What follows belongs to an exercise in optimizing a design on an open flow for small area; a production flow would make more cautious choices.
Where RTL was checked, it was by simulation tests only, not by an equivalence proof against the original.
The series may have gaps, and a smaller design here may also do less where the tests do not look.
Only the layout flow was run in run 2; the RTL was not checked for function there.
No activity file was given, so power comes from the tool's default toggle rates.

File: config.mk
export PLATFORM = sky130hd
export DESIGN_NAME = alu
export DESIGN_NICKNAME = alu
export VERILOG_FILES = /design/flow/design.v
export SDC_FILE = /design/flow/constraint.sdc
export NUM_CORES = 4
export LEC_CHECK = 0
export CAP_MARGIN = 20
export CORE_MARGIN = 2
export CORE_UTILIZATION = 40
export SLEW_MARGIN = 20
File: constraint.sdc
create_clock -name core_clock -period 5.0 [get_ports {clk}]
set_input_delay 1.0000 -clock core_clock [delete_from_list [all_inputs] [get_ports {clk}]]
set_output_delay 1.0000 -clock core_clock [all_outputs]
set_load 0.01 [all_outputs]
File: design.v
module alu(clk, rst, d1,d2, op,dout );
    input clk,rst;
    input [3:0] op;
    output reg [31:0] dout;
    input [31:0] d1;
    input [31:0] d2;
    wire signed[31:0] d1s,d2s;
    reg [31:0] ones;
    reg [31:0] test;
    assign d1s = d1;
    assign d2s = d2;
always @ (posedge clk) begin
    if(rst==1'b1) begin
        dout<=32'b0;
        ones<=32'hFFFFFFFF;
    end
    else begin
        case(op)
            4'b0000 : dout<=d1+d2;
            4'b0001 : dout<=d1-d2;
            4'b0011  : dout<=d1|d2;
            4'b0100 : dout<=d1^d2;
            4'b0010 : dout<=d1&d2;
            4'b0101 : dout<=d1>>d2;
            4'b0110 : dout<=d1<<d2;
            4'b1000 : if(d1[31]==1'b1) begin  
                        dout<=( (d1>>d2) | (ones<<(31-d2)) );  
                   end
                   else begin
                        dout<=d1>>d2; 
                   end
            4'b0111 : if(d1s < d2s) dout<=32'b1; else dout <=32'b0;
            4'b1001 : if(d1 < d2) dout<=32'b1; else dout <=32'b0;
        endcase
    end
end
endmodule
File: run.sh
#!/bin/bash
# synth_recipe.tcl (not shown) runs the flow's synth.tcl, then flattens the netlist and writes it again
# the make line also repeats each setting of config.mk as NAME=value (left out here)
make -C /OpenROAD-flow-scripts/flow DESIGN_CONFIG=/design/flow/config.mk WORK_HOME=/design/flow/orfs CLKGATE_MAP_FILE= SYNTH_SCRIPT=/design/flow/synth_recipe.tcl finish
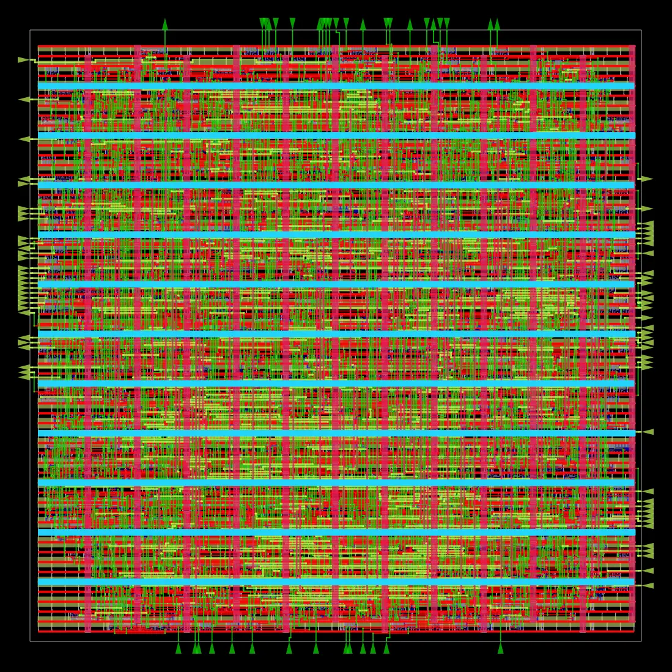
run_1/final_all.png
design area: 0.0127 sq mm
die area: 0.0281 sq mm
Post-Layout Cell Count: 2,013
DIE WIDTH: 168 um
I/O Pins: 102

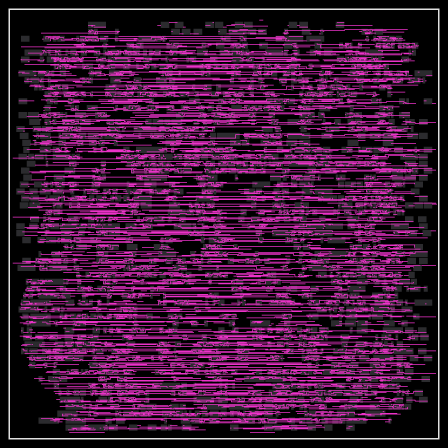
run_1/met1.png
Cells faint in the background.
The layer holds 41% of the routed length. 1,655 nets have wire on it. The wires run mostly horizontal. The longest straight run is 73.6 um.

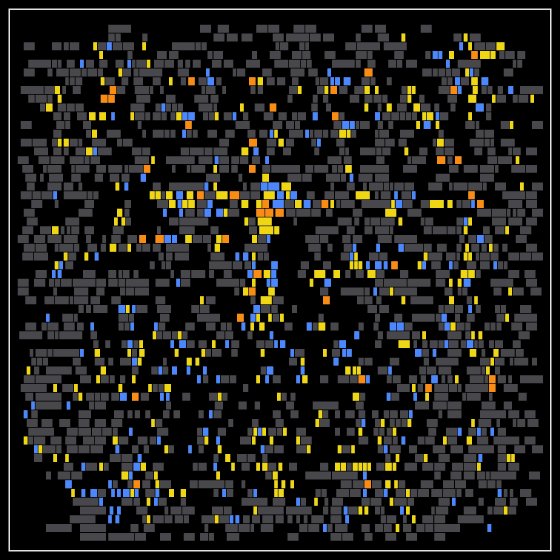
run_1/gate_families.png
Key: orange = AND and OR gates [cells 41]; yellow = NOR gates [cells 267, where all over the die]; blue = NAND gates [cells 199, where all over the die]

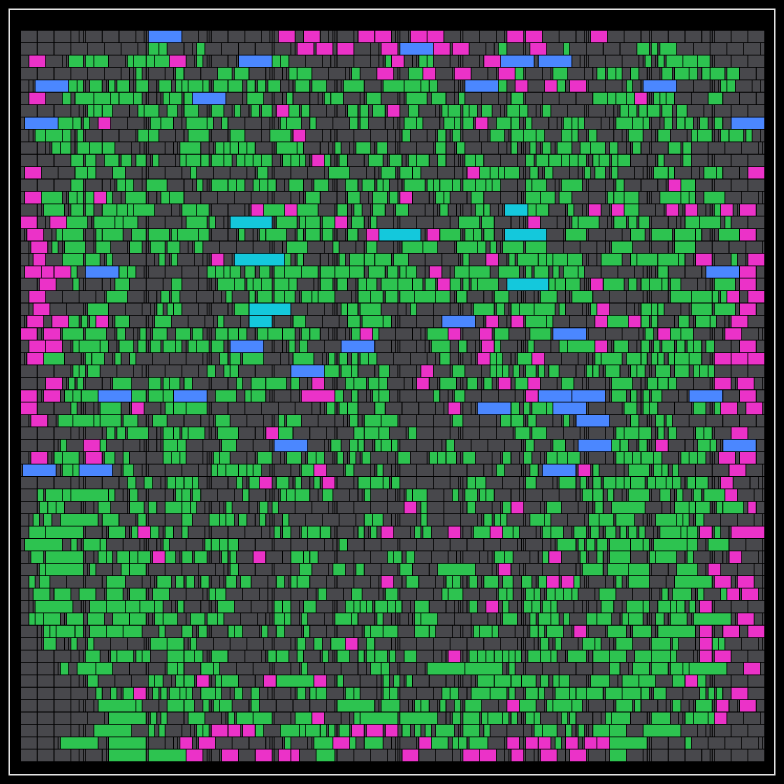
run_1/cell_classes.png
Fill, decap, tap and diode cells in grey.
Key: magenta = other buffers and delay cells [cells 212, share of their area 15%]; green = all other logic [cells 1,425, share of their area 78%]; cyan = clock drivers and dummy loads [cells 8, share of their area 1.5%]; blue = flip-flops [cells 32, share of their area 5.2%]

==> flow_summary.ini, run 1 <==
[status]
run_status = no timing/DRC/antenna violations

[synth]
synth_top_area_share_pct = 11.3
synth_ff_type = dfxtp_1
syn_inst = 1578
synth_area_per_cell_sq_um = 6.79
synth_async_sr_flop_share_pct = 0
yosys_warnings = 1
yosys-top-cells-area = ha_1 (11%), a21oi_1 (6.7%), nor2_1 (6.1%)
ys_types = 76
yosysSeqAreaShare_pct = 5.98
synth_edf_count = 0
synth_top_area_cell = ha_1
ys_ff_latch = 32
synthTopCellsByCount = nor2_1 (175), a21oi_1 (143), nand2_1 (131)
synth_most_common_cell = nor2_1
synthesis.area_sq_mm = 0.0107
syn_nets = 1747

[cells_and_area]
largest_reg_flops = 32
regArea_sq_um = 641
post-route-util_pct = 48.5
top_register = dout
nFillCells = 2759
multi_input_area_sq_mm = 0.00925
reg_top3 = dout x32
drive_gt1_share_pct = 12.3
area_growth_pct = 18.7
nets = 1845

[timing]
hold_violations = 0
tns_ns = 0
report.final.slew_viol_count = 0
rsz0062_at_grt = no
fmax_mhz = 217
finClkSkew_ns = 0
fin_ws_ns = 0.400
setup_viol = 0
period_needed_ns = 4.60
slew_headroom_pct = 39.4
tightest_slew_ns = 0.894
fin_crit_sh_pct = 92.0

[global_route]
grt_first_pass_wirelength_mm = 83.6
grt_pass1_vias = 12491
track_usage_pct = 39.6
grt_start_max_net_pins = 83
antenna_found_initial = 1

[cts]
worstSkewPairLatency_ns = 0.29
cts_made_buffers = 5
cts_buffer_depth = 2
clock-root-buffer = clkbuf_16
ctsHoldBuffers = 0
cts.htree.levels = 2
cts_setup_buffers = 0
clk_pin_slew_ns = 0.07
cts_sinks = 32
cts_tree = built

[setup_path]
end_kind = flip-flop
worst_ep_required_time_ns = 5.17
path_max_fanout = 5
startpoint_type = input port
worstPathCellList = clkdlybuf4s50_1 > inv_1 > ha_1 > or4_1 > or3_1 > a21oi_1 > nor4_1 > buf_4 > or3_1 > a211oi_1 > o21ai_0 > a21oi_1 > o21ai_0
regToRegSetupSlack_ns = 3.84
crit_slowest_cell = clkdlybuf4s50_1
max_stage_delay_ns = 0.61
cp.arrival_ns = 4.77
path_buf_inv = 3
cp_num_cells = 13
path_class = in -> reg
path_delay_family = simple AND/OR/NAND/NOR gates
reg2reg_depth = 4

[placement]
dp_hpwl_mm = 45.4
place_congestion = 1.01
post-place-ws_ns = 0.175
io_buffers = 101
dp_cells = 2004

[floorplanning]
fp.coreArea_sq_mm = 0.0262
initial_utilization_pct = 40.9
num_rows = 59

[min_path]
hold_depth = 2
min_path_type = reg -> reg

[route]
post_drt_wl_per_cell_um = 28.5
drt_iter0_drc = 2072
vias_per_cell = 6.88
vias = 13847
drc = 0
drtPass1Iterations = 8
drtAntennaViolNets = 0

[power_and_ir_drop]
p_per_area_mw_per_mm2 = 163
cellLeakagePower_nw = 5.07
ir_drop_mv = 0.102

[job]
maxCapViolations = 0
==> run 1: report_power, final <==
group	total [mW]	switching, mW	internal (mW)
registers	0.304	0.0215	0.282
logic	1.35	0.837	0.518
clock network	0.414	0.151	0.264
==> run 1: placed cells by master (no fill, tap or decap), types with 27 or more instances in the layout <==
cell and instances:
mux4_2 27, dfxtp_1 32, a21oi_1 142, o22ai_1 27, a31oi_1 28, nand3_1 29, a211oi_1 36, inv_1 96
ha_1 97, buf_4 112, o21ai_0 119, nor2_1 175, mux2i_1 65, clkdlybuf4s50_1 96, nor3_1 45, nand2_1 131
a221oi_1 35
==> run 1: through the flow <==
step | instance area (sq um) | power (mW) | hold WS, ns
after CTS | 12700 | 2.03 | 0.507
after global routing | 12700 | 2.17 | 0.521
after global placement | 12500 | 1.62 | 0.485
after detailed placement | 12500 | 1.61 | 0.498
final | 12700 | 2.07 | 0.501
after floorplan | 10700 | 1.08 | 0.507
==> run 1: kinds of logic (layout without fill, tap and decap cells) <==
logic type	count (synthesis)	after routing	share of synthesized area (%)
other cells	0	1	0
xor+xnor	26	26	2.13
compound gates	578	578	35.7
flops	32	32	5.98
buf+inv	219	318	7.86
fa+ha+maj	99	99	11.7
simple gates	507	507	22.2
mux	117	117	14.4
==> run 1: metal layers <==
layer / up-vias / global-route usage (%) / wire (um)
li1: 6149 / - / -
met1: 6548 / 54.5 / 23600
met2: 990 / 58.0 / 23500
met3: 160 / 8.01 / 6510
met4: 0 / 20.8 / 3770
met5: - / 0 / 0
==> run 1: cell type report <==
cell class | count | area share (%)
Antenna cell | 1 | 0.0197
Clock buffer | 7 | 1.20
Clock inverter | 1 | 0.236
Inverter | 98 | 2.89
Multi-Input combinational cell | 1327 | 72.7
Sequential cell | 32 | 5.04
Tap cell | 335 | 3.30
Timing Repair Buffer | 212 | 14.6
==> run 1: worst reg2reg max path, delay by kind of cell, from the launching register on <==
family             cells  cell delay, ns
AOI/OAI and AO/OA      2            0.34
and+or+nand+nor        2            0.30
DFF                    1            0.45
==> run 1: final timing paths <==
path	start	to
worst min register to register	dout[9]	dout[9]
worst max-delay path	d2[11]	dout[0]
worst min-delay path	dout[9]	dout[9]
worst max register to register	dout[0]	dout[0]
==> run 2: a larger rewrite; changed files in full <==
==> design.v <==
module alu(clk, rst, d1, d2, op, dout);
    input clk, rst;
    input [3:0] op;
    input [31:0] d1;
    input [31:0] d2;
    output reg [31:0] dout;
    wire is_add  = (op == 4'd0);
    wire is_sub  = (op == 4'd1);
    wire is_and  = (op == 4'd2);
    wire is_or   = (op == 4'd3);
    wire is_xor  = (op == 4'd4);
    wire is_srl  = (op == 4'd5);
    wire is_sll  = (op == 4'd6);
    wire is_slt  = (op == 4'd7);
    wire is_sra  = (op == 4'd8);
    wire is_sltu = (op == 4'd9);
    wire hold    = op[3] & (op[2] | op[1]);
    wire        sub = is_sub | is_slt | is_sltu;
    wire [31:0] bx  = d2 ^ {32{sub}};
    wire [31:0] pp  = d1 ^ bx;
    wire [31:0] gg  = d1 & bx;
    wire [32:0] pg0 = {pp, 1'b0};
    wire [32:0] gg0 = {gg, sub};
    wire G0_1 = gg0[1] | (pg0[1] & gg0[0]);
    wire P0_1 = pg0[1] & pg0[0];
    wire G0_3 = gg0[3] | (pg0[3] & gg0[2]);
    wire P0_3 = pg0[3] & pg0[2];
    wire G0_5 = gg0[5] | (pg0[5] & gg0[4]);
    wire P0_5 = pg0[5] & pg0[4];
    wire G0_7 = gg0[7] | (pg0[7] & gg0[6]);
    wire P0_7 = pg0[7] & pg0[6];
    wire G0_9 = gg0[9] | (pg0[9] & gg0[8]);
    wire P0_9 = pg0[9] & pg0[8];
    wire G0_11 = gg0[11] | (pg0[11] & gg0[10]);
    wire P0_11 = pg0[11] & pg0[10];
    wire G0_13 = gg0[13] | (pg0[13] & gg0[12]);
    wire P0_13 = pg0[13] & pg0[12];
    wire G0_15 = gg0[15] | (pg0[15] & gg0[14]);
    wire P0_15 = pg0[15] & pg0[14];
    wire G0_17 = gg0[17] | (pg0[17] & gg0[16]);
    wire P0_17 = pg0[17] & pg0[16];
    wire G0_19 = gg0[19] | (pg0[19] & gg0[18]);
    wire P0_19 = pg0[19] & pg0[18];
    wire G0_21 = gg0[21] | (pg0[21] & gg0[20]);
    wire P0_21 = pg0[21] & pg0[20];
    wire G0_23 = gg0[23] | (pg0[23] & gg0[22]);
    wire P0_23 = pg0[23] & pg0[22];
    wire G0_25 = gg0[25] | (pg0[25] & gg0[24]);
    wire P0_25 = pg0[25] & pg0[24];
    wire G0_27 = gg0[27] | (pg0[27] & gg0[26]);
    wire P0_27 = pg0[27] & pg0[26];
    wire G0_29 = gg0[29] | (pg0[29] & gg0[28]);
    wire P0_29 = pg0[29] & pg0[28];
    wire G0_31 = gg0[31] | (pg0[31] & gg0[30]);
    wire P0_31 = pg0[31] & pg0[30];
    wire G1_3 = G0_3 | (P0_3 & G0_1);
    wire P1_3 = P0_3 & P0_1;
    wire G1_7 = G0_7 | (P0_7 & G0_5);
    wire P1_7 = P0_7 & P0_5;
    wire G1_11 = G0_11 | (P0_11 & G0_9);
    wire P1_11 = P0_11 & P0_9;
    wire G1_15 = G0_15 | (P0_15 & G0_13);
    wire P1_15 = P0_15 & P0_13;
    wire G1_19 = G0_19 | (P0_19 & G0_17);
    wire P1_19 = P0_19 & P0_17;
    wire G1_23 = G0_23 | (P0_23 & G0_21);
    wire P1_23 = P0_23 & P0_21;
    wire G1_27 = G0_27 | (P0_27 & G0_25);
    wire P1_27 = P0_27 & P0_25;
    wire G1_31 = G0_31 | (P0_31 & G0_29);
    wire P1_31 = P0_31 & P0_29;
    wire G2_7 = G1_7 | (P1_7 & G1_3);
    wire P2_7 = P1_7 & P1_3;
    wire G2_15 = G1_15 | (P1_15 & G1_11);
    wire P2_15 = P1_15 & P1_11;
    wire G2_23 = G1_23 | (P1_23 & G1_19);
    wire P2_23 = P1_23 & P1_19;
    wire G2_31 = G1_31 | (P1_31 & G1_27);
    wire P2_31 = P1_31 & P1_27;
    wire G3_15 = G2_15 | (P2_15 & G2_7);
    wire P3_15 = P2_15 & P2_7;
    wire G3_31 = G2_31 | (P2_31 & G2_23);
    wire P3_31 = P2_31 & P2_23;
    wire G4_31 = G3_31 | (P3_31 & G3_15);
    wire P4_31 = P3_31 & P3_15;
    wire G6_23 = G2_23 | (P2_23 & G3_15);
    wire P6_23 = P2_23 & P3_15;
    wire G7_11 = G1_11 | (P1_11 & G2_7);
    wire P7_11 = P1_11 & P2_7;
    wire G7_19 = G1_19 | (P1_19 & G3_15);
    wire P7_19 = P1_19 & P3_15;
    wire G7_27 = G1_27 | (P1_27 & G6_23);
    wire P7_27 = P1_27 & P6_23;
    wire G8_5 = G0_5 | (P0_5 & G1_3);
    wire P8_5 = P0_5 & P1_3;
    wire G8_9 = G0_9 | (P0_9 & G2_7);
    wire P8_9 = P0_9 & P2_7;
    wire G8_13 = G0_13 | (P0_13 & G7_11);
    wire P8_13 = P0_13 & P7_11;
    wire G8_17 = G0_17 | (P0_17 & G3_15);
    wire P8_17 = P0_17 & P3_15;
    wire G8_21 = G0_21 | (P0_21 & G7_19);
    wire P8_21 = P0_21 & P7_19;
    wire G8_25 = G0_25 | (P0_25 & G6_23);
    wire P8_25 = P0_25 & P6_23;
    wire G8_29 = G0_29 | (P0_29 & G7_27);
    wire P8_29 = P0_29 & P7_27;
    wire G9_2 = gg0[2] | (pg0[2] & G0_1);
    wire P9_2 = pg0[2] & P0_1;
    wire G9_4 = gg0[4] | (pg0[4] & G1_3);
    wire P9_4 = pg0[4] & P1_3;
    wire G9_6 = gg0[6] | (pg0[6] & G8_5);
    wire P9_6 = pg0[6] & P8_5;
    wire G9_8 = gg0[8] | (pg0[8] & G2_7);
    wire P9_8 = pg0[8] & P2_7;
    wire G9_10 = gg0[10] | (pg0[10] & G8_9);
    wire P9_10 = pg0[10] & P8_9;
    wire G9_12 = gg0[12] | (pg0[12] & G7_11);
    wire P9_12 = pg0[12] & P7_11;
    wire G9_14 = gg0[14] | (pg0[14] & G8_13);
    wire P9_14 = pg0[14] & P8_13;
    wire G9_16 = gg0[16] | (pg0[16] & G3_15);
    wire P9_16 = pg0[16] & P3_15;
    wire G9_18 = gg0[18] | (pg0[18] & G8_17);
    wire P9_18 = pg0[18] & P8_17;
    wire G9_20 = gg0[20] | (pg0[20] & G7_19);
    wire P9_20 = pg0[20] & P7_19;
    wire G9_22 = gg0[22] | (pg0[22] & G8_21);
    wire P9_22 = pg0[22] & P8_21;
    wire G9_24 = gg0[24] | (pg0[24] & G6_23);
    wire P9_24 = pg0[24] & P6_23;
    wire G9_26 = gg0[26] | (pg0[26] & G8_25);
    wire P9_26 = pg0[26] & P8_25;
    wire G9_28 = gg0[28] | (pg0[28] & G7_27);
    wire P9_28 = pg0[28] & P7_27;
    wire G9_30 = gg0[30] | (pg0[30] & G8_29);
    wire P9_30 = pg0[30] & P8_29;
    wire G9_32 = gg0[32] | (pg0[32] & G4_31);
    wire P9_32 = pg0[32] & P4_31;
    wire [32:0] cy;
    assign cy[0] = gg0[0];
    assign cy[1] = G0_1;
    assign cy[2] = G9_2;
    assign cy[3] = G1_3;
    assign cy[4] = G9_4;
    assign cy[5] = G8_5;
    assign cy[6] = G9_6;
    assign cy[7] = G2_7;
    assign cy[8] = G9_8;
    assign cy[9] = G8_9;
    assign cy[10] = G9_10;
    assign cy[11] = G7_11;
    assign cy[12] = G9_12;
    assign cy[13] = G8_13;
    assign cy[14] = G9_14;
    assign cy[15] = G3_15;
    assign cy[16] = G9_16;
    assign cy[17] = G8_17;
    assign cy[18] = G9_18;
    assign cy[19] = G7_19;
    assign cy[20] = G9_20;
    assign cy[21] = G8_21;
    assign cy[22] = G9_22;
    assign cy[23] = G6_23;
    assign cy[24] = G9_24;
    assign cy[25] = G8_25;
    assign cy[26] = G9_26;
    assign cy[27] = G7_27;
    assign cy[28] = G9_28;
    assign cy[29] = G8_29;
    assign cy[30] = G9_30;
    assign cy[31] = G4_31;
    assign cy[32] = G9_32;
    wire [31:0] sum = pp ^ cy[31:0];
    wire        ltu = ~cy[32];
    wire        lt  = ltu ^ d1[31] ^ d2[31];
    wire        big = |d2[31:5];
    wire [31:0] ar, x, y, yr;
    genvar i;
    generate for (i = 0; i < 32; i = i + 1) begin : g_rev
        assign ar[i] = d1[31 - i];
        assign yr[i] = y[31 - i];
    end endgenerate
    assign x = is_sll ? ar : d1;
    wire fill = is_sra & d1[31];
    wire [31:0] s0 = d2[0] ? {fill, x[31:1]}          : x;
    wire [31:0] s1 = d2[1] ? {{2{fill}}, s0[31:2]}    : s0;
    wire [31:0] s2 = d2[2] ? {{4{fill}}, s1[31:4]}    : s1;
    wire [31:0] s3 = d2[3] ? {{8{fill}}, s2[31:8]}    : s2;
    assign      y  = d2[4] ? {{16{fill}}, s3[31:16]}  : s3;
    wire nr    = ~rst;
    wire e_sum = nr & (is_add | is_sub);
    wire e_p   = nr & (is_xor | is_or);
    wire e_g   = nr & (is_and | is_or);
    wire e_r   = nr & (is_srl | is_sra) & ~big;
    wire e_l   = nr & is_sll & ~big;
    wire e_h   = nr & hold;
    wire e_lt  = nr & ((is_slt & lt) | (is_sltu & ltu));
    wire [31:0] nxt = ({32{e_sum}} & sum) | ({32{e_p}} & pp) | ({32{e_g}} & gg)
                    | ({32{e_r}} & y) | ({32{e_l}} & yr) | ({32{e_h}} & dout)
                    | {31'd0, e_lt};
    always @(posedge clk)
        dout <= nxt;
endmodule
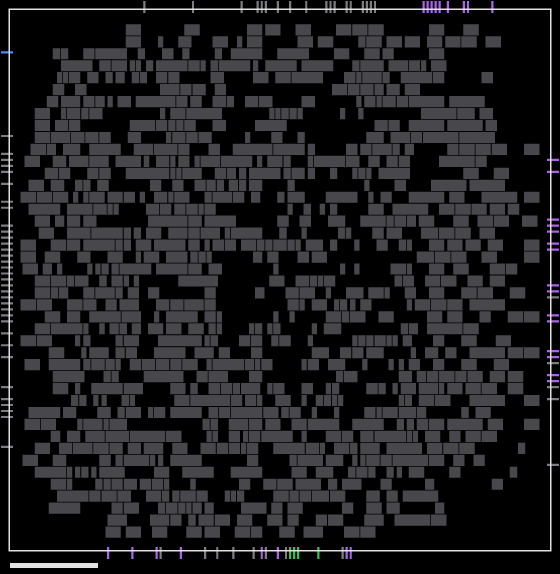
run_2/pins.png
Bar = 20 um. Pins as bars across the die edge, other pins in grey.
Key: blue = clk [pins 1, direction input, edge left]; green = op [pins 4, direction input, edge bottom]; purple = d1 [pins 32, direction input, edge 15 right, 9 top, 8 bottom]

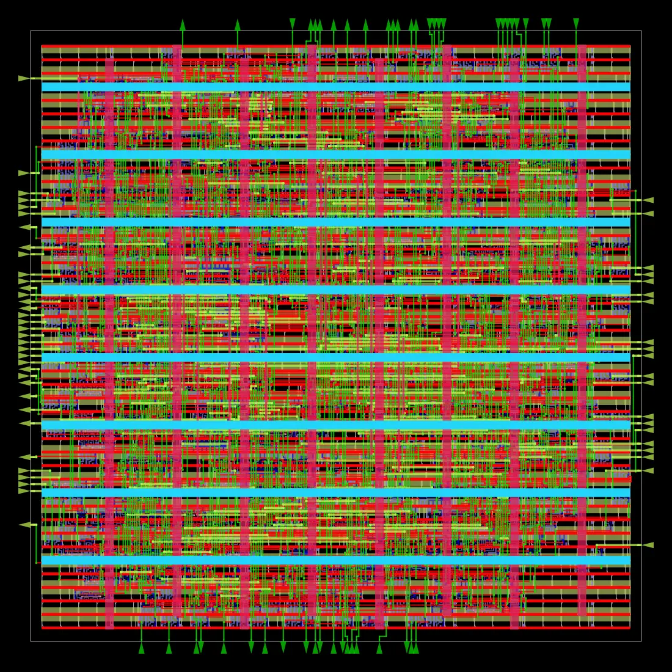
run_2/final_all.png
DIE WIDTH: 123 um
die area: 0.0151 sq mm
wirelength, routed: 24.4 mm
Post-Layout Cell Count: 1,032
design area: 0.00789 sq mm

==> flow_summary.ini, run 2 <==
[setup_path]
max_stage_delay_ns = 0.50
end_kind = flip-flop
worstPathCellList = clkdlybuf4s15_1 > and3b_2 > o21ai_4 > buf_6 > buf_12 > buf_4 > buf_8 > xnor2_1 > ha_1 > nand2_1 > o21ai_2 > a41o_1 > o31a_1 > a2111oi_2 > or3_4 > buf_4 > buf_4 > fa_1 > o21ai_0 > a221o_1 > a211o_1
reg2reg_depth = 5
regToRegSetupSlack_ns = 3.82
cp_common_cell = buf_4
path_max_fanout = 6
crit_start = op[2]
path_class = in -> reg
worst_ep_required_time_ns = 5.16
cp.arrival_ns = 5.05
worstReg2RegStart = dout[17]
crit_slowest_cell = fa_1
endpoint = dout[29]
startpoint_type = input port
r2r_end = dout[17]

[floorplanning]
num_rows = 43
fp.coreArea_sq_mm = 0.0138
initial_utilization_pct = 40.9
io_pins = 102

[power_and_ir_drop]
p_per_area_mw_per_mm2 = 201
ir_drop_mv = 0.129
cellLeakagePower_nw = 3.26
power_mw = 1.59
pwr-share-seq_pct = 19.6
p_switching_mw = 0.634
p_clk_share_pct = 19.9
p_comb_share_pct = 60.4
p_int_mw = 0.955
p_sw_share_pct = 39.9

[placement]
post-place-ws_ns = -0.703
placed_area_sq_mm = 0.00745
place_congestion = 1.01
dp_cells = 1012
io_buffers = 101
dp_hpwl_mm = 19.2

[cts]
cts_buffer_depth = 2
cts.htree.levels = 2
cts_tree = built
ctsHoldBuffers = 0
worstSkewPairLatency_ns = 0.28
cts_made_buffers = 5
clock-root-buffer = clkbuf_16
cts_sinks = 32
clk_pin_slew_ns = 0.05

[synth]
yosysSeqAreaShare_pct = 11.3
ys_ff_latch = 32
syn_nets = 798
synth_most_common_cell = mux2i_1
synth_top_area_cell = mux2i_1
synth_async_sr_flop_share_pct = 0
ys_types = 61
synth_ff_type = dfxtp_1
synthTopCellsByCount = mux2i_1 (71), nand2_1 (69), a21oi_1 (59)
synth_area_per_cell_sq_um = 8.31
yosys_warnings = 1
synth_top_area_share_pct = 12.6
syn_inst = 680
synthesis.area_sq_mm = 0.00565
yosys-top-cells-area = mux2i_1 (13%), dfxtp_1 (11%), mux4_2 (8.8%)
synth_edf_count = 0

[cells_and_area]
largest_reg_flops = 32
nets = 969
drive_gt1_share_pct = 23.4
final_common_cell = buf_4
top_register = dout
post-route-util_pct = 57.0
final_cell_mix = buf_4 (108), clkdlybuf4s50_1 (95), mux2i_1 (71)
num_antenna_cells = 0
reg_top3 = dout x32
area_growth_pct = 39.6

[route]
drt_iter0_drc = 834
drtPass1Iterations = 8
post_drt_wl_per_cell_um = 23.6
wl_met1_mm = 10.6
drtAntennaViolNets = 0
maxUsedRoutingLayer = met4
drc = 0
dr_wl_met3_mm = 2.66
wl_met2_mm = 10.5
vias_per_cell = 6.40
vias = 6608

[global_route]
grt_pass1_vias = 6216
antenna_found_initial = 1
globalRouteOverflowTotal = 0
grt_start_max_net_pins = 41
grt_first_pass_wirelength_mm = 35.9
track_usage_pct = 31.9

[timing]
fmax_mhz = 204
report.final.slew_viol_count = 0
finClkSkew_ns = 0
holdWs_ns = 0.531
hold_violations = 0
fin_ws_ns = 0.109
tightest_slew_ns = 1.13
setup_viol = 0
period_needed_ns = 4.89
fin_crit_sh_pct = 97.8
slew_headroom_pct = 24.8
tns_ns = 0

[min_path]
hold_depth = 2
min_path_type = reg -> reg

[status]
run_status = no timing/DRC/antenna violations

[job]
maxCapViolations = 0
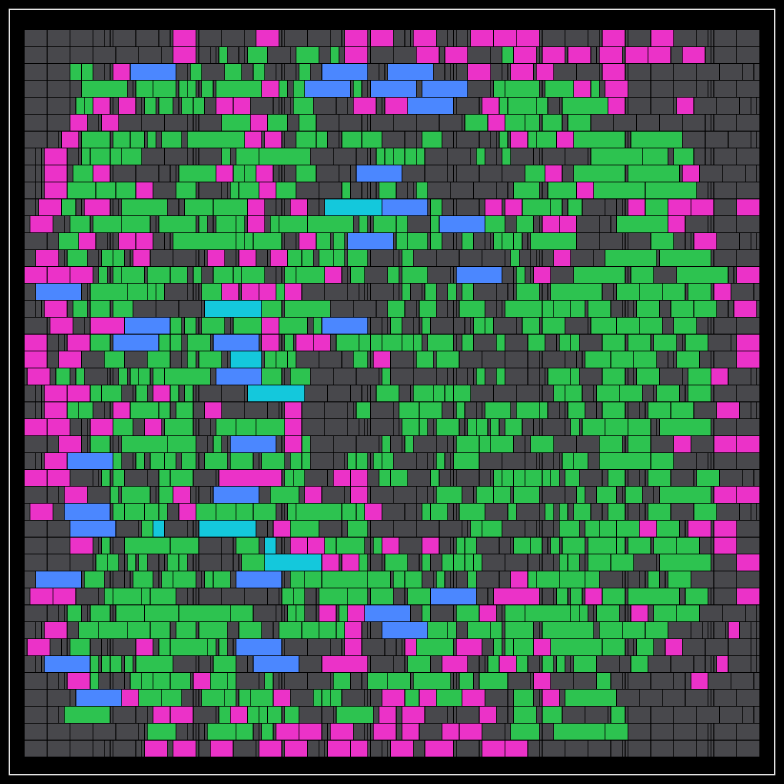
run_2/cell_classes.png
Fill, decap, tap and diode cells in grey.
Key: green = all other logic [cells 596, share of their area 65%]; cyan = clock drivers and dummy loads [cells 8, share of their area 1.9%]; blue = flip-flops [cells 32, share of their area 8.4%]; magenta = other buffers and delay cells [cells 216, share of their area 25%]

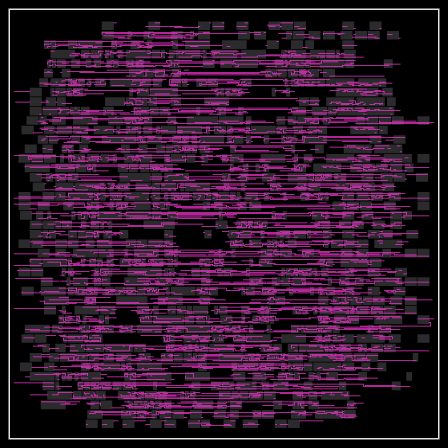
run_2/met1.png
Cells faint in the background.
The wires run mostly horizontal. The layer carries 10,600 um of wire. 902 nets have wire on it. The layer holds 43% of the routed length. The longest straight run is 45.5 um.

-- run 2: cell types whose count changed in the layout (fill, tap and decap cells not counted), moves of 28 or more --
cell	change
ha_1	-66
a31oi_1	-28
a211oi_1	-31
nor2_1	-126
nor3_1	-39
inv_1	-81
a21oi_1	-88
o21ai_0	-86
nand2_1	-62
-- run 2: worst min path at each step --
stage | to | slack, ns | startpoint
after detailed placement | dout[14] | 0.51 | dout[14]
after global placement | dout[14] | 0.52 | dout[14]
after CTS | dout[14] | 0.53 | dout[14]
after floorplan | dout[26] | 0.53 | dout[26]
final | dout[14] | 0.53 | dout[14]
after global routing | dout[14] | 0.56 | dout[14]
-- run 2: final cells by class --
class / instances / area [sq um]
flip-flops and latches: 32 / 641
well taps: 180 / 225
fillers: 1237 / 5940
clock inverters: 2 / 10.0
repair buffers: 216 / 1930
multi-input cells: 581 / 4890
inverters: 15 / 56.3
clock buffers: 6 / 139
-- run 2: worst max-delay path: cells and delay by family --
family / cells / cell delay [ns]
AND/OR/NAND/NOR: 3 / 0.70
adder cells (fa/ha/maj): 2 / 0.86
buffers and inverters: 7 / 1.02
AO/OA/AOI/OAI: 8 / 1.36
XOR/XNOR: 1 / 0.08
-- run 2: repair_timing --
item,in CTS,in global routing
setup endpoints to repair,11,12
gates cloned,1,0
setup buffers,10,1
resized for setup,26,26
pin swaps,19,25
-- run 2: cell families (layout without fill, tap and decap cells) --
kind of cell,count (synthesis),count (layout),share of synthesized area (%)
flip-flops,32,32,11.3
AND/OR/NAND/NOR,177,177,14.6
multiplexers,103,103,23.3
buffers and inverters,67,239,5.51
AO/OA/AOI/OAI,217,217,26.8
XOR/XNOR,36,36,5.58
adder cells (fa/ha/maj),48,48,12.8
-- run 2: power by group through the flow --
stage	Combinational, mW	Sequential [mW]	Clock (mW)
4_1_cts	0.917	0.311	0.319
3_3_place_gp	0.869	0.316	0
2_1_floorplan	0.467	0.325	0
5_1_grt	1.02	0.314	0.327
3_5_place_dp	0.883	0.315	0
6_report	0.960	0.312	0.317
-- run 2: metal layers --
layer	global-route usage, %	up-vias
li1	-	2983
met1	46.4	3194
met2	48.0	385
met3	5.39	46
met4	9.70	0
met5	0	-
==> run 3: a larger rewrite; changed files in full <==
removed: run.sh
==> design.v <==
module alu(clk, rst, d1, d2, op, dout);
    input clk, rst;
    input [3:0] op;
    input [31:0] d1;
    input [31:0] d2;
    output reg [31:0] dout;
    wire is_add  = (op == 4'd0);
    wire is_sub  = (op == 4'd1);
    wire is_and  = (op == 4'd2);
    wire is_or   = (op == 4'd3);
    wire is_xor  = (op == 4'd4);
    wire is_srl  = (op == 4'd5);
    wire is_sll  = (op == 4'd6);
    wire is_slt  = (op == 4'd7);
    wire is_sra  = (op == 4'd8);
    wire is_sltu = (op == 4'd9);
    wire hold    = op[3] & (op[2] | op[1]);
    wire        sub = is_sub | is_slt | is_sltu;
    wire [31:0] bx  = d2 ^ {32{sub}};
    wire [31:0] pp  = d1 ^ bx;
    wire [31:0] gg  = d1 & bx;
    wire [32:0] pg0 = {pp, 1'b0};
    wire [32:0] gg0 = {gg, sub};
    wire G0_1 = gg0[1] | (pg0[1] & gg0[0]);
    wire P0_1 = pg0[1] & pg0[0];
    wire G0_3 = gg0[3] | (pg0[3] & gg0[2]);
    wire P0_3 = pg0[3] & pg0[2];
    wire G0_5 = gg0[5] | (pg0[5] & gg0[4]);
    wire P0_5 = pg0[5] & pg0[4];
    wire G0_7 = gg0[7] | (pg0[7] & gg0[6]);
    wire P0_7 = pg0[7] & pg0[6];
    wire G0_9 = gg0[9] | (pg0[9] & gg0[8]);
    wire P0_9 = pg0[9] & pg0[8];
    wire G0_11 = gg0[11] | (pg0[11] & gg0[10]);
    wire P0_11 = pg0[11] & pg0[10];
    wire G0_13 = gg0[13] | (pg0[13] & gg0[12]);
    wire P0_13 = pg0[13] & pg0[12];
    wire G0_15 = gg0[15] | (pg0[15] & gg0[14]);
    wire P0_15 = pg0[15] & pg0[14];
    wire G0_17 = gg0[17] | (pg0[17] & gg0[16]);
    wire P0_17 = pg0[17] & pg0[16];
    wire G0_19 = gg0[19] | (pg0[19] & gg0[18]);
    wire P0_19 = pg0[19] & pg0[18];
    wire G0_21 = gg0[21] | (pg0[21] & gg0[20]);
    wire P0_21 = pg0[21] & pg0[20];
    wire G0_23 = gg0[23] | (pg0[23] & gg0[22]);
    wire P0_23 = pg0[23] & pg0[22];
    wire G0_25 = gg0[25] | (pg0[25] & gg0[24]);
    wire P0_25 = pg0[25] & pg0[24];
    wire G0_27 = gg0[27] | (pg0[27] & gg0[26]);
    wire P0_27 = pg0[27] & pg0[26];
    wire G0_29 = gg0[29] | (pg0[29] & gg0[28]);
    wire P0_29 = pg0[29] & pg0[28];
    wire G0_31 = gg0[31] | (pg0[31] & gg0[30]);
    wire P0_31 = pg0[31] & pg0[30];
    wire G1_3 = G0_3 | (P0_3 & G0_1);
    wire P1_3 = P0_3 & P0_1;
    wire G1_7 = G0_7 | (P0_7 & G0_5);
    wire P1_7 = P0_7 & P0_5;
    wire G1_11 = G0_11 | (P0_11 & G0_9);
    wire P1_11 = P0_11 & P0_9;
    wire G1_15 = G0_15 | (P0_15 & G0_13);
    wire P1_15 = P0_15 & P0_13;
    wire G1_19 = G0_19 | (P0_19 & G0_17);
    wire P1_19 = P0_19 & P0_17;
    wire G1_23 = G0_23 | (P0_23 & G0_21);
    wire P1_23 = P0_23 & P0_21;
    wire G1_27 = G0_27 | (P0_27 & G0_25);
    wire P1_27 = P0_27 & P0_25;
    wire G1_31 = G0_31 | (P0_31 & G0_29);
    wire P1_31 = P0_31 & P0_29;
    wire G2_7 = G1_7 | (P1_7 & G1_3);
    wire P2_7 = P1_7 & P1_3;
    wire G2_15 = G1_15 | (P1_15 & G1_11);
    wire P2_15 = P1_15 & P1_11;
    wire G2_23 = G1_23 | (P1_23 & G1_19);
    wire P2_23 = P1_23 & P1_19;
    wire G2_31 = G1_31 | (P1_31 & G1_27);
    wire P2_31 = P1_31 & P1_27;
    wire G3_15 = G2_15 | (P2_15 & G2_7);
    wire P3_15 = P2_15 & P2_7;
    wire G3_31 = G2_31 | (P2_31 & G2_23);
    wire P3_31 = P2_31 & P2_23;
    wire G4_31 = G3_31 | (P3_31 & G3_15);
    wire P4_31 = P3_31 & P3_15;
    wire G6_23 = G2_23 | (P2_23 & G3_15);
    wire P6_23 = P2_23 & P3_15;
    wire G7_11 = G1_11 | (P1_11 & G2_7);
    wire P7_11 = P1_11 & P2_7;
    wire G7_19 = G1_19 | (P1_19 & G3_15);
    wire P7_19 = P1_19 & P3_15;
    wire G7_27 = G1_27 | (P1_27 & G6_23);
    wire P7_27 = P1_27 & P6_23;
    wire G8_5 = G0_5 | (P0_5 & G1_3);
    wire P8_5 = P0_5 & P1_3;
    wire G8_9 = G0_9 | (P0_9 & G2_7);
    wire P8_9 = P0_9 & P2_7;
    wire G8_13 = G0_13 | (P0_13 & G7_11);
    wire P8_13 = P0_13 & P7_11;
    wire G8_17 = G0_17 | (P0_17 & G3_15);
    wire P8_17 = P0_17 & P3_15;
    wire G8_21 = G0_21 | (P0_21 & G7_19);
    wire P8_21 = P0_21 & P7_19;
    wire G8_25 = G0_25 | (P0_25 & G6_23);
    wire P8_25 = P0_25 & P6_23;
    wire G8_29 = G0_29 | (P0_29 & G7_27);
    wire P8_29 = P0_29 & P7_27;
    wire G9_2 = gg0[2] | (pg0[2] & G0_1);
    wire P9_2 = pg0[2] & P0_1;
    wire G9_4 = gg0[4] | (pg0[4] & G1_3);
    wire P9_4 = pg0[4] & P1_3;
    wire G9_6 = gg0[6] | (pg0[6] & G8_5);
    wire P9_6 = pg0[6] & P8_5;
    wire G9_8 = gg0[8] | (pg0[8] & G2_7);
    wire P9_8 = pg0[8] & P2_7;
    wire G9_10 = gg0[10] | (pg0[10] & G8_9);
    wire P9_10 = pg0[10] & P8_9;
    wire G9_12 = gg0[12] | (pg0[12] & G7_11);
    wire P9_12 = pg0[12] & P7_11;
    wire G9_14 = gg0[14] | (pg0[14] & G8_13);
    wire P9_14 = pg0[14] & P8_13;
    wire G9_16 = gg0[16] | (pg0[16] & G3_15);
    wire P9_16 = pg0[16] & P3_15;
    wire G9_18 = gg0[18] | (pg0[18] & G8_17);
    wire P9_18 = pg0[18] & P8_17;
    wire G9_20 = gg0[20] | (pg0[20] & G7_19);
    wire P9_20 = pg0[20] & P7_19;
    wire G9_22 = gg0[22] | (pg0[22] & G8_21);
    wire P9_22 = pg0[22] & P8_21;
    wire G9_24 = gg0[24] | (pg0[24] & G6_23);
    wire P9_24 = pg0[24] & P6_23;
    wire G9_26 = gg0[26] | (pg0[26] & G8_25);
    wire P9_26 = pg0[26] & P8_25;
    wire G9_28 = gg0[28] | (pg0[28] & G7_27);
    wire P9_28 = pg0[28] & P7_27;
    wire G9_30 = gg0[30] | (pg0[30] & G8_29);
    wire P9_30 = pg0[30] & P8_29;
    wire G9_32 = gg0[32] | (pg0[32] & G4_31);
    wire P9_32 = pg0[32] & P4_31;
    wire [32:0] cy;
    assign cy[0] = gg0[0];
    assign cy[1] = G0_1;
    assign cy[2] = G9_2;
    assign cy[3] = G1_3;
    assign cy[4] = G9_4;
    assign cy[5] = G8_5;
    assign cy[6] = G9_6;
    assign cy[7] = G2_7;
    assign cy[8] = G9_8;
    assign cy[9] = G8_9;
    assign cy[10] = G9_10;
    assign cy[11] = G7_11;
    assign cy[12] = G9_12;
    assign cy[13] = G8_13;
    assign cy[14] = G9_14;
    assign cy[15] = G3_15;
    assign cy[16] = G9_16;
    assign cy[17] = G8_17;
    assign cy[18] = G9_18;
    assign cy[19] = G7_19;
    assign cy[20] = G9_20;
    assign cy[21] = G8_21;
    assign cy[22] = G9_22;
    assign cy[23] = G6_23;
    assign cy[24] = G9_24;
    assign cy[25] = G8_25;
    assign cy[26] = G9_26;
    assign cy[27] = G7_27;
    assign cy[28] = G9_28;
    assign cy[29] = G8_29;
    assign cy[30] = G9_30;
    assign cy[31] = G4_31;
    assign cy[32] = G9_32;
    wire [31:0] sum = pp ^ cy[31:0];
    wire        ltu = ~cy[32];
    wire        lt  = ltu ^ d1[31] ^ d2[31];
    wire        big = |d2[31:5];
    wire [31:0] y, yr;
    genvar i;
    wire sh_l = is_sll;
    wire sh_r = is_srl | is_sra;
    wire sh_on = sh_l | sh_r;
    wire fill = is_sra & d1[31];
    wire [31:0] t0;
    assign t0[0] = ~((sh_l & d1[31]) | (sh_r & d1[0]));
    assign t0[1] = ~((sh_l & d1[30]) | (sh_r & d1[1]));
    assign t0[2] = ~((sh_l & d1[29]) | (sh_r & d1[2]));
    assign t0[3] = ~((sh_l & d1[28]) | (sh_r & d1[3]));
    assign t0[4] = ~((sh_l & d1[27]) | (sh_r & d1[4]));
    assign t0[5] = ~((sh_l & d1[26]) | (sh_r & d1[5]));
    assign t0[6] = ~((sh_l & d1[25]) | (sh_r & d1[6]));
    assign t0[7] = ~((sh_l & d1[24]) | (sh_r & d1[7]));
    assign t0[8] = ~((sh_l & d1[23]) | (sh_r & d1[8]));
    assign t0[9] = ~((sh_l & d1[22]) | (sh_r & d1[9]));
    assign t0[10] = ~((sh_l & d1[21]) | (sh_r & d1[10]));
    assign t0[11] = ~((sh_l & d1[20]) | (sh_r & d1[11]));
    assign t0[12] = ~((sh_l & d1[19]) | (sh_r & d1[12]));
    assign t0[13] = ~((sh_l & d1[18]) | (sh_r & d1[13]));
    assign t0[14] = ~((sh_l & d1[17]) | (sh_r & d1[14]));
    assign t0[15] = ~((sh_l & d1[16]) | (sh_r & d1[15]));
    assign t0[16] = ~((sh_l & d1[15]) | (sh_r & d1[16]));
    assign t0[17] = ~((sh_l & d1[14]) | (sh_r & d1[17]));
    assign t0[18] = ~((sh_l & d1[13]) | (sh_r & d1[18]));
    assign t0[19] = ~((sh_l & d1[12]) | (sh_r & d1[19]));
    assign t0[20] = ~((sh_l & d1[11]) | (sh_r & d1[20]));
    assign t0[21] = ~((sh_l & d1[10]) | (sh_r & d1[21]));
    assign t0[22] = ~((sh_l & d1[9]) | (sh_r & d1[22]));
    assign t0[23] = ~((sh_l & d1[8]) | (sh_r & d1[23]));
    assign t0[24] = ~((sh_l & d1[7]) | (sh_r & d1[24]));
    assign t0[25] = ~((sh_l & d1[6]) | (sh_r & d1[25]));
    assign t0[26] = ~((sh_l & d1[5]) | (sh_r & d1[26]));
    assign t0[27] = ~((sh_l & d1[4]) | (sh_r & d1[27]));
    assign t0[28] = ~((sh_l & d1[3]) | (sh_r & d1[28]));
    assign t0[29] = ~((sh_l & d1[2]) | (sh_r & d1[29]));
    assign t0[30] = ~((sh_l & d1[1]) | (sh_r & d1[30]));
    assign t0[31] = ~((sh_l & d1[0]) | (sh_r & d1[31]));
    wire m0 = sh_on & d2[0];
    wire n0 = sh_on & ~d2[0];
    wire [31:0] t1;
    assign t1[0] = ~((m0 & t0[1]) | (n0 & t0[0]));
    assign t1[1] = ~((m0 & t0[2]) | (n0 & t0[1]));
    assign t1[2] = ~((m0 & t0[3]) | (n0 & t0[2]));
    assign t1[3] = ~((m0 & t0[4]) | (n0 & t0[3]));
    assign t1[4] = ~((m0 & t0[5]) | (n0 & t0[4]));
    assign t1[5] = ~((m0 & t0[6]) | (n0 & t0[5]));
    assign t1[6] = ~((m0 & t0[7]) | (n0 & t0[6]));
    assign t1[7] = ~((m0 & t0[8]) | (n0 & t0[7]));
    assign t1[8] = ~((m0 & t0[9]) | (n0 & t0[8]));
    assign t1[9] = ~((m0 & t0[10]) | (n0 & t0[9]));
    assign t1[10] = ~((m0 & t0[11]) | (n0 & t0[10]));
    assign t1[11] = ~((m0 & t0[12]) | (n0 & t0[11]));
    assign t1[12] = ~((m0 & t0[13]) | (n0 & t0[12]));
    assign t1[13] = ~((m0 & t0[14]) | (n0 & t0[13]));
    assign t1[14] = ~((m0 & t0[15]) | (n0 & t0[14]));
    assign t1[15] = ~((m0 & t0[16]) | (n0 & t0[15]));
    assign t1[16] = ~((m0 & t0[17]) | (n0 & t0[16]));
    assign t1[17] = ~((m0 & t0[18]) | (n0 & t0[17]));
    assign t1[18] = ~((m0 & t0[19]) | (n0 & t0[18]));
    assign t1[19] = ~((m0 & t0[20]) | (n0 & t0[19]));
    assign t1[20] = ~((m0 & t0[21]) | (n0 & t0[20]));
    assign t1[21] = ~((m0 & t0[22]) | (n0 & t0[21]));
    assign t1[22] = ~((m0 & t0[23]) | (n0 & t0[22]));
    assign t1[23] = ~((m0 & t0[24]) | (n0 & t0[23]));
    assign t1[24] = ~((m0 & t0[25]) | (n0 & t0[24]));
    assign t1[25] = ~((m0 & t0[26]) | (n0 & t0[25]));
    assign t1[26] = ~((m0 & t0[27]) | (n0 & t0[26]));
    assign t1[27] = ~((m0 & t0[28]) | (n0 & t0[27]));
    assign t1[28] = ~((m0 & t0[29]) | (n0 & t0[28]));
    assign t1[29] = ~((m0 & t0[30]) | (n0 & t0[29]));
    assign t1[30] = ~((m0 & t0[31]) | (n0 & t0[30]));
    assign t1[31] = ~((m0 & ~fill) | (n0 & t0[31]));
    wire m1 = sh_on & d2[1];
    wire n1 = sh_on & ~d2[1];
    wire [31:0] t2;
    assign t2[0] = ~((m1 & t1[2]) | (n1 & t1[0]));
    assign t2[1] = ~((m1 & t1[3]) | (n1 & t1[1]));
    assign t2[2] = ~((m1 & t1[4]) | (n1 & t1[2]));
    assign t2[3] = ~((m1 & t1[5]) | (n1 & t1[3]));
    assign t2[4] = ~((m1 & t1[6]) | (n1 & t1[4]));
    assign t2[5] = ~((m1 & t1[7]) | (n1 & t1[5]));
    assign t2[6] = ~((m1 & t1[8]) | (n1 & t1[6]));
    assign t2[7] = ~((m1 & t1[9]) | (n1 & t1[7]));
    assign t2[8] = ~((m1 & t1[10]) | (n1 & t1[8]));
    assign t2[9] = ~((m1 & t1[11]) | (n1 & t1[9]));
    assign t2[10] = ~((m1 & t1[12]) | (n1 & t1[10]));
    assign t2[11] = ~((m1 & t1[13]) | (n1 & t1[11]));
    assign t2[12] = ~((m1 & t1[14]) | (n1 & t1[12]));
    assign t2[13] = ~((m1 & t1[15]) | (n1 & t1[13]));
    assign t2[14] = ~((m1 & t1[16]) | (n1 & t1[14]));
    assign t2[15] = ~((m1 & t1[17]) | (n1 & t1[15]));
    assign t2[16] = ~((m1 & t1[18]) | (n1 & t1[16]));
    assign t2[17] = ~((m1 & t1[19]) | (n1 & t1[17]));
    assign t2[18] = ~((m1 & t1[20]) | (n1 & t1[18]));
    assign t2[19] = ~((m1 & t1[21]) | (n1 & t1[19]));
    assign t2[20] = ~((m1 & t1[22]) | (n1 & t1[20]));
    assign t2[21] = ~((m1 & t1[23]) | (n1 & t1[21]));
    assign t2[22] = ~((m1 & t1[24]) | (n1 & t1[22]));
    assign t2[23] = ~((m1 & t1[25]) | (n1 & t1[23]));
    assign t2[24] = ~((m1 & t1[26]) | (n1 & t1[24]));
    assign t2[25] = ~((m1 & t1[27]) | (n1 & t1[25]));
    assign t2[26] = ~((m1 & t1[28]) | (n1 & t1[26]));
    assign t2[27] = ~((m1 & t1[29]) | (n1 & t1[27]));
    assign t2[28] = ~((m1 & t1[30]) | (n1 & t1[28]));
    assign t2[29] = ~((m1 & t1[31]) | (n1 & t1[29]));
    assign t2[30] = ~((m1 & fill) | (n1 & t1[30]));
    assign t2[31] = ~((m1 & fill) | (n1 & t1[31]));
    wire m2 = sh_on & d2[2];
    wire n2 = sh_on & ~d2[2];
    wire [31:0] t3;
    assign t3[0] = ~((m2 & t2[4]) | (n2 & t2[0]));
    assign t3[1] = ~((m2 & t2[5]) | (n2 & t2[1]));
    assign t3[2] = ~((m2 & t2[6]) | (n2 & t2[2]));
    assign t3[3] = ~((m2 & t2[7]) | (n2 & t2[3]));
    assign t3[4] = ~((m2 & t2[8]) | (n2 & t2[4]));
    assign t3[5] = ~((m2 & t2[9]) | (n2 & t2[5]));
    assign t3[6] = ~((m2 & t2[10]) | (n2 & t2[6]));
    assign t3[7] = ~((m2 & t2[11]) | (n2 & t2[7]));
    assign t3[8] = ~((m2 & t2[12]) | (n2 & t2[8]));
    assign t3[9] = ~((m2 & t2[13]) | (n2 & t2[9]));
    assign t3[10] = ~((m2 & t2[14]) | (n2 & t2[10]));
    assign t3[11] = ~((m2 & t2[15]) | (n2 & t2[11]));
    assign t3[12] = ~((m2 & t2[16]) | (n2 & t2[12]));
    assign t3[13] = ~((m2 & t2[17]) | (n2 & t2[13]));
    assign t3[14] = ~((m2 & t2[18]) | (n2 & t2[14]));
    assign t3[15] = ~((m2 & t2[19]) | (n2 & t2[15]));
    assign t3[16] = ~((m2 & t2[20]) | (n2 & t2[16]));
    assign t3[17] = ~((m2 & t2[21]) | (n2 & t2[17]));
    assign t3[18] = ~((m2 & t2[22]) | (n2 & t2[18]));
    assign t3[19] = ~((m2 & t2[23]) | (n2 & t2[19]));
    assign t3[20] = ~((m2 & t2[24]) | (n2 & t2[20]));
    assign t3[21] = ~((m2 & t2[25]) | (n2 & t2[21]));
    assign t3[22] = ~((m2 & t2[26]) | (n2 & t2[22]));
    assign t3[23] = ~((m2 & t2[27]) | (n2 & t2[23]));
    assign t3[24] = ~((m2 & t2[28]) | (n2 & t2[24]));
    assign t3[25] = ~((m2 & t2[29]) | (n2 & t2[25]));
    assign t3[26] = ~((m2 & t2[30]) | (n2 & t2[26]));
    assign t3[27] = ~((m2 & t2[31]) | (n2 & t2[27]));
    assign t3[28] = ~((m2 & ~fill) | (n2 & t2[28]));
    assign t3[29] = ~((m2 & ~fill) | (n2 & t2[29]));
    assign t3[30] = ~((m2 & ~fill) | (n2 & t2[30]));
    assign t3[31] = ~((m2 & ~fill) | (n2 & t2[31]));
    wire m3 = sh_on & d2[3];
    wire n3 = sh_on & ~d2[3];
    wire [31:0] t4;
    assign t4[0] = ~((m3 & t3[8]) | (n3 & t3[0]));
    assign t4[1] = ~((m3 & t3[9]) | (n3 & t3[1]));
    assign t4[2] = ~((m3 & t3[10]) | (n3 & t3[2]));
    assign t4[3] = ~((m3 & t3[11]) | (n3 & t3[3]));
    assign t4[4] = ~((m3 & t3[12]) | (n3 & t3[4]));
    assign t4[5] = ~((m3 & t3[13]) | (n3 & t3[5]));
    assign t4[6] = ~((m3 & t3[14]) | (n3 & t3[6]));
    assign t4[7] = ~((m3 & t3[15]) | (n3 & t3[7]));
    assign t4[8] = ~((m3 & t3[16]) | (n3 & t3[8]));
    assign t4[9] = ~((m3 & t3[17]) | (n3 & t3[9]));
    assign t4[10] = ~((m3 & t3[18]) | (n3 & t3[10]));
    assign t4[11] = ~((m3 & t3[19]) | (n3 & t3[11]));
    assign t4[12] = ~((m3 & t3[20]) | (n3 & t3[12]));
    assign t4[13] = ~((m3 & t3[21]) | (n3 & t3[13]));
    assign t4[14] = ~((m3 & t3[22]) | (n3 & t3[14]));
    assign t4[15] = ~((m3 & t3[23]) | (n3 & t3[15]));
    assign t4[16] = ~((m3 & t3[24]) | (n3 & t3[16]));
    assign t4[17] = ~((m3 & t3[25]) | (n3 & t3[17]));
    assign t4[18] = ~((m3 & t3[26]) | (n3 & t3[18]));
    assign t4[19] = ~((m3 & t3[27]) | (n3 & t3[19]));
    assign t4[20] = ~((m3 & t3[28]) | (n3 & t3[20]));
    assign t4[21] = ~((m3 & t3[29]) | (n3 & t3[21]));
    assign t4[22] = ~((m3 & t3[30]) | (n3 & t3[22]));
    assign t4[23] = ~((m3 & t3[31]) | (n3 & t3[23]));
    assign t4[24] = ~((m3 & fill) | (n3 & t3[24]));
    assign t4[25] = ~((m3 & fill) | (n3 & t3[25]));
    assign t4[26] = ~((m3 & fill) | (n3 & t3[26]));
    assign t4[27] = ~((m3 & fill) | (n3 & t3[27]));
    assign t4[28] = ~((m3 & fill) | (n3 & t3[28]));
    assign t4[29] = ~((m3 & fill) | (n3 & t3[29]));
    assign t4[30] = ~((m3 & fill) | (n3 & t3[30]));
    assign t4[31] = ~((m3 & fill) | (n3 & t3[31]));
    wire m4 = sh_on & d2[4];
    wire n4 = sh_on & ~d2[4];
    wire [31:0] t5;
    assign t5[0] = ~((m4 & t4[16]) | (n4 & t4[0]));
    assign t5[1] = ~((m4 & t4[17]) | (n4 & t4[1]));
    assign t5[2] = ~((m4 & t4[18]) | (n4 & t4[2]));
    assign t5[3] = ~((m4 & t4[19]) | (n4 & t4[3]));
    assign t5[4] = ~((m4 & t4[20]) | (n4 & t4[4]));
    assign t5[5] = ~((m4 & t4[21]) | (n4 & t4[5]));
    assign t5[6] = ~((m4 & t4[22]) | (n4 & t4[6]));
    assign t5[7] = ~((m4 & t4[23]) | (n4 & t4[7]));
    assign t5[8] = ~((m4 & t4[24]) | (n4 & t4[8]));
    assign t5[9] = ~((m4 & t4[25]) | (n4 & t4[9]));
    assign t5[10] = ~((m4 & t4[26]) | (n4 & t4[10]));
    assign t5[11] = ~((m4 & t4[27]) | (n4 & t4[11]));
    assign t5[12] = ~((m4 & t4[28]) | (n4 & t4[12]));
    assign t5[13] = ~((m4 & t4[29]) | (n4 & t4[13]));
    assign t5[14] = ~((m4 & t4[30]) | (n4 & t4[14]));
    assign t5[15] = ~((m4 & t4[31]) | (n4 & t4[15]));
    assign t5[16] = ~((m4 & ~fill) | (n4 & t4[16]));
    assign t5[17] = ~((m4 & ~fill) | (n4 & t4[17]));
    assign t5[18] = ~((m4 & ~fill) | (n4 & t4[18]));
    assign t5[19] = ~((m4 & ~fill) | (n4 & t4[19]));
    assign t5[20] = ~((m4 & ~fill) | (n4 & t4[20]));
    assign t5[21] = ~((m4 & ~fill) | (n4 & t4[21]));
    assign t5[22] = ~((m4 & ~fill) | (n4 & t4[22]));
    assign t5[23] = ~((m4 & ~fill) | (n4 & t4[23]));
    assign t5[24] = ~((m4 & ~fill) | (n4 & t4[24]));
    assign t5[25] = ~((m4 & ~fill) | (n4 & t4[25]));
    assign t5[26] = ~((m4 & ~fill) | (n4 & t4[26]));
    assign t5[27] = ~((m4 & ~fill) | (n4 & t4[27]));
    assign t5[28] = ~((m4 & ~fill) | (n4 & t4[28]));
    assign t5[29] = ~((m4 & ~fill) | (n4 & t4[29]));
    assign t5[30] = ~((m4 & ~fill) | (n4 & t4[30]));
    assign t5[31] = ~((m4 & ~fill) | (n4 & t4[31]));
    assign y = t5;
    generate for (i = 0; i < 32; i = i + 1) begin : g_rev
        assign yr[i] = y[31 - i];
    end endgenerate
    wire nr    = ~rst;
    wire e_sum = nr & (is_add | is_sub);
    wire e_p   = nr & (is_xor | is_or);
    wire e_g   = nr & (is_and | is_or);
    wire e_r   = nr & (is_srl | is_sra) & ~big;
    wire e_l   = nr & is_sll & ~big;
    wire e_h   = nr & hold;
    wire e_lt  = nr & ((is_slt & lt) | (is_sltu & ltu));
    wire [31:0] nxt = ({32{e_sum}} & sum) | ({32{e_p}} & pp) | ({32{e_g}} & gg)
                    | ({32{e_r}} & y) | ({32{e_l}} & yr) | ({32{e_h}} & dout)
                    | {31'd0, e_lt};
    always @(posedge clk)
        dout <= nxt;
endmodule
==> flow/run.sh <==
#!/bin/bash
# Own layout flow: the standard ORFS flow, with
#  - ORFS's synthesis run unchanged except that ABC maps with an area script
#    (flow/abc_area.script) in place of the delay-oriented one;
#  - ports buffered with sky130_fd_sc_hd__buf_1.
# Each tool's output goes to the ORFS logs under orfs/logs; make's to flow.log.
set -euo pipefail
W=$PWD
export AREA_ABC_SCRIPT=$W/flow/abc_area.script
{ head -n 1 synth_recipe.tcl; echo "source $W/flow/abc_hook.tcl"; tail -n +2 synth_recipe.tcl; } > synth_area.tcl
EXTRA=()
if [[ -f flow/make_args.txt ]]; then mapfile -t EXTRA < flow/make_args.txt; fi
bash standard.sh SYNTH_SCRIPT=$W/synth_area.tcl "${EXTRA[@]}" finish > flow.log 2>&1
==> flow/abc_area.script <==
&get -n
&st
&dch
&nf -R 1000
&put
topo
stime -c
buffer -c
upsize -c
dnsize -c
==> flow/abc_hook.tcl <==
# Run ABC with an area-oriented script instead of ORFS's delay-oriented one.
# Everything else in ORFS's synthesis is left as it is.
proc abc {args} {
  set i [lsearch -exact $args -script]
  if { $i >= 0 } {
    set args [lreplace $args [expr {$i + 1}] [expr {$i + 1}] $::env(AREA_ABC_SCRIPT)]
  }
  set j [lsearch -exact $args -D]
  if { $j >= 0 } {
    set args [lreplace $args $j [expr {$j + 1}]]
  }
  yosys abc {*}$args
}
==> flow/make_args.txt <==
BUFFER_PORTS_ARGS=-buffer_cell sky130_fd_sc_hd__buf_1
CTS_ARGS=-sink_clustering_enable -repair_clock_nets -dont_use_dummy_load -buf_list sky130_fd_sc_hd__clkbuf_8
==> standard.sh <==
#!/bin/bash
# synth_recipe.tcl (not shown) runs the flow's synth.tcl, then flattens the netlist and writes it again
# the make line also repeats each setting of config.mk as NAME=value (left out here)
make -C /OpenROAD-flow-scripts/flow DESIGN_CONFIG=/design/flow/config.mk WORK_HOME=/design/flow/orfs CLKGATE_MAP_FILE= SYNTH_SCRIPT=/design/flow/synth_recipe.tcl "${@:-finish}"
==> config.mk <==
export PLATFORM = sky130hd
export DESIGN_NAME = alu
export DESIGN_NICKNAME = alu
export VERILOG_FILES = /design/flow/design.v
export SDC_FILE = /design/flow/constraint.sdc
export NUM_CORES = 4
export LEC_CHECK = 0
export CAP_MARGIN = 0
export CORE_MARGIN = 2
export CORE_UTILIZATION = 60
export PLACE_DENSITY = 0.7
export SLEW_MARGIN = 0
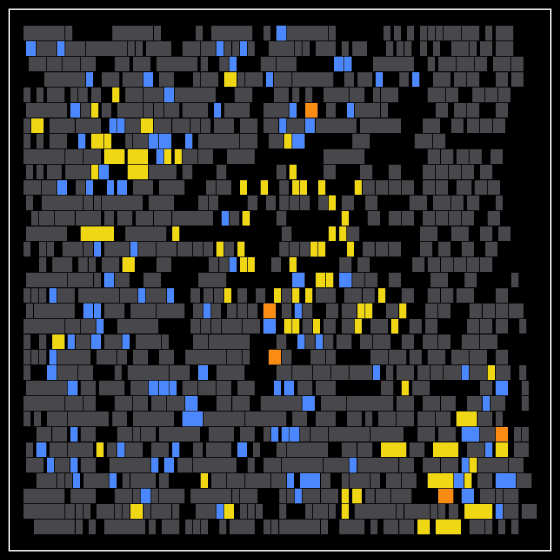
run_3/gate_families.png
Key: orange = AND and OR gates [cells 5]; yellow = NOR gates [cells 72, where all over the die]; blue = NAND gates [cells 97, where all over the die]

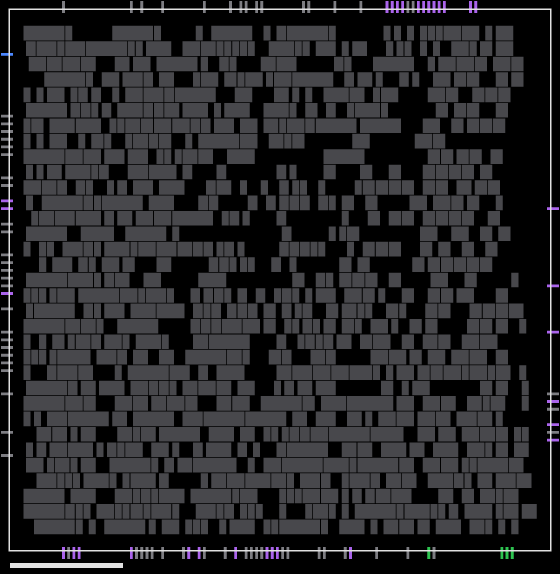
run_3/pins.png
Bar = 20 um. Pins as bars across the die edge, other pins in grey.
Key: green = op [pins 4, direction input, edge bottom]; purple = d1 [pins 32, direction input, edge 12 top, 11 bottom, 6 right, 3 left]; blue = clk [pins 1, direction input, edge left]
All pins by edge: 36 bottom, 29 left, 28 top, 9 right.

==> flow_summary.ini, run 3 <==
[synth]
yosysSeqAreaShare_pct = 12.8
synth_mux_area_share_pct = 0.451
synthXorXnorAreaFrac_pct = 8.77
synth_most_common_cell = o22ai_1
yosys_warnings = 1
synth_top_area_share_pct = 12.8
synth_top_family_by_area = compound AO/OA/AOI/OAI gates
syn_inst = 683
syn_nets = 801
synthAdderAreaFrac_pct = 14.4
ys_ff_latch = 32
synth_async_sr_flop_share_pct = 0
ys_types = 51
synth_top_area_cell = dfxtp_1
synth_ff_type = dfxtp_1
synth-simple-area-share_pct = 16.0
yosys-top-cells-area = dfxtp_1 (13%), o22ai_1 (13%), ha_1 (8.0%)
synth_edf_count = 0
synthesis.area_sq_mm = 0.00499
synthTopCellsByCount = o22ai_1 (100), a21oi_1 (59), nand2_1 (58)
synth_area_per_cell_sq_um = 7.31
synth_compound_area_share_pct = 40.5

[floorplanning]
io_pins = 102
num_rows = 33
fp.coreArea_sq_mm = 0.00813
initial_utilization_pct = 61.4

[cells_and_area]
reg_top3 = dout x32
drive_gt1_share_pct = 10.6
top_register = dout
final_common_cell = buf_1
area_growth_pct = 16.0
largest_reg_flops = 32
num_antenna_cells = 0
postLayoutCellArea_sq_mm = 0.00579
nets = 897
final_cell_mix = buf_1 (101), o22ai_1 (100), nand2_1 (58), a21oi_1 (58), nor2_1 (50)

[cts]
cts_tree = built
worstSkewPairLatency_ns = 0.29
clock-root-buffer = clkbuf_8
cts_sinks = 32
clk_pin_slew_ns = 0.07
cts.htree.levels = 2
cts_made_buffers = 5
cts_buffer_depth = 2
ctsHoldBuffers = 0

[power_and_ir_drop]
cellLeakagePower_nw = 2.22
p_sw_share_pct = 44.9
p_per_area_mw_per_mm2 = 201
p_switching_mw = 0.523
p_int_mw = 0.641
p_comb_share_pct = 58.2
ir_drop_mv = 0.136
pwr-share-seq_pct = 25.1
p_clk_share_pct = 16.8

[global_route]
grt_first_pass_wirelength_mm = 30.0
grt_start_max_net_pins = 36
antenna_found_initial = 0
grt_pass1_vias = 5791
track_usage_pct = 42.8
globalRouteOverflowTotal = 0

[setup_path]
max_stage_delay_ns = 0.45
end_kind = flip-flop
path_max_fanout = 4
path_delay_family = compound AO/OA/AOI/OAI gates
crit_slowest_cell = fa_1
path_class = in -> reg
cp.arrival_ns = 4.94
startpoint_type = input port
worst_ep_required_time_ns = 5.18
worstPathCellList = buf_1 > nor2b_4 > nand3_2 > o21a_4 > xnor2_1 > ha_1 > nand3_2 > nand2_2 > nand3_2 > nand2_2 > a31oi_1 > buf_4 > nor3_4 > nor3_2 > nor2_2 > inv_2 > nor3_2 > nor3_2 > o31a_1 > o31ai_4 > fa_1 > a222oi_1 > o21ai_1 > a221o_1
path_buf_inv = 3

[route]
drc = 0
vias = 6431
vias_per_cell = 7.29
drtPass1Iterations = 9
drt_iter0_drc = 1178
drt_wl_total_mm = 19.9
drtAntennaViolNets = 0
post_drt_wl_per_cell_um = 22.6

[min_path]
min_path_type = reg -> reg

[placement]
io_buffers = 101
placed_area_sq_mm = 0.00563
dp_hpwl_mm = 15.0
place_congestion = 0.979

[job]
maxCapViolations = 0

[status]
run_status = no timing/DRC/antenna violations

[timing]
tightest_slew_ns = 0.881
setup_viol = 0
fmax_mhz = 210
hold_violations = 0
holdWs_ns = 0.516
report.final.slew_viol_count = 0
slew_headroom_pct = 41.0
period_needed_ns = 4.75
fin_crit_sh_pct = 95.1
finClkSkew_ns = 0
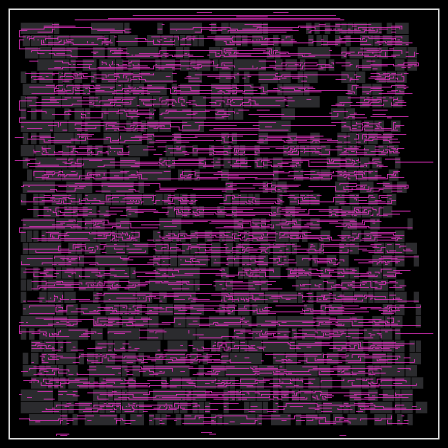
run_3/met1.png
Cells faint in the background.
The longest straight run is 59.8 um. The layer carries 7,830 um of wire. The layer holds 39% of the routed length. 821 nets have wire on it. The wires run mostly horizontal.

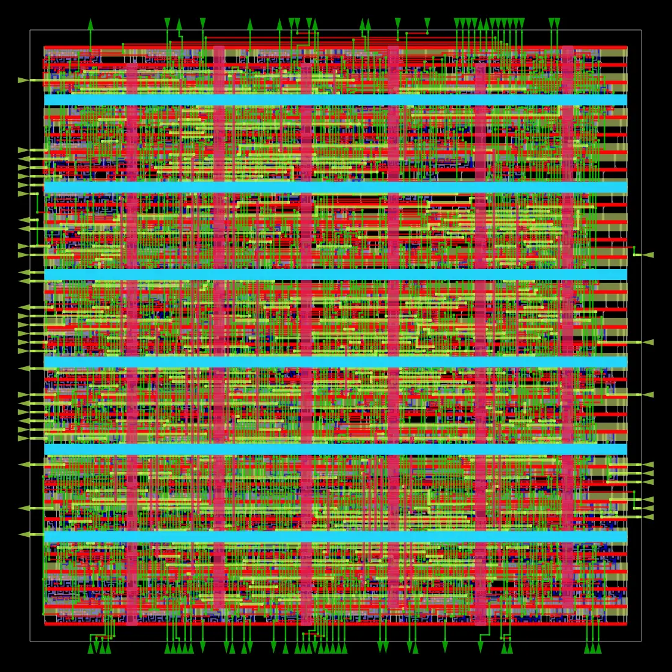
run_3/final_all.png
DIE WIDTH: 95.2 um
die area: 0.00906 sq mm

==> run 3: worst paths after layout <==
kind | start | to | slack [ns] | depth (start not counted)
min | dout[12] | dout[12] | 0.52 | 2
min reg2reg | dout[12] | dout[12] | 0.52 | 2
max reg2reg | dout[31] | dout[31] | 3.80 | 3
max | op[3] | dout[31] | 0.25 | 24
==> run 3: metrics by stage <==
stage / utilization, % / std cells / TNS [ns] / setup WS [ns] / total power [mW]
6_report: 71.2 / 882 / 0 / 0.247 / 1.16
5_1_grt: 71.2 / 882 / -0.00305 / -0.00305 / 1.22
3_5_place_dp: 69.3 / 873 / -0.268 / -0.211 / 0.928
4_1_cts: 70.1 / 878 / 0 / 0.0976 / 1.12
2_1_floorplan: - / 683 / 0 / 0.00555 / 0.715
3_3_place_gp: 69.3 / 873 / 0 / 0.0336 / 0.903
==> run 3: power by group through the flow <==
stage | logic [mW] | clock network [mW] | registers [mW]
after CTS | 0.637 | 0.194 | 0.291
after global placement | 0.608 | 0 | 0.295
after floorplan | 0.410 | 0 | 0.305
after global routing | 0.729 | 0.202 | 0.293
after detailed placement | 0.631 | 0 | 0.297
final | 0.677 | 0.195 | 0.292
==> run 3: routing by layer <==
| metal | vias to the layer above | routed length, um | track usage, % |
|---|---|---|---|
| met5 | - | 0 | 0 |
| met4 | 0 | 680 | 15.7 |
| met3 | 65 | 2720 | 10.4 |
| met2 | 515 | 8660 | 64.6 |
| met1 | 2991 | 7830 | 59.2 |
| li1 | 2860 | - | - |
==> run 3: area by class of cell <==
type                       count  area, sq um
clock buffer                   5         68.8
fill                         714         2350
inverter                      21         78.8
multi-input combinational    567         4090
sequential                    32          641
tap                          105          131
timing repair buffer         152          778
==> run 3: cells by family after synthesis <==
logic type | after synthesis
compound gates | 294
xor+xnor | 50
fa+ha+maj | 48
buf+inv | 84
flops | 32
mux | 1
simple gates | 174
==> run 3: timing repair <==
| action | 4_1_cts | 5_1_grt |
|---|---|---|
| resized for setup | 0 | 9 |
| setup buffers | 0 | 4 |
| endpoints found under the setup margin | 0 | 2 |
--- run 4 (diff from run 3) ---
==> config.mk (replaced) <==
export PLATFORM = sky130hd
export DESIGN_NAME = alu
export DESIGN_NICKNAME = alu
export VERILOG_FILES = /design/flow/design.v
export SDC_FILE = /design/flow/constraint.sdc
export NUM_CORES = 4
export LEC_CHECK = 0
export CAP_MARGIN = 20
export CORE_MARGIN = 2
export CORE_UTILIZATION = 40
export SLEW_MARGIN = 20
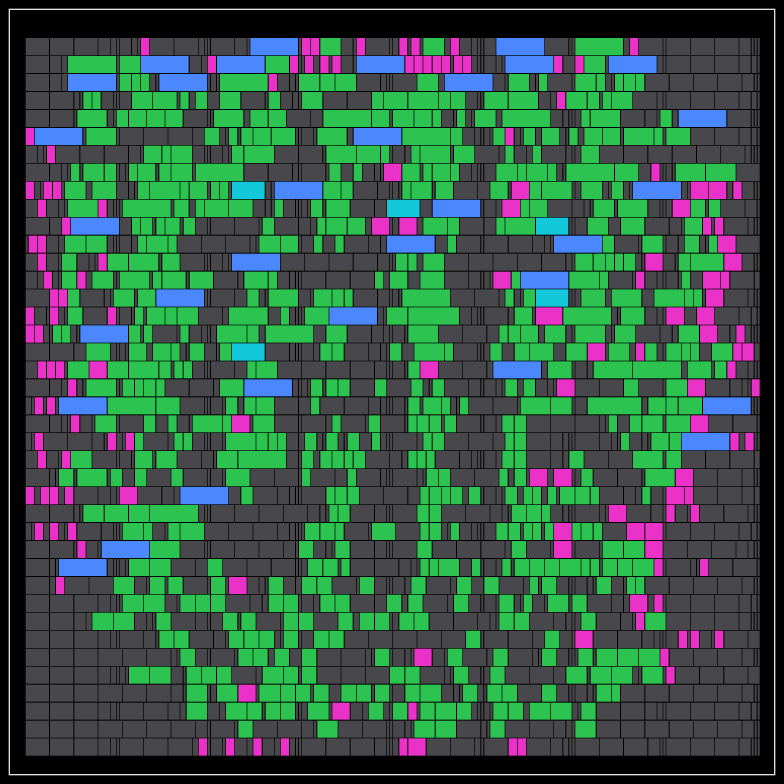
run_4/cell_classes.png
Fill, decap, tap and diode cells in grey.
Key: blue = flip-flops [cells 32, share of their area 12%]; cyan = cells driving clock nets [cells 5, share of their area 1.2%]; magenta = other buffers and delay cells [cells 144, share of their area 13%]; green = all other logic [cells 588, share of their area 75%]

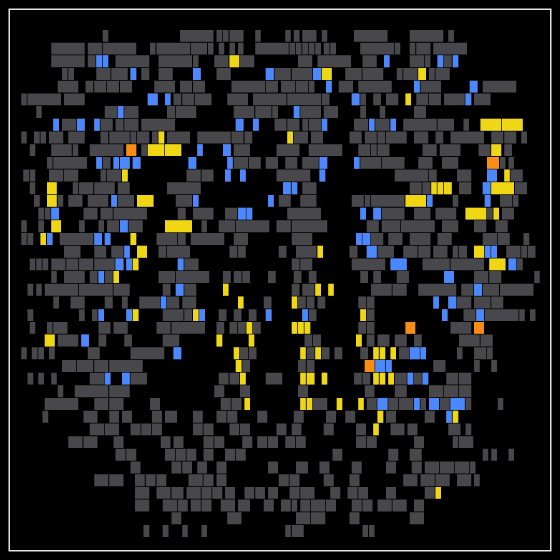
run_4/gate_families.png
Key: blue = NAND gates [cells 97]; yellow = NOR gates [cells 72]; orange = AND and OR gates [cells 5]

==> flow_summary.ini, run 4 <==
[cells_and_area]
top_register = dout
largest_reg_flops = 32
area_growth_pct = 15.8
num_antenna_cells = 0
nets = 889
drive_gt1_share_pct = 9.49

[status]
run_status = no timing/DRC/antenna violations

[cts]
cts_made_buffers = 5
cts_buffer_depth = 2
cts_tree = built
worstSkewPairLatency_ns = 0.29
ctsHoldBuffers = 0
cts_sinks = 32
clk_pin_slew_ns = 0.06

[route]
vias = 6201
drc = 0
drtPass1Iterations = 6
drtAntennaViolNets = 0
drt_iter0_drc = 812
drt_wl_total_mm = 21.0

[power_and_ir_drop]
p_comb_share_pct = 56.7
power_mw = 1.14
p_sw_share_pct = 45.4
p_per_area_mw_per_mm2 = 197
ir_drop_mv = 0.112
cellLeakagePower_nw = 2.17
p_switching_mw = 0.517
p_int_mw = 0.623
pwr-share-seq_pct = 25.7

[timing]
hold_violations = 0
tightest_slew_ns = 1.02
fin_crit_sh_pct = 94.9
slew_headroom_pct = 31.5
finClkSkew_ns = 0
period_needed_ns = 4.74
tns_ns = 0

[setup_path]
reg2reg_depth = 3
worst_ep_required_time_ns = 5.17
cp_common_cell = nor3_2
startpoint_type = input port
path_buf_inv = 3
end_kind = flip-flop
worstReg2RegStart = dout[31]
path_delay_family = compound AO/OA/AOI/OAI gates
path_max_fanout = 4

[floorplanning]
io_pins = 102
dieArea_sq_mm = 0.0134
initial_utilization_pct = 41.2
fp.coreArea_sq_mm = 0.0121

[global_route]
globalRouteOverflowTotal = 0
grt_start_max_net_pins = 36
grt_pass1_vias = 5985
track_usage_pct = 31.1
grt_first_pass_wirelength_mm = 32.3

[synth]
yosysSeqAreaShare_pct = 12.8
syn_inst = 683
yosys_warnings = 1
yosys-top-cells-area = dfxtp_1 (13%), o22ai_1 (13%), ha_1 (8.0%)
syn_nets = 801
synth_area_per_cell_sq_um = 7.31
synth_async_sr_flop_share_pct = 0
synth_top_area_share_pct = 12.8
synth_ff_type = dfxtp_1
synth_top_area_cell = dfxtp_1
synth_edf_count = 0

[placement]
io_buffers = 101
place_congestion = 0.956

[job]
maxCapViolations = 0

[min_path]
hold_depth = 2
hold_start = dout[1]
whs_endpoint = dout[1]
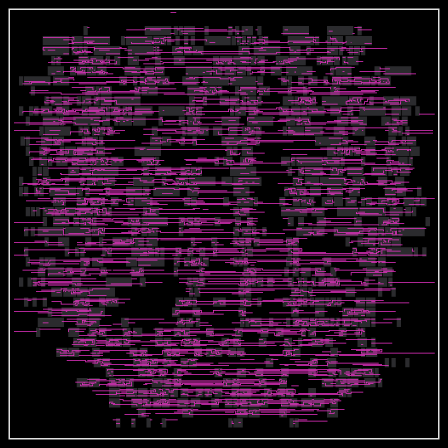
run_4/met1.png
Cells faint in the background.
The layer holds 41% of the routed length. The wires run mostly horizontal. The layer carries 8,720 um of wire. The longest straight run is 48.8 um. 799 nets have wire on it.

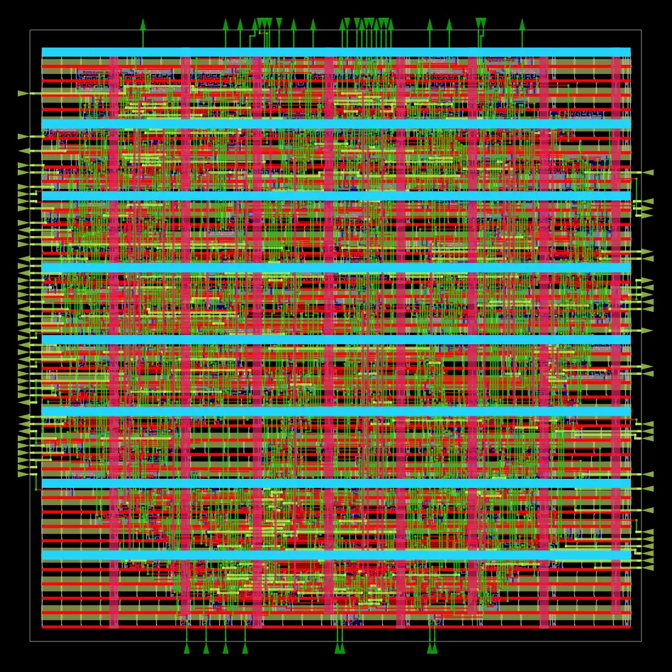
run_4/final_all.png
design area: 0.00578 sq mm
Die Y: 116 um
DIE WIDTH: 116 um
Post-Layout Cell Count: 937

==> run 4: cell counts after synthesis <==
No cell type changed its count.
==> run 4: tightest hold or removal path, stage by stage, from the launching register on <==
cell      delay [ns]
dfxtp_1         0.33
a222oi_1        0.08
nand3_1         0.08
==> run 4: worst max path at each step <==
stage | depth (start not counted) | start | end | slack [ns]
floorplan | 25 | op[2] | dout[31] | 0.006
global placement | 24 | op[0] | dout[0] | 0.08
detailed placement | 25 | op[0] | dout[0] | -0.04
CTS | 25 | op[0] | dout[0] | 0.23
global route | 26 | op[1] | dout[0] | -0.005
finish | 26 | op[1] | dout[0] | 0.26
==> run 4: kinds of logic after synthesis <==
kind of cell	count (synthesis)	share of synthesized area, %
compound gates	294	40.5
xor+xnor	50	8.77
fa+ha+maj	48	14.4
buf+inv	84	7.02
flops	32	12.8
mux	1	0.451
simple gates	174	16.0
==> run 4: layout make-up <==
class,count,area (sq um)
sequential,32,641
timing repair buffer,144,707
multi-input combinational,567,4070
fill,1290,6330
tap,168,210
clock buffer,5,68.8
inverter,21,78.8
==> run 4: per-stage QoR <==
step / utilization [%] / cell area (sq um) / std cells / hold WS [ns] / worst slack (ns)
floorplan: - / 5010 / 683 / 0.534 / 0.00555
global placement: 46.8 / 5660 / 931 / 0.505 / 0.0769
detailed placement: 46.8 / 5660 / 931 / 0.505 / -0.0438
CTS: 47.3 / 5730 / 936 / 0.520 / 0.230
global route: 47.7 / 5780 / 937 / 0.541 / -0.00465
finish: 47.7 / 5780 / 937 / 0.521 / 0.257
==> run 4: what timing repair did <==
action                     4_1_cts  5_1_grt
resized for setup                0        8
setup endpoints to repair        0        3
buffers inserted                 0        1
hold endpoints to repair         0        0
==> run 4: power groups by stage <==
stage / registers, mW / logic, mW / clock network [mW]
after floorplan: 0.305 / 0.410 / 0
after global placement: 0.298 / 0.609 / 0
after detailed placement: 0.297 / 0.619 / 0
after CTS: 0.292 / 0.624 / 0.204
after global routing: 0.295 / 0.710 / 0.211
final: 0.293 / 0.647 / 0.201
==> run 4: routing by layer <==
layer | part of all wire [%] | track usage (%) | vias to the layer above
met5 | 0 | 0 | -
li1 | - | - | 2830
met3 | 7.4 | 4.29 | 55
met4 | 5.8 | 16.3 | 0
met1 | 41 | 40.7 | 2978
met2 | 45 | 50.1 | 338
--- run 5 (diff from run 4) ---
==> flow/make_args.txt (replaced) <==
BUFFER_PORTS_ARGS=-buffer_cell sky130_fd_sc_hd__buf_1
CTS_ARGS=-sink_clustering_enable -repair_clock_nets -dont_use_dummy_load -buf_list sky130_fd_sc_hd__clkbuf_8
RECOVER_POWER=100
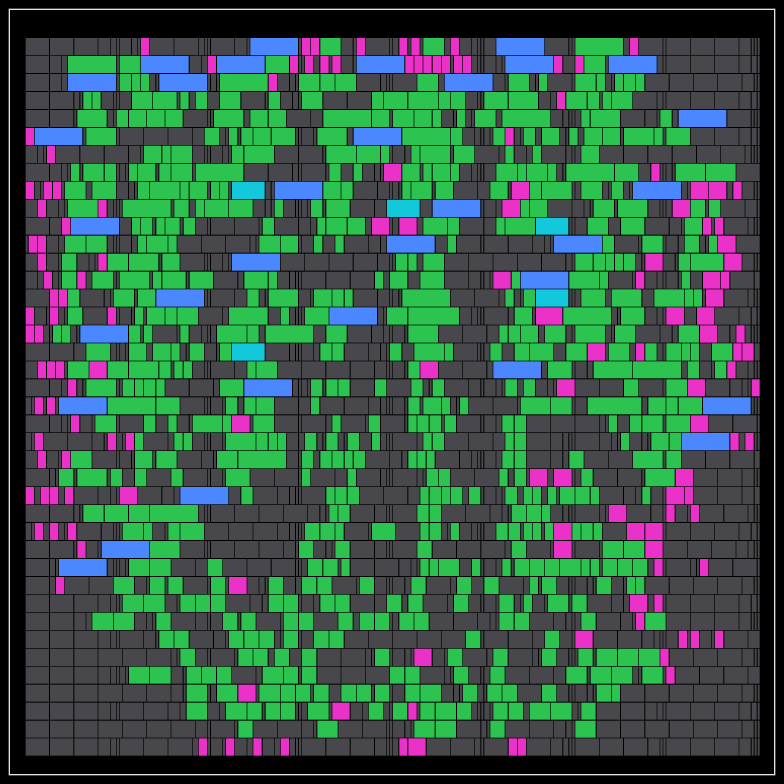
run_5/cell_classes.png
Fill, decap, tap and diode cells in grey.
Key: blue = flip-flops [cells 32, share of their area 12%]; magenta = other buffers and delay cells [cells 144, share of their area 13%]; green = all other logic [cells 588, share of their area 75%]; cyan = cells driving clock nets [cells 5, share of their area 1.2%]

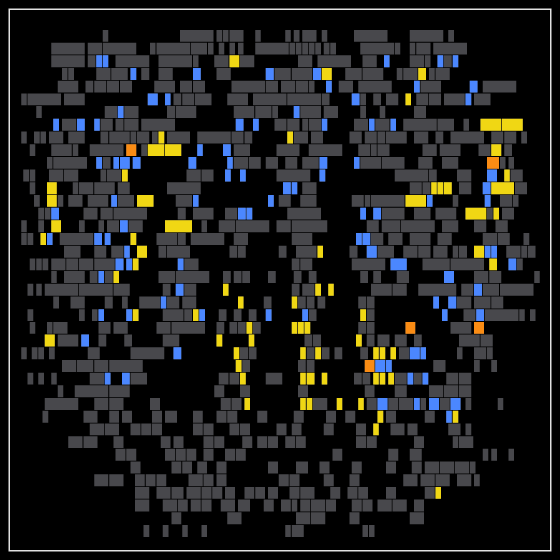
run_5/gate_families.png
fraction of area in multi-input gates: 70.4%

==> flow_summary.ini, run 5 <==
[synth]
synth_async_sr_flop_share_pct = 0
synth_area_per_cell_sq_um = 7.31
synth_ff_type = dfxtp_1
synthTopCellsByCount = o22ai_1 (100), a21oi_1 (59), nand2_1 (58)
syn_inst = 683
ys_ff_latch = 32
synthesis.area_sq_mm = 0.00499
yosysSeqAreaShare_pct = 12.8
yosys-top-cells-area = dfxtp_1 (13%), o22ai_1 (13%), ha_1 (8.0%)
synth_top_area_share_pct = 12.8
synth_most_common_cell = o22ai_1
ys_types = 51
synth_top_area_cell = dfxtp_1
syn_nets = 801
synth_edf_count = 0
yosys_warnings = 1

[cts]
cts_made_buffers = 5
cts.htree.levels = 2
cts_sinks = 32
clock-root-buffer = clkbuf_8
cts_tree = built
cts_buffer_depth = 2
worstSkewPairLatency_ns = 0.29
clk_pin_slew_ns = 0.08

[power_and_ir_drop]
p_switching_mw = 0.517
p_clk_share_pct = 17.7
powerComb_mw = 0.646
ir_drop_mv = 0.111
p_seq_mw = 0.293
power_leader = combinational logic
p_per_area_mw_per_mm2 = 197
p_comb_share_pct = 56.7
clk-power_mw = 0.201
p_int_mw = 0.623
p_sw_share_pct = 45.3
pwr-share-seq_pct = 25.7
cellLeakagePower_nw = 2.17

[timing]
slew_headroom_pct = 26.2
setup_viol = 0
holdWs_ns = 0.527
tightest_slew_ns = 1.11
fin_crit_sh_pct = 95.1
hold_violations = 0
report.final.slew_viol_count = 0
fmax_mhz = 210
period_needed_ns = 4.75
finClkSkew_ns = 0

[min_path]
hold_start = dout[24]
min_path_type = reg -> reg

[route]
drtAntennaViolNets = 0
drc = 0
drt_iter0_drc = 843
vias_per_cell = 6.60
drt_wl_total_mm = 21.0
post_drt_wl_per_cell_um = 22.4
vias = 6183
drtPass1Iterations = 9

[placement]
place_congestion = 0.956
dp_hpwl_mm = 16.5
dp_cells = 931
io_buffers = 101

[setup_path]
end_kind = flip-flop
worst_ep_required_time_ns = 5.17
cp.arrival_ns = 4.92
worstReg2RegStart = dout[31]
startpoint_type = input port
path_max_fanout = 4
path_class = in -> reg
crit_start = op[1]

[cells_and_area]
multi_input_area_sq_mm = 0.00407
nets = 889
drive_gt1_share_pct = 9.23
area_growth_pct = 15.6
nFillCells = 1292
reg_top3 = dout x32
num_antenna_cells = 0
largest_reg_flops = 32
top_register = dout
finalNonFillerCells = 937
regArea_sq_um = 641
final_cell_mix = o22ai_1 (100), buf_1 (100), nand2_1 (58), a21oi_1 (58), nor2_1 (50)

[floorplanning]
fp.coreArea_sq_mm = 0.0121
initial_utilization_pct = 41.2
num_rows = 40
io_pins = 102
dieArea_sq_mm = 0.0134
dieHeight_um = 116
die_width_um = 116

[status]
run_status = no timing/DRC/antenna violations

[job]
maxCapViolations = 0

[global_route]
globalRouteOverflowTotal = 0
grt_start_max_net_pins = 36
track_usage_pct = 31.1
grt_first_pass_wirelength_mm = 32.3
grt_pass1_vias = 5985
antenna_found_initial = 0
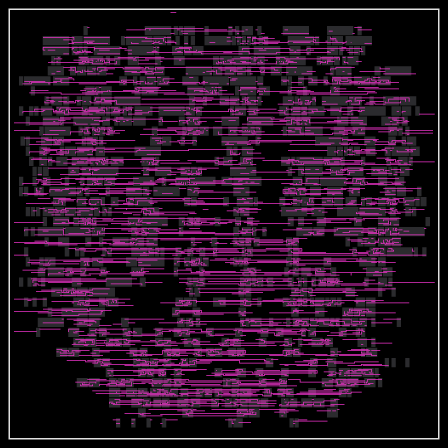
run_5/met1.png
Cells faint in the background.
799 nets have wire on it. The layer carries 8,430 um of wire.

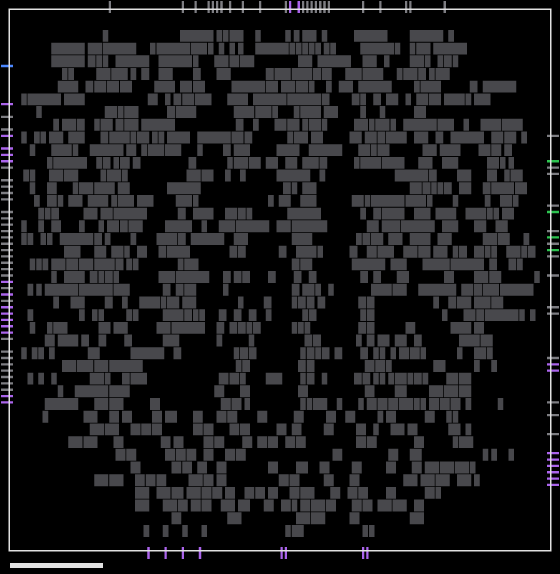
run_5/pins.png
Bar = 20 um. Pins as bars across the die edge, other pins in grey.
Key: green = op [pins 4, direction input, edge right]; purple = d1 [pins 32, direction input, edge 14 left, 8 right, 8 bottom, 2 top]; blue = clk [pins 1, direction input, edge left]
All pins by edge: 43 left, 26 right, 25 top, 8 bottom.

## run 5: routing by layer
metal	vias to the layer above	GRT usage (%)	wire length, um
li1	2833	-	-
met1	2907	40.7	8430
met2	382	50.1	9550
met3	61	4.29	1820
met4	0	16.3	1210
met5	-	0	0
## run 5: path summary, 6_finish.rpt
kind	endpoint	slack (ns)	cells after the start
worst max-delay path	dout[0]	0.25	26
worst min-delay path	dout[24]	0.53	2
worst max register to register	dout[31]	3.90	3
worst min register to register	dout[24]	0.53	2
## run 5: layout make-up
cell class              count  share of cell area (%)
multi-input cells         567                    70.4
repair buffers            144                    12.3
flip-flops and latches     32                    11.1
well taps                 168                    3.64
inverters                  21                    1.37
clock buffers               5                    1.19
## run 5: metrics by stage
step / setup WS, ns / power [mW] / util (%) / area [sq um] / TNS [ns]
floorplan: 0.00555 / 0.715 / - / 5010 / 0
finish: 0.247 / 1.14 / 47.6 / 5770 / 0
global placement: 0.0769 / 0.907 / 46.8 / 5660 / 0
global route: -0.00465 / 1.22 / 47.6 / 5770 / -0.00465
CTS: 0.230 / 1.12 / 47.3 / 5730 / 0
detailed placement: -0.0438 / 0.916 / 46.8 / 5660 / -0.0855
## run 5: kinds of logic (layout without fill, tap and decap cells)
kind of cell    after synthesis  in the layout  synth area share [%]
compound gates              294            294                  40.5
xor+xnor                     50             50                  8.77
fa+ha+maj                    48             48                  14.4
buf+inv                      84            170                  7.02
flops                        32             32                  12.8
mux                           1              1                 0.451
simple gates                174            174                  16.0
## run 5: what timing repair did
item | CTS | global route
gates resized for setup | 0 | 8
hold buffers | 0 | 0
endpoints found under the setup margin | 0 | 3
setup buffers | 0 | 1
## run 5: worst max-delay path, cell delays in order
cell and delay (ns):
buf_1 0.13, inv_1 0.09, nand2_1 0.07, o21a_2 0.26
xnor2_1 0.16, ha_1 0.36, a21oi_1 0.19, nand2_2 0.11
nand3_2 0.09, nand2_2 0.09, a31oi_4 0.26, nor3_4 0.06
nor3_2 0.19, nor2_2 0.07, inv_2 0.08, nor3_2 0.05
nor3_2 0.25, o31a_1 0.21, o31ai_2 0.08, fa_1 0.48
xnor2_1 0.19, nor2_1 0.05, nor2_1 0.09, o21ai_0 0.08
a21oi_1 0.13, o211ai_1 0.09
--- run 6 (diff from run 5) ---
==> flow/abc_area.script (replaced) <==
&get -n
&st
&dch
&nf -R 1000
&put
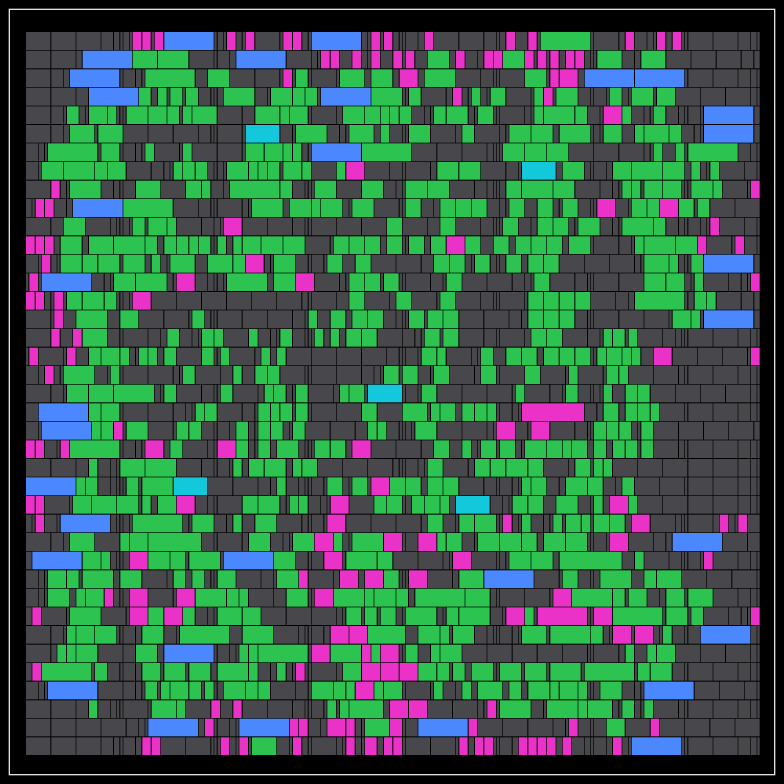
run_6/cell_classes.png
Fill, decap, tap and diode cells in grey.
Key: green = all other logic [cells 588, share of their area 73%]; blue = flip-flops [cells 32, share of their area 11%]; cyan = cells driving clock nets [cells 5, share of their area 1.2%]; magenta = other buffers and delay cells [cells 160, share of their area 15%]

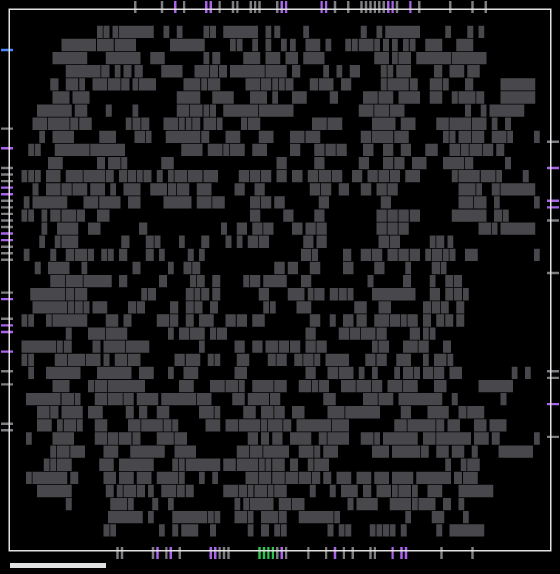
run_6/pins.png
Bar = 20 um. Pins as bars across the die edge, other pins in grey.
I/O Buffers: 101
DIE WIDTH: 112 um
Die Y: 112 um

==> flow_summary.ini, run 6 <==
[status]
run_status = no timing/DRC/antenna violations

[global_route]
grt_start_max_net_pins = 36
globalRouteOverflowTotal = 0
grt_pass1_vias = 5925
gr-usage-met3_pct = 5.28
antenna_found_initial = 0
grt_use_met2_pct = 52.2
gr-max-usage-layer = met2
grt_util_met1_pct = 45.1
grt_first_pass_wirelength_mm = 32.3
track_usage_pct = 32.6

[synth]
yosysSeqAreaShare_pct = 13.7
synth_top_area_share_pct = 13.7
synth_top_area_cell = dfxtp_1
synth_edf_count = 0
syn_nets = 738
yosys_warnings = 1
synth_area_per_cell_sq_um = 7.52
synth_most_common_cell = o22ai_1
synth_async_sr_flop_share_pct = 0
yosys-top-cells-area = dfxtp_1 (14%), o22ai_1 (13%), ha_1 (8.6%)
ys_ff_latch = 32
syn_inst = 620
ys_types = 38
synthesis.area_sq_mm = 0.00466
synth_ff_type = dfxtp_1
synthTopCellsByCount = o22ai_1 (100), nand2_1 (60), a21oi_1 (59)

[cells_and_area]
post-route-util_pct = 51.6
nets = 905
num_antenna_cells = 0
nFillCells = 1220
drive_gt1_share_pct = 11.0
final_cell_mix = o22ai_1 (100), buf_1 (99), nand2_1 (58), a21oi_1 (58), buf_4 (55)
top_register = dout
reg_top3 = dout x32
area_growth_pct = 26.4
largest_reg_flops = 32

[cts]
worstSkewPairLatency_ns = 0.32
clk_pin_slew_ns = 0.08
clock-root-buffer = clkbuf_8
cts_sinks = 32
cts_tree = built
cts.htree.levels = 2
cts_buffer_depth = 2
ctsHoldBuffers = 0
cts_made_buffers = 5

[setup_path]
worst_ep_required_time_ns = 5.21
crit_slowest_cell = fa_1
path_max_fanout = 4
cp.arrival_ns = 4.96
path_class = in -> reg
regToRegSetupSlack_ns = 3.91
max_stage_delay_ns = 0.50
end_kind = flip-flop
path_delay_family = simple AND/OR/NAND/NOR gates
startpoint_type = input port
path_buf_inv = 4

[power_and_ir_drop]
cellLeakagePower_nw = 2.19
p_per_area_mw_per_mm2 = 201
ir_drop_mv = 0.121

[placement]
place_congestion = 1.04
dp_hpwl_mm = 16.2
dp_cells = 917

[timing]
finClkSkew_ns = 0
rsz0062_at_grt = no
slew_headroom_pct = 41.3
holdWs_ns = 0.522
report.final.slew_viol_count = 0
fin_crit_sh_pct = 95.1
hold_violations = 0
tns_ns = 0
tightest_slew_ns = 0.881
period_needed_ns = 4.76
fmax_mhz = 210
setup_viol = 0

[route]
vias_per_cell = 6.78
post_drt_wl_per_cell_um = 22.6
drc = 0
drt_iter0_drc = 801
drtPass1Iterations = 6
drtAntennaViolNets = 0
vias = 6289

[job]
maxCapViolations = 0

[floorplanning]
fp.coreArea_sq_mm = 0.0114
initial_utilization_pct = 40.9
io_pins = 102

[min_path]
min_path_type = reg -> reg
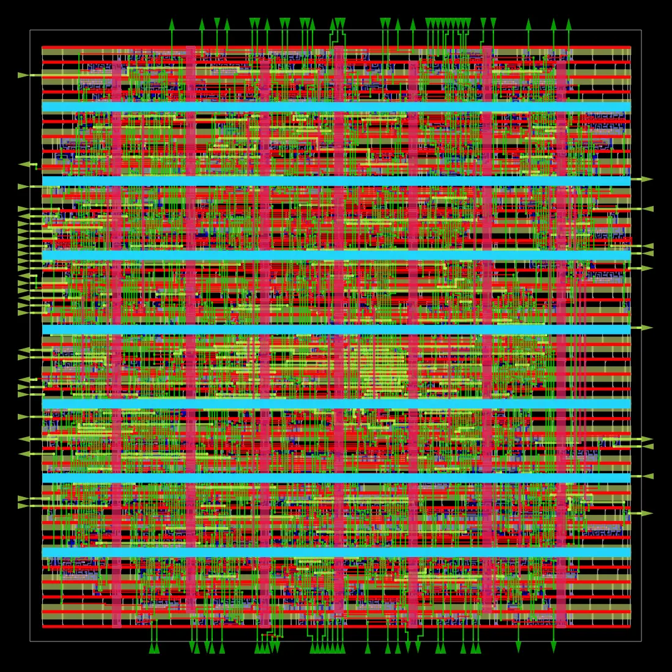
run_6/final_all.png
Post-Layout Cell Count: 928
FP Rows: 39
wirelength, routed: 21.0 mm
die area: 0.0125 sq mm

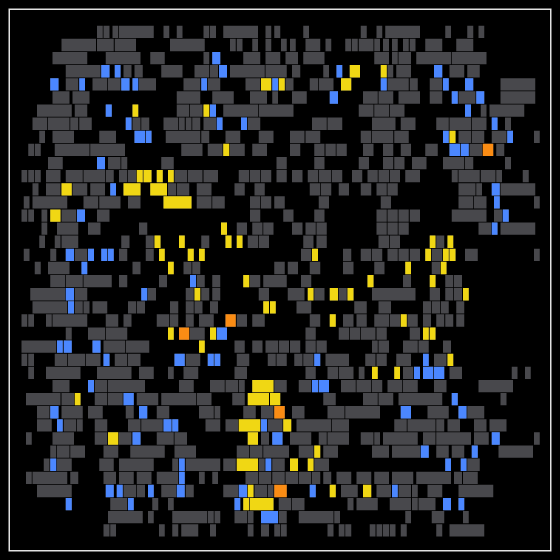
run_6/gate_families.png
fraction of area in multi-input gates: 69.2%
most common cell after layout, fill and taps aside: o22ai_1

## run 6: cell types whose count changed after synthesis, sizes merged
cell / before / now
buf: 21 / 0
clkbuf: 42 / 0
clkinv: 0 / 21
inv: 21 / 0
## run 6: timing repair
action | 4_1_cts | 5_1_grt
setup endpoints to repair | 0 | 4
buffers inserted | 0 | 6
resized for setup | 0 | 9
## run 6: cells by family after synthesis
family,after synthesis,share of synthesized area (%)
compound gates,294,43.2
flops,32,13.7
mux,1,0.215
simple gates,174,16.3
xor+xnor,50,9.39
buf+inv,21,1.69
fa+ha+maj,48,15.5
## run 6: layout make-up
class                           instances  area [sq um]  area share (%)
Clock buffer                            5          68.8            1.17
Tap cell                              143           179            3.04
Multi-Input combinational cell        567          4080            69.2
Sequential cell                        32           641            10.9
Inverter                               21          80.1            1.36
Timing Repair Buffer                  160           847            14.4
## run 6: final timing paths
| check | start | to | cells past startpoint |
|---|---|---|---|
| worst max register to register | dout[31] | dout[31] | 3 |
| worst max-delay path | op[2] | dout[29] | 25 |
| worst min register to register | dout[4] | dout[4] | 2 |
| worst min-delay path | dout[4] | dout[4] | 2 |
## run 6: per-stage QoR
stage / power [mW] / setup WS [ns] / area [sq um]
2_1_floorplan: 0.697 / 0.0303 / 4720
3_3_place_gp: 0.932 / 0.0436 / 5720
3_5_place_dp: 0.943 / -0.161 / 5720
4_1_cts: 1.15 / 0.173 / 5790
5_1_grt: 1.26 / 0.00294 / 5890
6_report: 1.18 / 0.245 / 5890
## run 6: layer usage
| layer | up-vias | wire, um |
|---|---|---|
| li1 | 2859 | - |
| met1 | 3019 | 9020 |
| met3 | 49 | 1810 |
| met2 | 362 | 9540 |
| met4 | 0 | 626 |
| met5 | - | 0 |
## run 6: worst min-delay path, cell delays in order, from the launching register on
cell and delay, ns:
dfxtp_1 0.33, a222oi_1 0.08, nand3_1 0.08
## run 6: where the power goes
| group | switching, mW | leakage [nW] | internal (mW) |
|---|---|---|---|
| clock network | 0.116 | 0.0359 | 0.0901 |
| registers | 0.0125 | 0.262 | 0.278 |
| logic | 0.405 | 1.90 | 0.281 |
| total | 0.534 | 2.19 | 0.649 |
--- run 7 (diff from run 6) ---
==> flow/abc_area.script (replaced) <==
&get -n
&st
&dch
&nf -R 1000
&put
topo
stime -c
buffer -c
upsize -c
dnsize -c
==> flow/make_args.txt (replaced) <==
BUFFER_PORTS_ARGS=-buffer_cell sky130_fd_sc_hd__buf_1
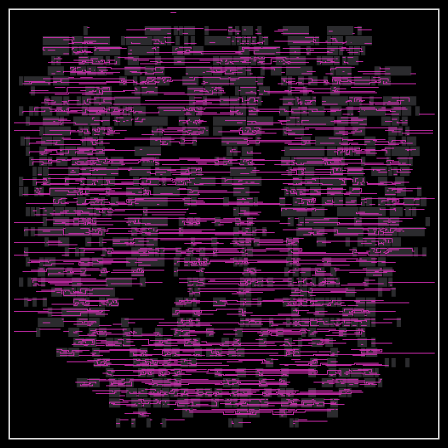
run_7/met1.png
Cells faint in the background.
The layer holds 41% of the routed length. 803 nets have wire on it. The wires run mostly horizontal.

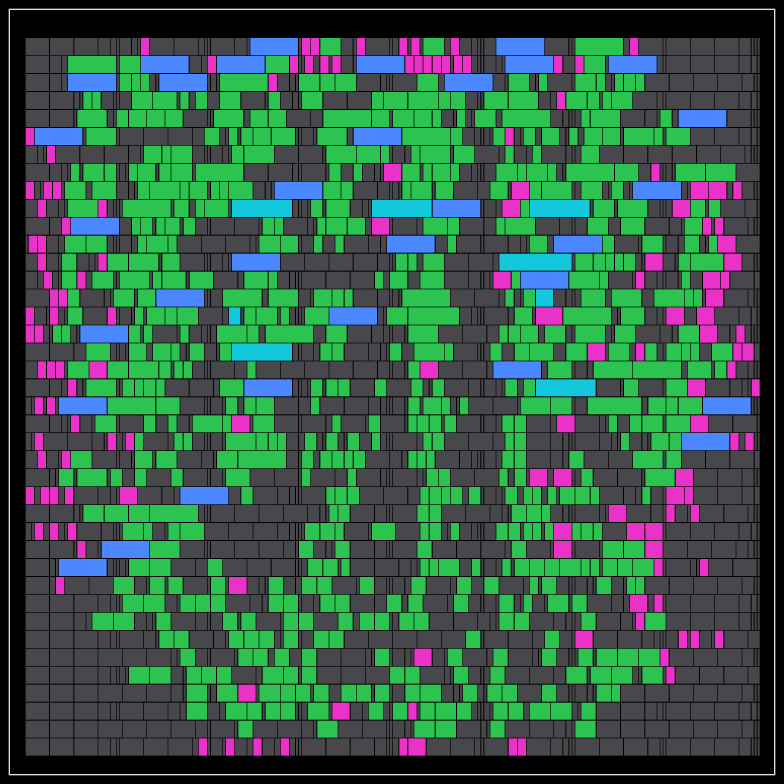
run_7/cell_classes.png
Fill, decap, tap and diode cells in grey.
Key: cyan = clock drivers and dummy loads [cells 8, share of their area 3.0%]; blue = flip-flops [cells 32, share of their area 11%]; green = all other logic [cells 588, share of their area 73%]; magenta = other buffers and delay cells [cells 143, share of their area 12%]

==> flow_summary.ini, run 7 <==
[cts]
cts.htree.levels = 2
worstSkewPairLatency_ns = 0.28
cts_made_buffers = 5
cts_buffer_depth = 2
clock-root-buffer = clkbuf_16
cts_tree = built

[synth]
synth_top_area_share_pct = 12.8
synth_most_common_cell = o22ai_1
ys_ff_latch = 32
yosys_warnings = 1
synth_top_area_cell = dfxtp_1
synth_area_per_cell_sq_um = 7.31
ys_types = 51
yosysSeqAreaShare_pct = 12.8
syn_inst = 683
synthTopCellsByCount = o22ai_1 (100), a21oi_1 (59), nand2_1 (58)
synth_edf_count = 0

[power_and_ir_drop]
p_comb_share_pct = 49.3
p_sw_share_pct = 41.4
cellLeakagePower_nw = 2.21
p_clk_share_pct = 28.3
pwr-share-seq_pct = 22.4
p_int_mw = 0.766

[setup_path]
end_kind = flip-flop
cp.arrival_ns = 4.84
crit_start = op[1]
path_max_fanout = 4
startpoint_type = input port
worstReg2RegStart = dout[31]
worst_ep_required_time_ns = 5.17

[timing]
period_needed_ns = 4.67
tns_ns = 0
fmax_mhz = 214
hold_violations = 0
fin_ws_ns = 0.329
rsz0062_at_grt = no
fin_crit_sh_pct = 93.4

[route]
drc = 0
drt_iter0_drc = 791
vias = 6190
vias_per_cell = 6.59
post_drt_wl_per_cell_um = 22.3
drtAntennaViolNets = 0

[cells_and_area]
area_growth_pct = 17.6
top_register = dout
drive_gt1_share_pct = 9.73
postLayoutCellArea_sq_mm = 0.00587
largest_reg_flops = 32
final_cell_mix = o22ai_1 (100), buf_1 (100), nand2_1 (58), a21oi_1 (58), nor2_1 (50)
num_antenna_cells = 0

[global_route]
globalRouteOverflowTotal = 0
track_usage_pct = 31.2
grt_pass1_vias = 5987
grt_start_max_net_pins = 36
antenna_found_initial = 0

[placement]
post-place-ws_ns = -0.0438
placed_area_sq_mm = 0.00566
io_buffers = 101
dp_cells = 931

[floorplanning]
fp.coreArea_sq_mm = 0.0121
initial_utilization_pct = 41.2

[min_path]
hold_start = dout[24]

[job]
maxCapViolations = 0

[status]
run_status = no timing/DRC/antenna violations
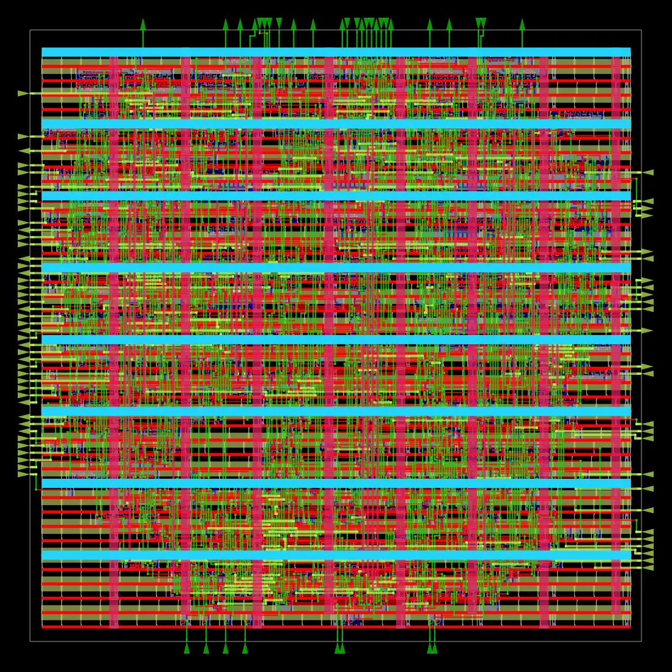
run_7/final_all.png
Post-Layout Cell Count: 939
DIE WIDTH: 116 um
wirelength, routed: 20.9 mm

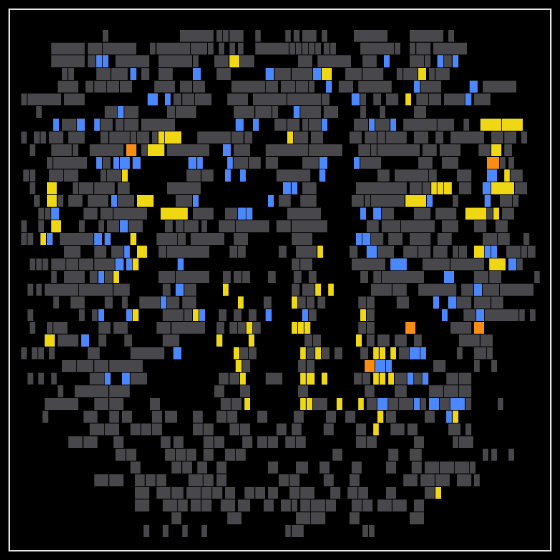
run_7/gate_families.png
fraction of area in multi-input gates: 69.4%

-- run 7: cell types whose count changed after synthesis, sizes merged --
cell	before	now
clkbuf	0	42
clkinv	21	0
inv	0	21
buf	0	21
-- run 7: final timing paths --
| path | cells past startpoint | end | slack, ns |
|---|---|---|---|
| setup / recovery | 23 | dout[31] | 0.33 |
| hold / removal | 2 | dout[24] | 0.52 |
| setup reg to reg | 3 | dout[31] | 3.91 |
| hold reg to reg | 2 | dout[24] | 0.52 |
-- run 7: power groups by stage --
stage / Combinational [mW] / Sequential (mW) / Clock, mW
3_5_place_dp: 0.619 / 0.297 / 0
3_3_place_gp: 0.609 / 0.298 / 0
4_1_cts: 0.624 / 0.292 / 0.374
2_1_floorplan: 0.410 / 0.305 / 0
6_report: 0.645 / 0.293 / 0.371
5_1_grt: 0.708 / 0.295 / 0.381
-- run 7: what timing repair did --
action / in CTS / in global routing
setup buffers: 0 / 0
setup endpoints to repair: 0 / 4
gates resized for setup: 0 / 8
hold buffers: 0 / 0
-- run 7: cell families (layout without fill, tap and decap cells) --
group	count (synthesis)	after routing	synth area share [%]
xor+xnor	50	50	8.77
compound gates	294	294	40.5
fa+ha+maj	48	48	14.4
buf+inv	84	172	7.02
flops	32	32	12.8
mux	1	1	0.451
simple gates	174	174	16.0
-- run 7: worst max-delay path, cell delays in order --
cell and delay (ns):
buf_1 0.12, inv_1 0.09, nand2_1 0.07, o21a_2 0.26, xnor2_1 0.15, ha_1 0.35
a21oi_1 0.10, nand2_2 0.11, nand3_2 0.08, nand2_2 0.12, a31oi_4 0.13, nor3_4 0.16
nor3_2 0.08, nor2_2 0.15, inv_2 0.08, nor3_2 0.17, nor3_2 0.07, o31a_1 0.28
o31ai_2 0.23, fa_1 0.42, a222oi_1 0.24, o21ai_1 0.11, a221o_1 0.26
-- run 7: cell type report --
cell class | instances | area [sq um] | area share (%)
multi-input cells | 567 | 4070 | 69.4
repair buffers | 143 | 699 | 11.9
flip-flops and latches | 32 | 641 | 10.9
well taps | 168 | 210 | 3.58
clock buffers | 5 | 125 | 2.13
inverters | 21 | 78.8 | 1.34
clock inverters | 3 | 42.5 | 0.725
-- run 7: per-layer routing --
metal  track usage, %  share of wire, %  vias to the layer above
met1             41.1                41                     2917
met3             3.71               8.0                       53
met5                0                 0                        -
met2             50.3                46                      385
li1                 -                 -                     2835
met4             16.2               5.6                        0
--- run 8 (diff from run 7) ---
==> flow/make_args.txt (replaced) <==
BUFFER_PORTS_ARGS=-buffer_cell sky130_fd_sc_hd__buf_1
CTS_ARGS=-sink_clustering_enable -repair_clock_nets -dont_use_dummy_load -buf_list sky130_fd_sc_hd__clkbuf_8 -sink_clustering_size 32 -sink_clustering_max_diameter 150
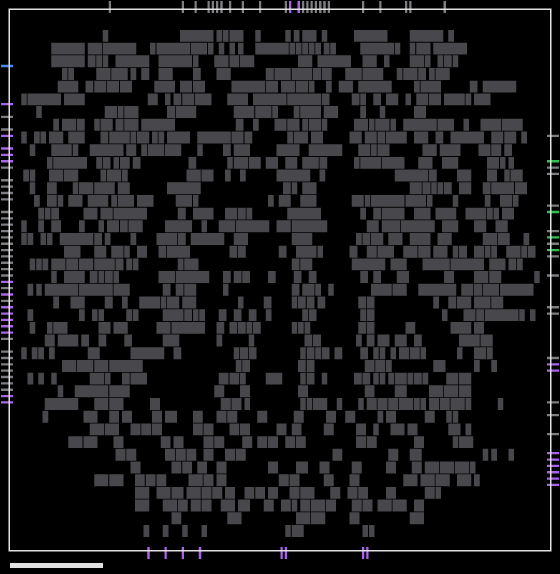
run_8/pins.png
Bar = 20 um. Pins as bars across the die edge, other pins in grey.
Key: purple = d1 [pins 32, direction input, edge 14 left, 8 right, 8 bottom, 2 top]; green = op [pins 4, direction input, edge right]; blue = clk [pins 1, direction input, edge left]
All pins by edge: 43 left, 26 right, 25 top, 8 bottom.

==> flow_summary.ini, run 8 <==
[cells_and_area]
postLayoutCellArea_sq_mm = 0.00578
drive_gt1_share_pct = 9.49
area_growth_pct = 15.8
nets = 889
num_antenna_cells = 0
final_cell_mix = o22ai_1 (100), buf_1 (100), nand2_1 (58), a21oi_1 (58), nor2_1 (50)

[cts]
cts_tree = built
cts_made_buffers = 5
clock-root-buffer = clkbuf_8
cts_sinks = 32
ctsHoldBuffers = 0
clk_pin_slew_ns = 0.06
cts.htree.levels = 2
cts_buffer_depth = 2

[setup_path]
reg2reg_depth = 3
cp.arrival_ns = 4.91
cp_common_cell = nor3_2
end_kind = flip-flop
worstReg2RegStart = dout[31]
r2r_end = dout[31]
crit_slowest_cell = fa_1
path_max_fanout = 4
regToRegSetupSlack_ns = 3.91
worst_ep_required_time_ns = 5.17

[status]
run_status = no timing/DRC/antenna violations

[placement]
place_congestion = 0.956
placed_area_sq_mm = 0.00566
io_buffers = 101
dp_cells = 931

[timing]
tightest_slew_ns = 1.02
finClkSkew_ns = 0
period_needed_ns = 4.74
fmax_mhz = 211
hold_violations = 0
tns_ns = 0
report.final.slew_viol_count = 0

[global_route]
globalRouteOverflowTotal = 0
grt_pass1_vias = 5985
track_usage_pct = 31.1
grt_start_max_net_pins = 36

[synth]
synth_most_common_cell = o22ai_1
synthTopCellsByCount = o22ai_1 (100), a21oi_1 (59), nand2_1 (58)
synth_edf_count = 0
syn_nets = 801
synth_top_area_cell = dfxtp_1
synth_area_per_cell_sq_um = 7.31
synth_ff_type = dfxtp_1
synth_async_sr_flop_share_pct = 0
ys_types = 51
yosys_warnings = 1
syn_inst = 683
synthesis.area_sq_mm = 0.00499

[power_and_ir_drop]
power_mw = 1.14
ir_drop_mv = 0.112
p_per_area_mw_per_mm2 = 197

[route]
drt_wl_total_mm = 21.0
drc = 0
post_drt_wl_per_cell_um = 22.4
drt_iter0_drc = 812
drtPass1Iterations = 6
drtAntennaViolNets = 0
vias_per_cell = 6.62

[min_path]
hold_start = dout[1]
hold_depth = 2
whs_endpoint = dout[1]

[floorplanning]
io_pins = 102
dieArea_sq_mm = 0.0134
num_rows = 40
die_width_um = 116
initial_utilization_pct = 41.2
fp.coreArea_sq_mm = 0.0121
dieHeight_um = 116
[run 8: cell counts after synthesis]
Identical to the previous run, type by type.
[run 8: per-stage QoR]
step | worst slack, ns | util (%)
3_3_place_gp | 0.0769 | 46.8
5_1_grt | -0.00465 | 47.7
6_report | 0.257 | 47.7
2_1_floorplan | 0.00555 | -
3_5_place_dp | -0.0438 | 46.8
4_1_cts | 0.230 | 47.3
[run 8: layout make-up]
class / count / area, sq um
clock buffer: 5 / 68.8
fill: 1290 / 6330
inverter: 21 / 78.8
multi-input combinational: 567 / 4070
sequential: 32 / 641
tap: 168 / 210
timing repair buffer: 144 / 707
[run 8: logic make-up after synthesis]
family                   count (synthesis)  synth area share (%)
AO/OA/AOI/OAI                          294                  40.5
AND/OR/NAND/NOR                        174                  16.0
multiplexers                             1                 0.451
XOR/XNOR                                50                  8.77
adder cells (fa/ha/maj)                 48                  14.4
buffers and inverters                   84                  7.02
flip-flops                              32                  12.8
[run 8: worst max path at each step]
stage                     start        to  depth (start not counted)
after floorplan           op[2]  dout[31]                         25
after global placement    op[0]   dout[0]                         24
after detailed placement  op[0]   dout[0]                         25
after CTS                 op[0]   dout[0]                         25
after global routing      op[1]   dout[0]                         26
final                     op[1]   dout[0]                         26
[run 8: critical path: cells and delay by family]
family                     cells  cell delay [ns]
AOI/OAI and AO/OA              8             1.29
and+or+nand+nor               11             1.12
adders and majority gates      2             0.83
xor gates and xnor gates       2             0.34
buffers and inverters          3             0.30
[run 8: what timing repair did]
action / CTS / global route
resized for setup: 0 / 8
hold endpoints to repair: 0 / 0
endpoints found under the setup margin: 0 / 3
buffers inserted: 0 / 1
[run 8: metal layers]
metal / GRT usage, % / vias up / wire length, um
met5: 0 / - / 0
met1: 40.7 / 2978 / 8720
met3: 4.29 / 55 / 1550
met2: 50.1 / 338 / 9540
li1: - / 2830 / -
met4: 16.3 / 0 / 1230
[run 8: report_power, final]
group          internal (mW)  switching (mW)  leakage (nW)
combinational          0.255           0.391          1.87
sequential             0.278          0.0149         0.262
clock                 0.0901           0.111        0.0359
total                  0.623           0.517          2.17
--- run 9 (diff from run 8) ---
--- a/design.v
+++ b/design.v
@@ -15,6 +15,8 @@
     wire is_sra  = (op == 4'd8);
     wire is_sltu = (op == 4'd9);
     wire hold    = op[3] & (op[2] | op[1]);
+    wire nr      = ~rst;
+    genvar i;
     wire        sub = is_sub | is_slt | is_sltu;
     wire [31:0] bx  = d2 ^ {32{sub}};
     wire [31:0] pp  = d1 ^ bx;
@@ -171,16 +173,15 @@
     assign cy[30] = G9_30;
     assign cy[31] = G4_31;
     assign cy[32] = G9_32;
-    wire [31:0] sum = pp ^ cy[31:0];
     wire        ltu = ~cy[32];
     wire        lt  = ltu ^ d1[31] ^ d2[31];
-    wire        big = |d2[31:5];
-    wire [31:0] y, yr;
-    genvar i;
-    wire sh_l = is_sll;
-    wire sh_r = is_srl | is_sra;
-    wire sh_on = sh_l | sh_r;
-    wire fill = is_sra & d1[31];
+    wire        use_cy = is_add | is_sub;
+    wire [31:0] sum = pp ^ (cy[31:0] & {32{use_cy}});
+    wire        big  = |d2[31:5];
+    wire        sh_l = is_sll;
+    wire        sh_r = is_srl | is_sra;
+    wire        sh_on = sh_l | sh_r;
+    wire        fill = is_sra & d1[31];
     wire [31:0] t0;
     assign t0[0] = ~((sh_l & d1[31]) | (sh_r & d1[0]));
     assign t0[1] = ~((sh_l & d1[30]) | (sh_r & d1[1]));
@@ -389,21 +390,19 @@
     assign t5[29] = ~((m4 & ~fill) | (n4 & t4[29]));
     assign t5[30] = ~((m4 & ~fill) | (n4 & t4[30]));
     assign t5[31] = ~((m4 & ~fill) | (n4 & t4[31]));
-    assign y = t5;
-    generate for (i = 0; i < 32; i = i + 1) begin : g_rev
-        assign yr[i] = y[31 - i];
+    wire [31:0] y = t5;
+    wire e_r = nr & sh_r & ~big;
+    wire e_l = nr & sh_l & ~big;
+    wire [31:0] shres;
+    generate for (i = 0; i < 32; i = i + 1) begin : g_sh
+        assign shres[i] = (e_r & y[i]) | (e_l & y[31 - i]);
     end endgenerate
-    wire nr    = ~rst;
-    wire e_sum = nr & (is_add | is_sub);
-    wire e_p   = nr & (is_xor | is_or);
-    wire e_g   = nr & (is_and | is_or);
-    wire e_r   = nr & (is_srl | is_sra) & ~big;
-    wire e_l   = nr & is_sll & ~big;
     wire e_h   = nr & hold;
     wire e_lt  = nr & ((is_slt & lt) | (is_sltu & ltu));
-    wire [31:0] nxt = ({32{e_sum}} & sum) | ({32{e_p}} & pp) | ({32{e_g}} & gg)
-                    | ({32{e_r}} & y) | ({32{e_l}} & yr) | ({32{e_h}} & dout)
-                    | {31'd0, e_lt};
+    wire e_sum = nr & (is_add | is_sub | is_xor | is_or);
+    wire e_g   = nr & (is_and | is_or);
+    wire [31:0] nxt = ({32{e_sum}} & sum) | ({32{e_g}} & gg) | shres
+                    | ({32{e_h}} & dout) | {31'd0, e_lt};
     always @(posedge clk)
         dout <= nxt;
 endmodule
==> flow/make_args.txt (replaced) <==
BUFFER_PORTS_ARGS=-buffer_cell sky130_fd_sc_hd__buf_1
CTS_ARGS=-sink_clustering_enable -repair_clock_nets -dont_use_dummy_load -buf_list sky130_fd_sc_hd__clkbuf_8
RECOVER_POWER=100
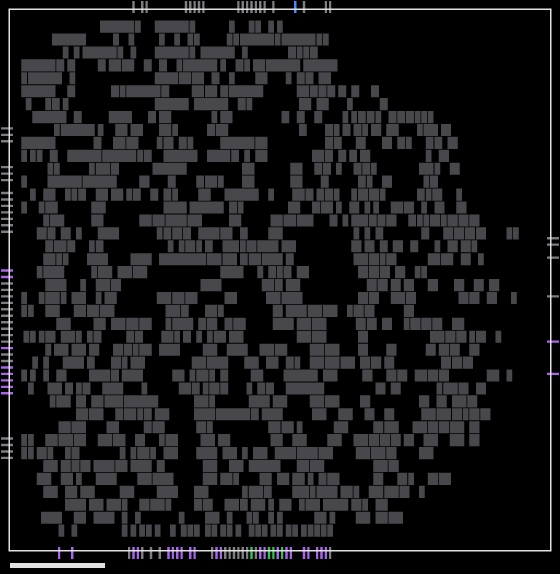
run_9/pins.png
Bar = 20 um. Pins as bars across the die edge, other pins in grey.
Key: purple = d1 [pins 32, direction input, edge 22 bottom, 8 left, 2 right]; blue = clk [pins 1, direction input, edge top]; green = op [pins 4, direction input, edge bottom]

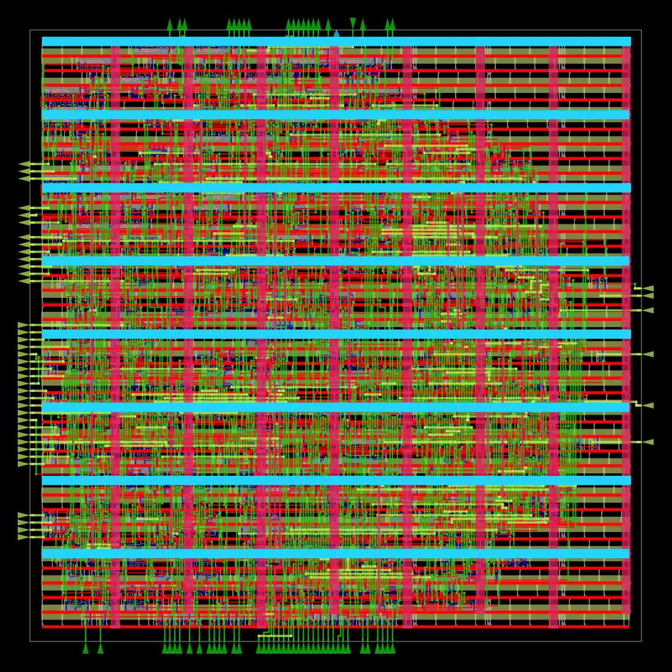
run_9/final_all.png
design area: 0.00551 sq mm
Die Y: 114 um
Post-Layout Cell Count: 922
wirelength, routed: 19.8 mm
DIE WIDTH: 114 um

==> flow_summary.ini, run 9 <==
[route]
drc = 0
vias = 6026
vias_per_cell = 6.54
drtAntennaViolNets = 0
drtPass1Iterations = 5
post_drt_wl_per_cell_um = 21.5
drt_iter0_drc = 704

[global_route]
antenna_found_initial = 0
grt_start_max_net_pins = 36
gr-usage-met3_pct = 3.19
grt_first_pass_wirelength_mm = 29.8
gr-max-usage-layer = met2
globalRouteOverflowTotal = 0
grt_use_met2_pct = 51.4
grt_util_met1_pct = 39.0
grt_pass1_vias = 5388
track_usage_pct = 29.7

[cells_and_area]
top_register = dout
nFillCells = 1234
num_antenna_cells = 0
final_cell_mix = o22ai_1 (102), buf_1 (101), a21oi_1 (70)
largest_reg_flops = 32
nets = 879
final_common_cell = o22ai_1
reg_top3 = dout x32
drive_gt1_share_pct = 6.97
area_growth_pct = 14.6
post-route-util_pct = 46.5

[synth]
syn_inst = 695
yosysSeqAreaShare_pct = 13.3
synth_top_area_cell = dfxtp_1
synth_edf_count = 0
syn_nets = 797
ys_types = 50
ys_ff_latch = 32
synth_area_per_cell_sq_um = 6.92
synth_most_common_cell = o22ai_1
synthesis.area_sq_mm = 0.00481
yosys-top-cells-area = dfxtp_1 (13%), o22ai_1 (13%), a22oi_1 (10%)
synthTopCellsByCount = o22ai_1 (102), a21oi_1 (70), a22oi_1 (67)
synth_async_sr_flop_share_pct = 0
yosys_warnings = 1
synth_top_area_share_pct = 13.3
synth_ff_type = dfxtp_1

[floorplanning]
io_pins = 102
dieArea_sq_mm = 0.0129
initial_utilization_pct = 40.5
fp.coreArea_sq_mm = 0.0119
num_rows = 40

[setup_path]
end_kind = flip-flop
crit_start = op[2]
worst_ep_required_time_ns = 5.15
startpoint_type = input port
path_max_fanout = 6
reg2reg_depth = 2
cp.arrival_ns = 4.94
worstReg2RegStart = dout[0]
regToRegSetupSlack_ns = 4.30
r2r_end = dout[0]
path_class = in -> reg
endpoint = dout[0]

[power_and_ir_drop]
power_mw = 1.06
cellLeakagePower_nw = 2.03
ir_drop_mv = 0.133
p_per_area_mw_per_mm2 = 192

[cts]
cts_buffer_depth = 2
cts_sinks = 32
cts.htree.levels = 2
cts_tree = built
clk_pin_slew_ns = 0.06
cts_made_buffers = 5
ctsHoldBuffers = 0
clock-root-buffer = clkbuf_8
worstSkewPairLatency_ns = 0.27

[placement]
place_congestion = 1.01
io_buffers = 101
placed_area_sq_mm = 0.00543
dp_hpwl_mm = 16.1

[timing]
slew_headroom_pct = 48.3
setup_viol = 0
period_needed_ns = 4.79
tns_ns = 0
report.final.slew_viol_count = 0
fin_crit_sh_pct = 95.8
tightest_slew_ns = 0.774
finClkSkew_ns = 0
hold_violations = 0
fmax_mhz = 209
holdWs_ns = 0.452

[min_path]
min_path_type = reg -> reg

[status]
run_status = no timing/DRC/antenna violations

[job]
maxCapViolations = 0
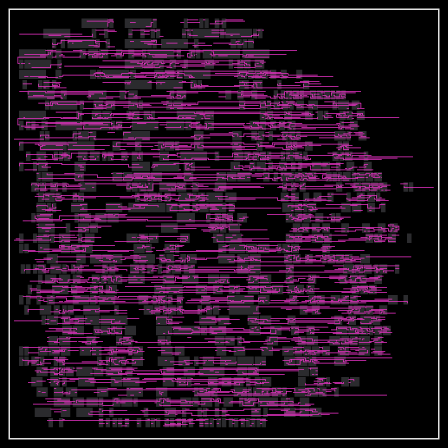
run_9/met1.png
Cells faint in the background.
800 nets have wire on it. The longest straight run is 52.0 um. The wires run mostly horizontal. The layer carries 8,280 um of wire.

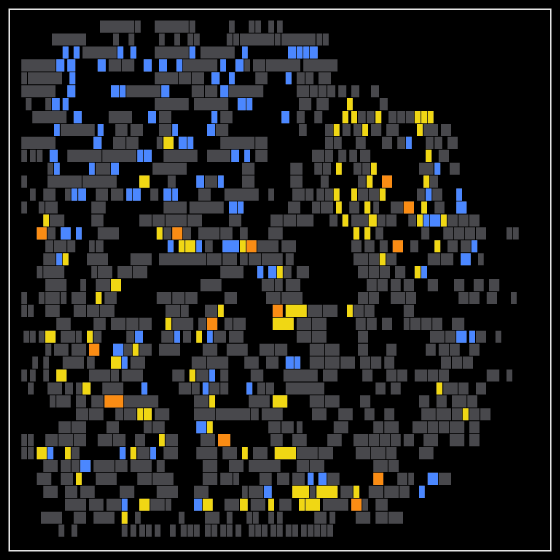
run_9/gate_families.png
fraction of area in multi-input gates: 71.9%

run 9: layout make-up:
class / instances / area [sq um] / area share [%]
Clock buffer: 5 / 68.8 / 1.25
Inverter: 7 / 26.3 / 0.477
Multi-Input combinational cell: 596 / 3970 / 71.9
Sequential cell: 32 / 641 / 11.6
Tap cell: 147 / 184 / 3.34
Timing Repair Buffer: 135 / 627 / 11.4
run 9: worst min path at each step:
stage	depth (start not counted)	startpoint	endpoint
after global routing	2	dout[29]	dout[29]
after global placement	2	dout[18]	dout[18]
after detailed placement	2	dout[29]	dout[29]
final	2	dout[29]	dout[29]
after floorplan	2	dout[10]	dout[10]
after CTS	2	dout[29]	dout[29]
run 9: where the power goes:
group / switching [mW] / internal, mW / leakage, nW
Combinational: 0.356 / 0.228 / 1.73
Sequential: 0.0135 / 0.277 / 0.262
Clock: 0.0943 / 0.0897 / 0.0359
run 9: kinds of logic after synthesis:
group	after synthesis	share of synthesized area, %
xor+xnor	60	10.9
fa+ha+maj	32	8.32
buf+inv	67	5.33
flops	32	13.3
simple gates	194	18.6
compound gates	309	43.1
mux	1	0.468
run 9: critical path: stages:
cell and delay (ns):
buf_1 0.15, nor2b_2 0.23, nand3_1 0.13, a21boi_4 0.19, buf_4 0.18, xnor2_1 0.13
ha_1 0.34, a21oi_1 0.19, nor2_1 0.09, a2111oi_4 0.40, nor3_1 0.11, or3_4 0.41
a211oi_4 0.22, o31ai_1 0.15, a21oi_2 0.16, nand2b_1 0.11, and2b_1 0.15, xnor2_1 0.13
xor2_1 0.16, nor2_1 0.05, a41oi_1 0.17, o21ai_1 0.08
run 9: what timing repair did:
action / 4_1_cts / 5_1_grt
setup buffers: 0 / 2
gates resized for setup: 0 / 2
setup endpoints to repair: 0 / 1
hold endpoints to repair: 0 / 0
run 9: per-stage QoR:
step                setup WS, ns  instances
detailed placement       -0.0136        915
finish                     0.209        922
CTS                        0.256        920
floorplan                 0.0401        695
global route             -0.0750        922
global placement          0.0798        915
run 9: metal layers:
metal	up-vias	share of wire [%]
li1	2854	-
met1	2827	42
met2	302	48
met3	43	7.6
met4	0	3.0
met5	-	0

-- what the ideal ports hide --
How much do the figures lean on ideal ports? The routed layouts below were timed once more, with nothing changed but the port constraints.
Step 1: set_driving_cell puts a clkbuf_16 on clk and a buf_2 on each other input, an assumption about the parent block.
Step 2 also shifts input and output timing later by t, the mid clock arrival at the registers, as if the neighbouring blocks saw the same clock.
Three values: ideal ports, drivers, drivers and shift; two values: the first two.
| run | shift t [ns] | setup WS [ns] | worst setup path after step 2 | worst register clock-pin slew, ns | pins driven straight from the clock port |
|---|---|---|---|---|---|
| run 1 | 0.333 | 0.400 / 0.418 / 0.085 | input to register | 0.07 / 0.07 | 1 |
| run 2 | 0.320 | 0.109 / 0.121 / -0.198 | input to register | 0.06 / 0.06 | 1 |
| run 3 | 0.319 | 0.247 / 0.257 / -0.061 | input to register | 0.08 / 0.08 | 1 |
| run 4 | 0.328 | 0.257 / 0.267 / -0.060 | input to register | 0.09 / 0.09 | 1 |
| run 5 | 0.327 | 0.247 / 0.256 / -0.070 | input to register | 0.08 / 0.08 | 1 |
| run 6 | 0.348 | 0.245 / 0.241 / -0.107 | input to register | 0.08 / 0.08 | 1 |
| run 7 | 0.321 | 0.329 / 0.342 / 0.021 | input to register | 0.06 / 0.06 | 1 |
| run 8 | 0.328 | 0.257 / 0.267 / -0.060 | input to register | 0.09 / 0.09 | 1 |
| run 9 | 0.311 | 0.209 / 0.216 / -0.095 | input to register | 0.08 / 0.08 | 1 |
With both steps, setup timing fails in 7 of these runs, where it was met with ideal ports. The setup slack of run 6, which loses most, moves by -0.004 ns with the drivers and by -0.352 ns with both steps.
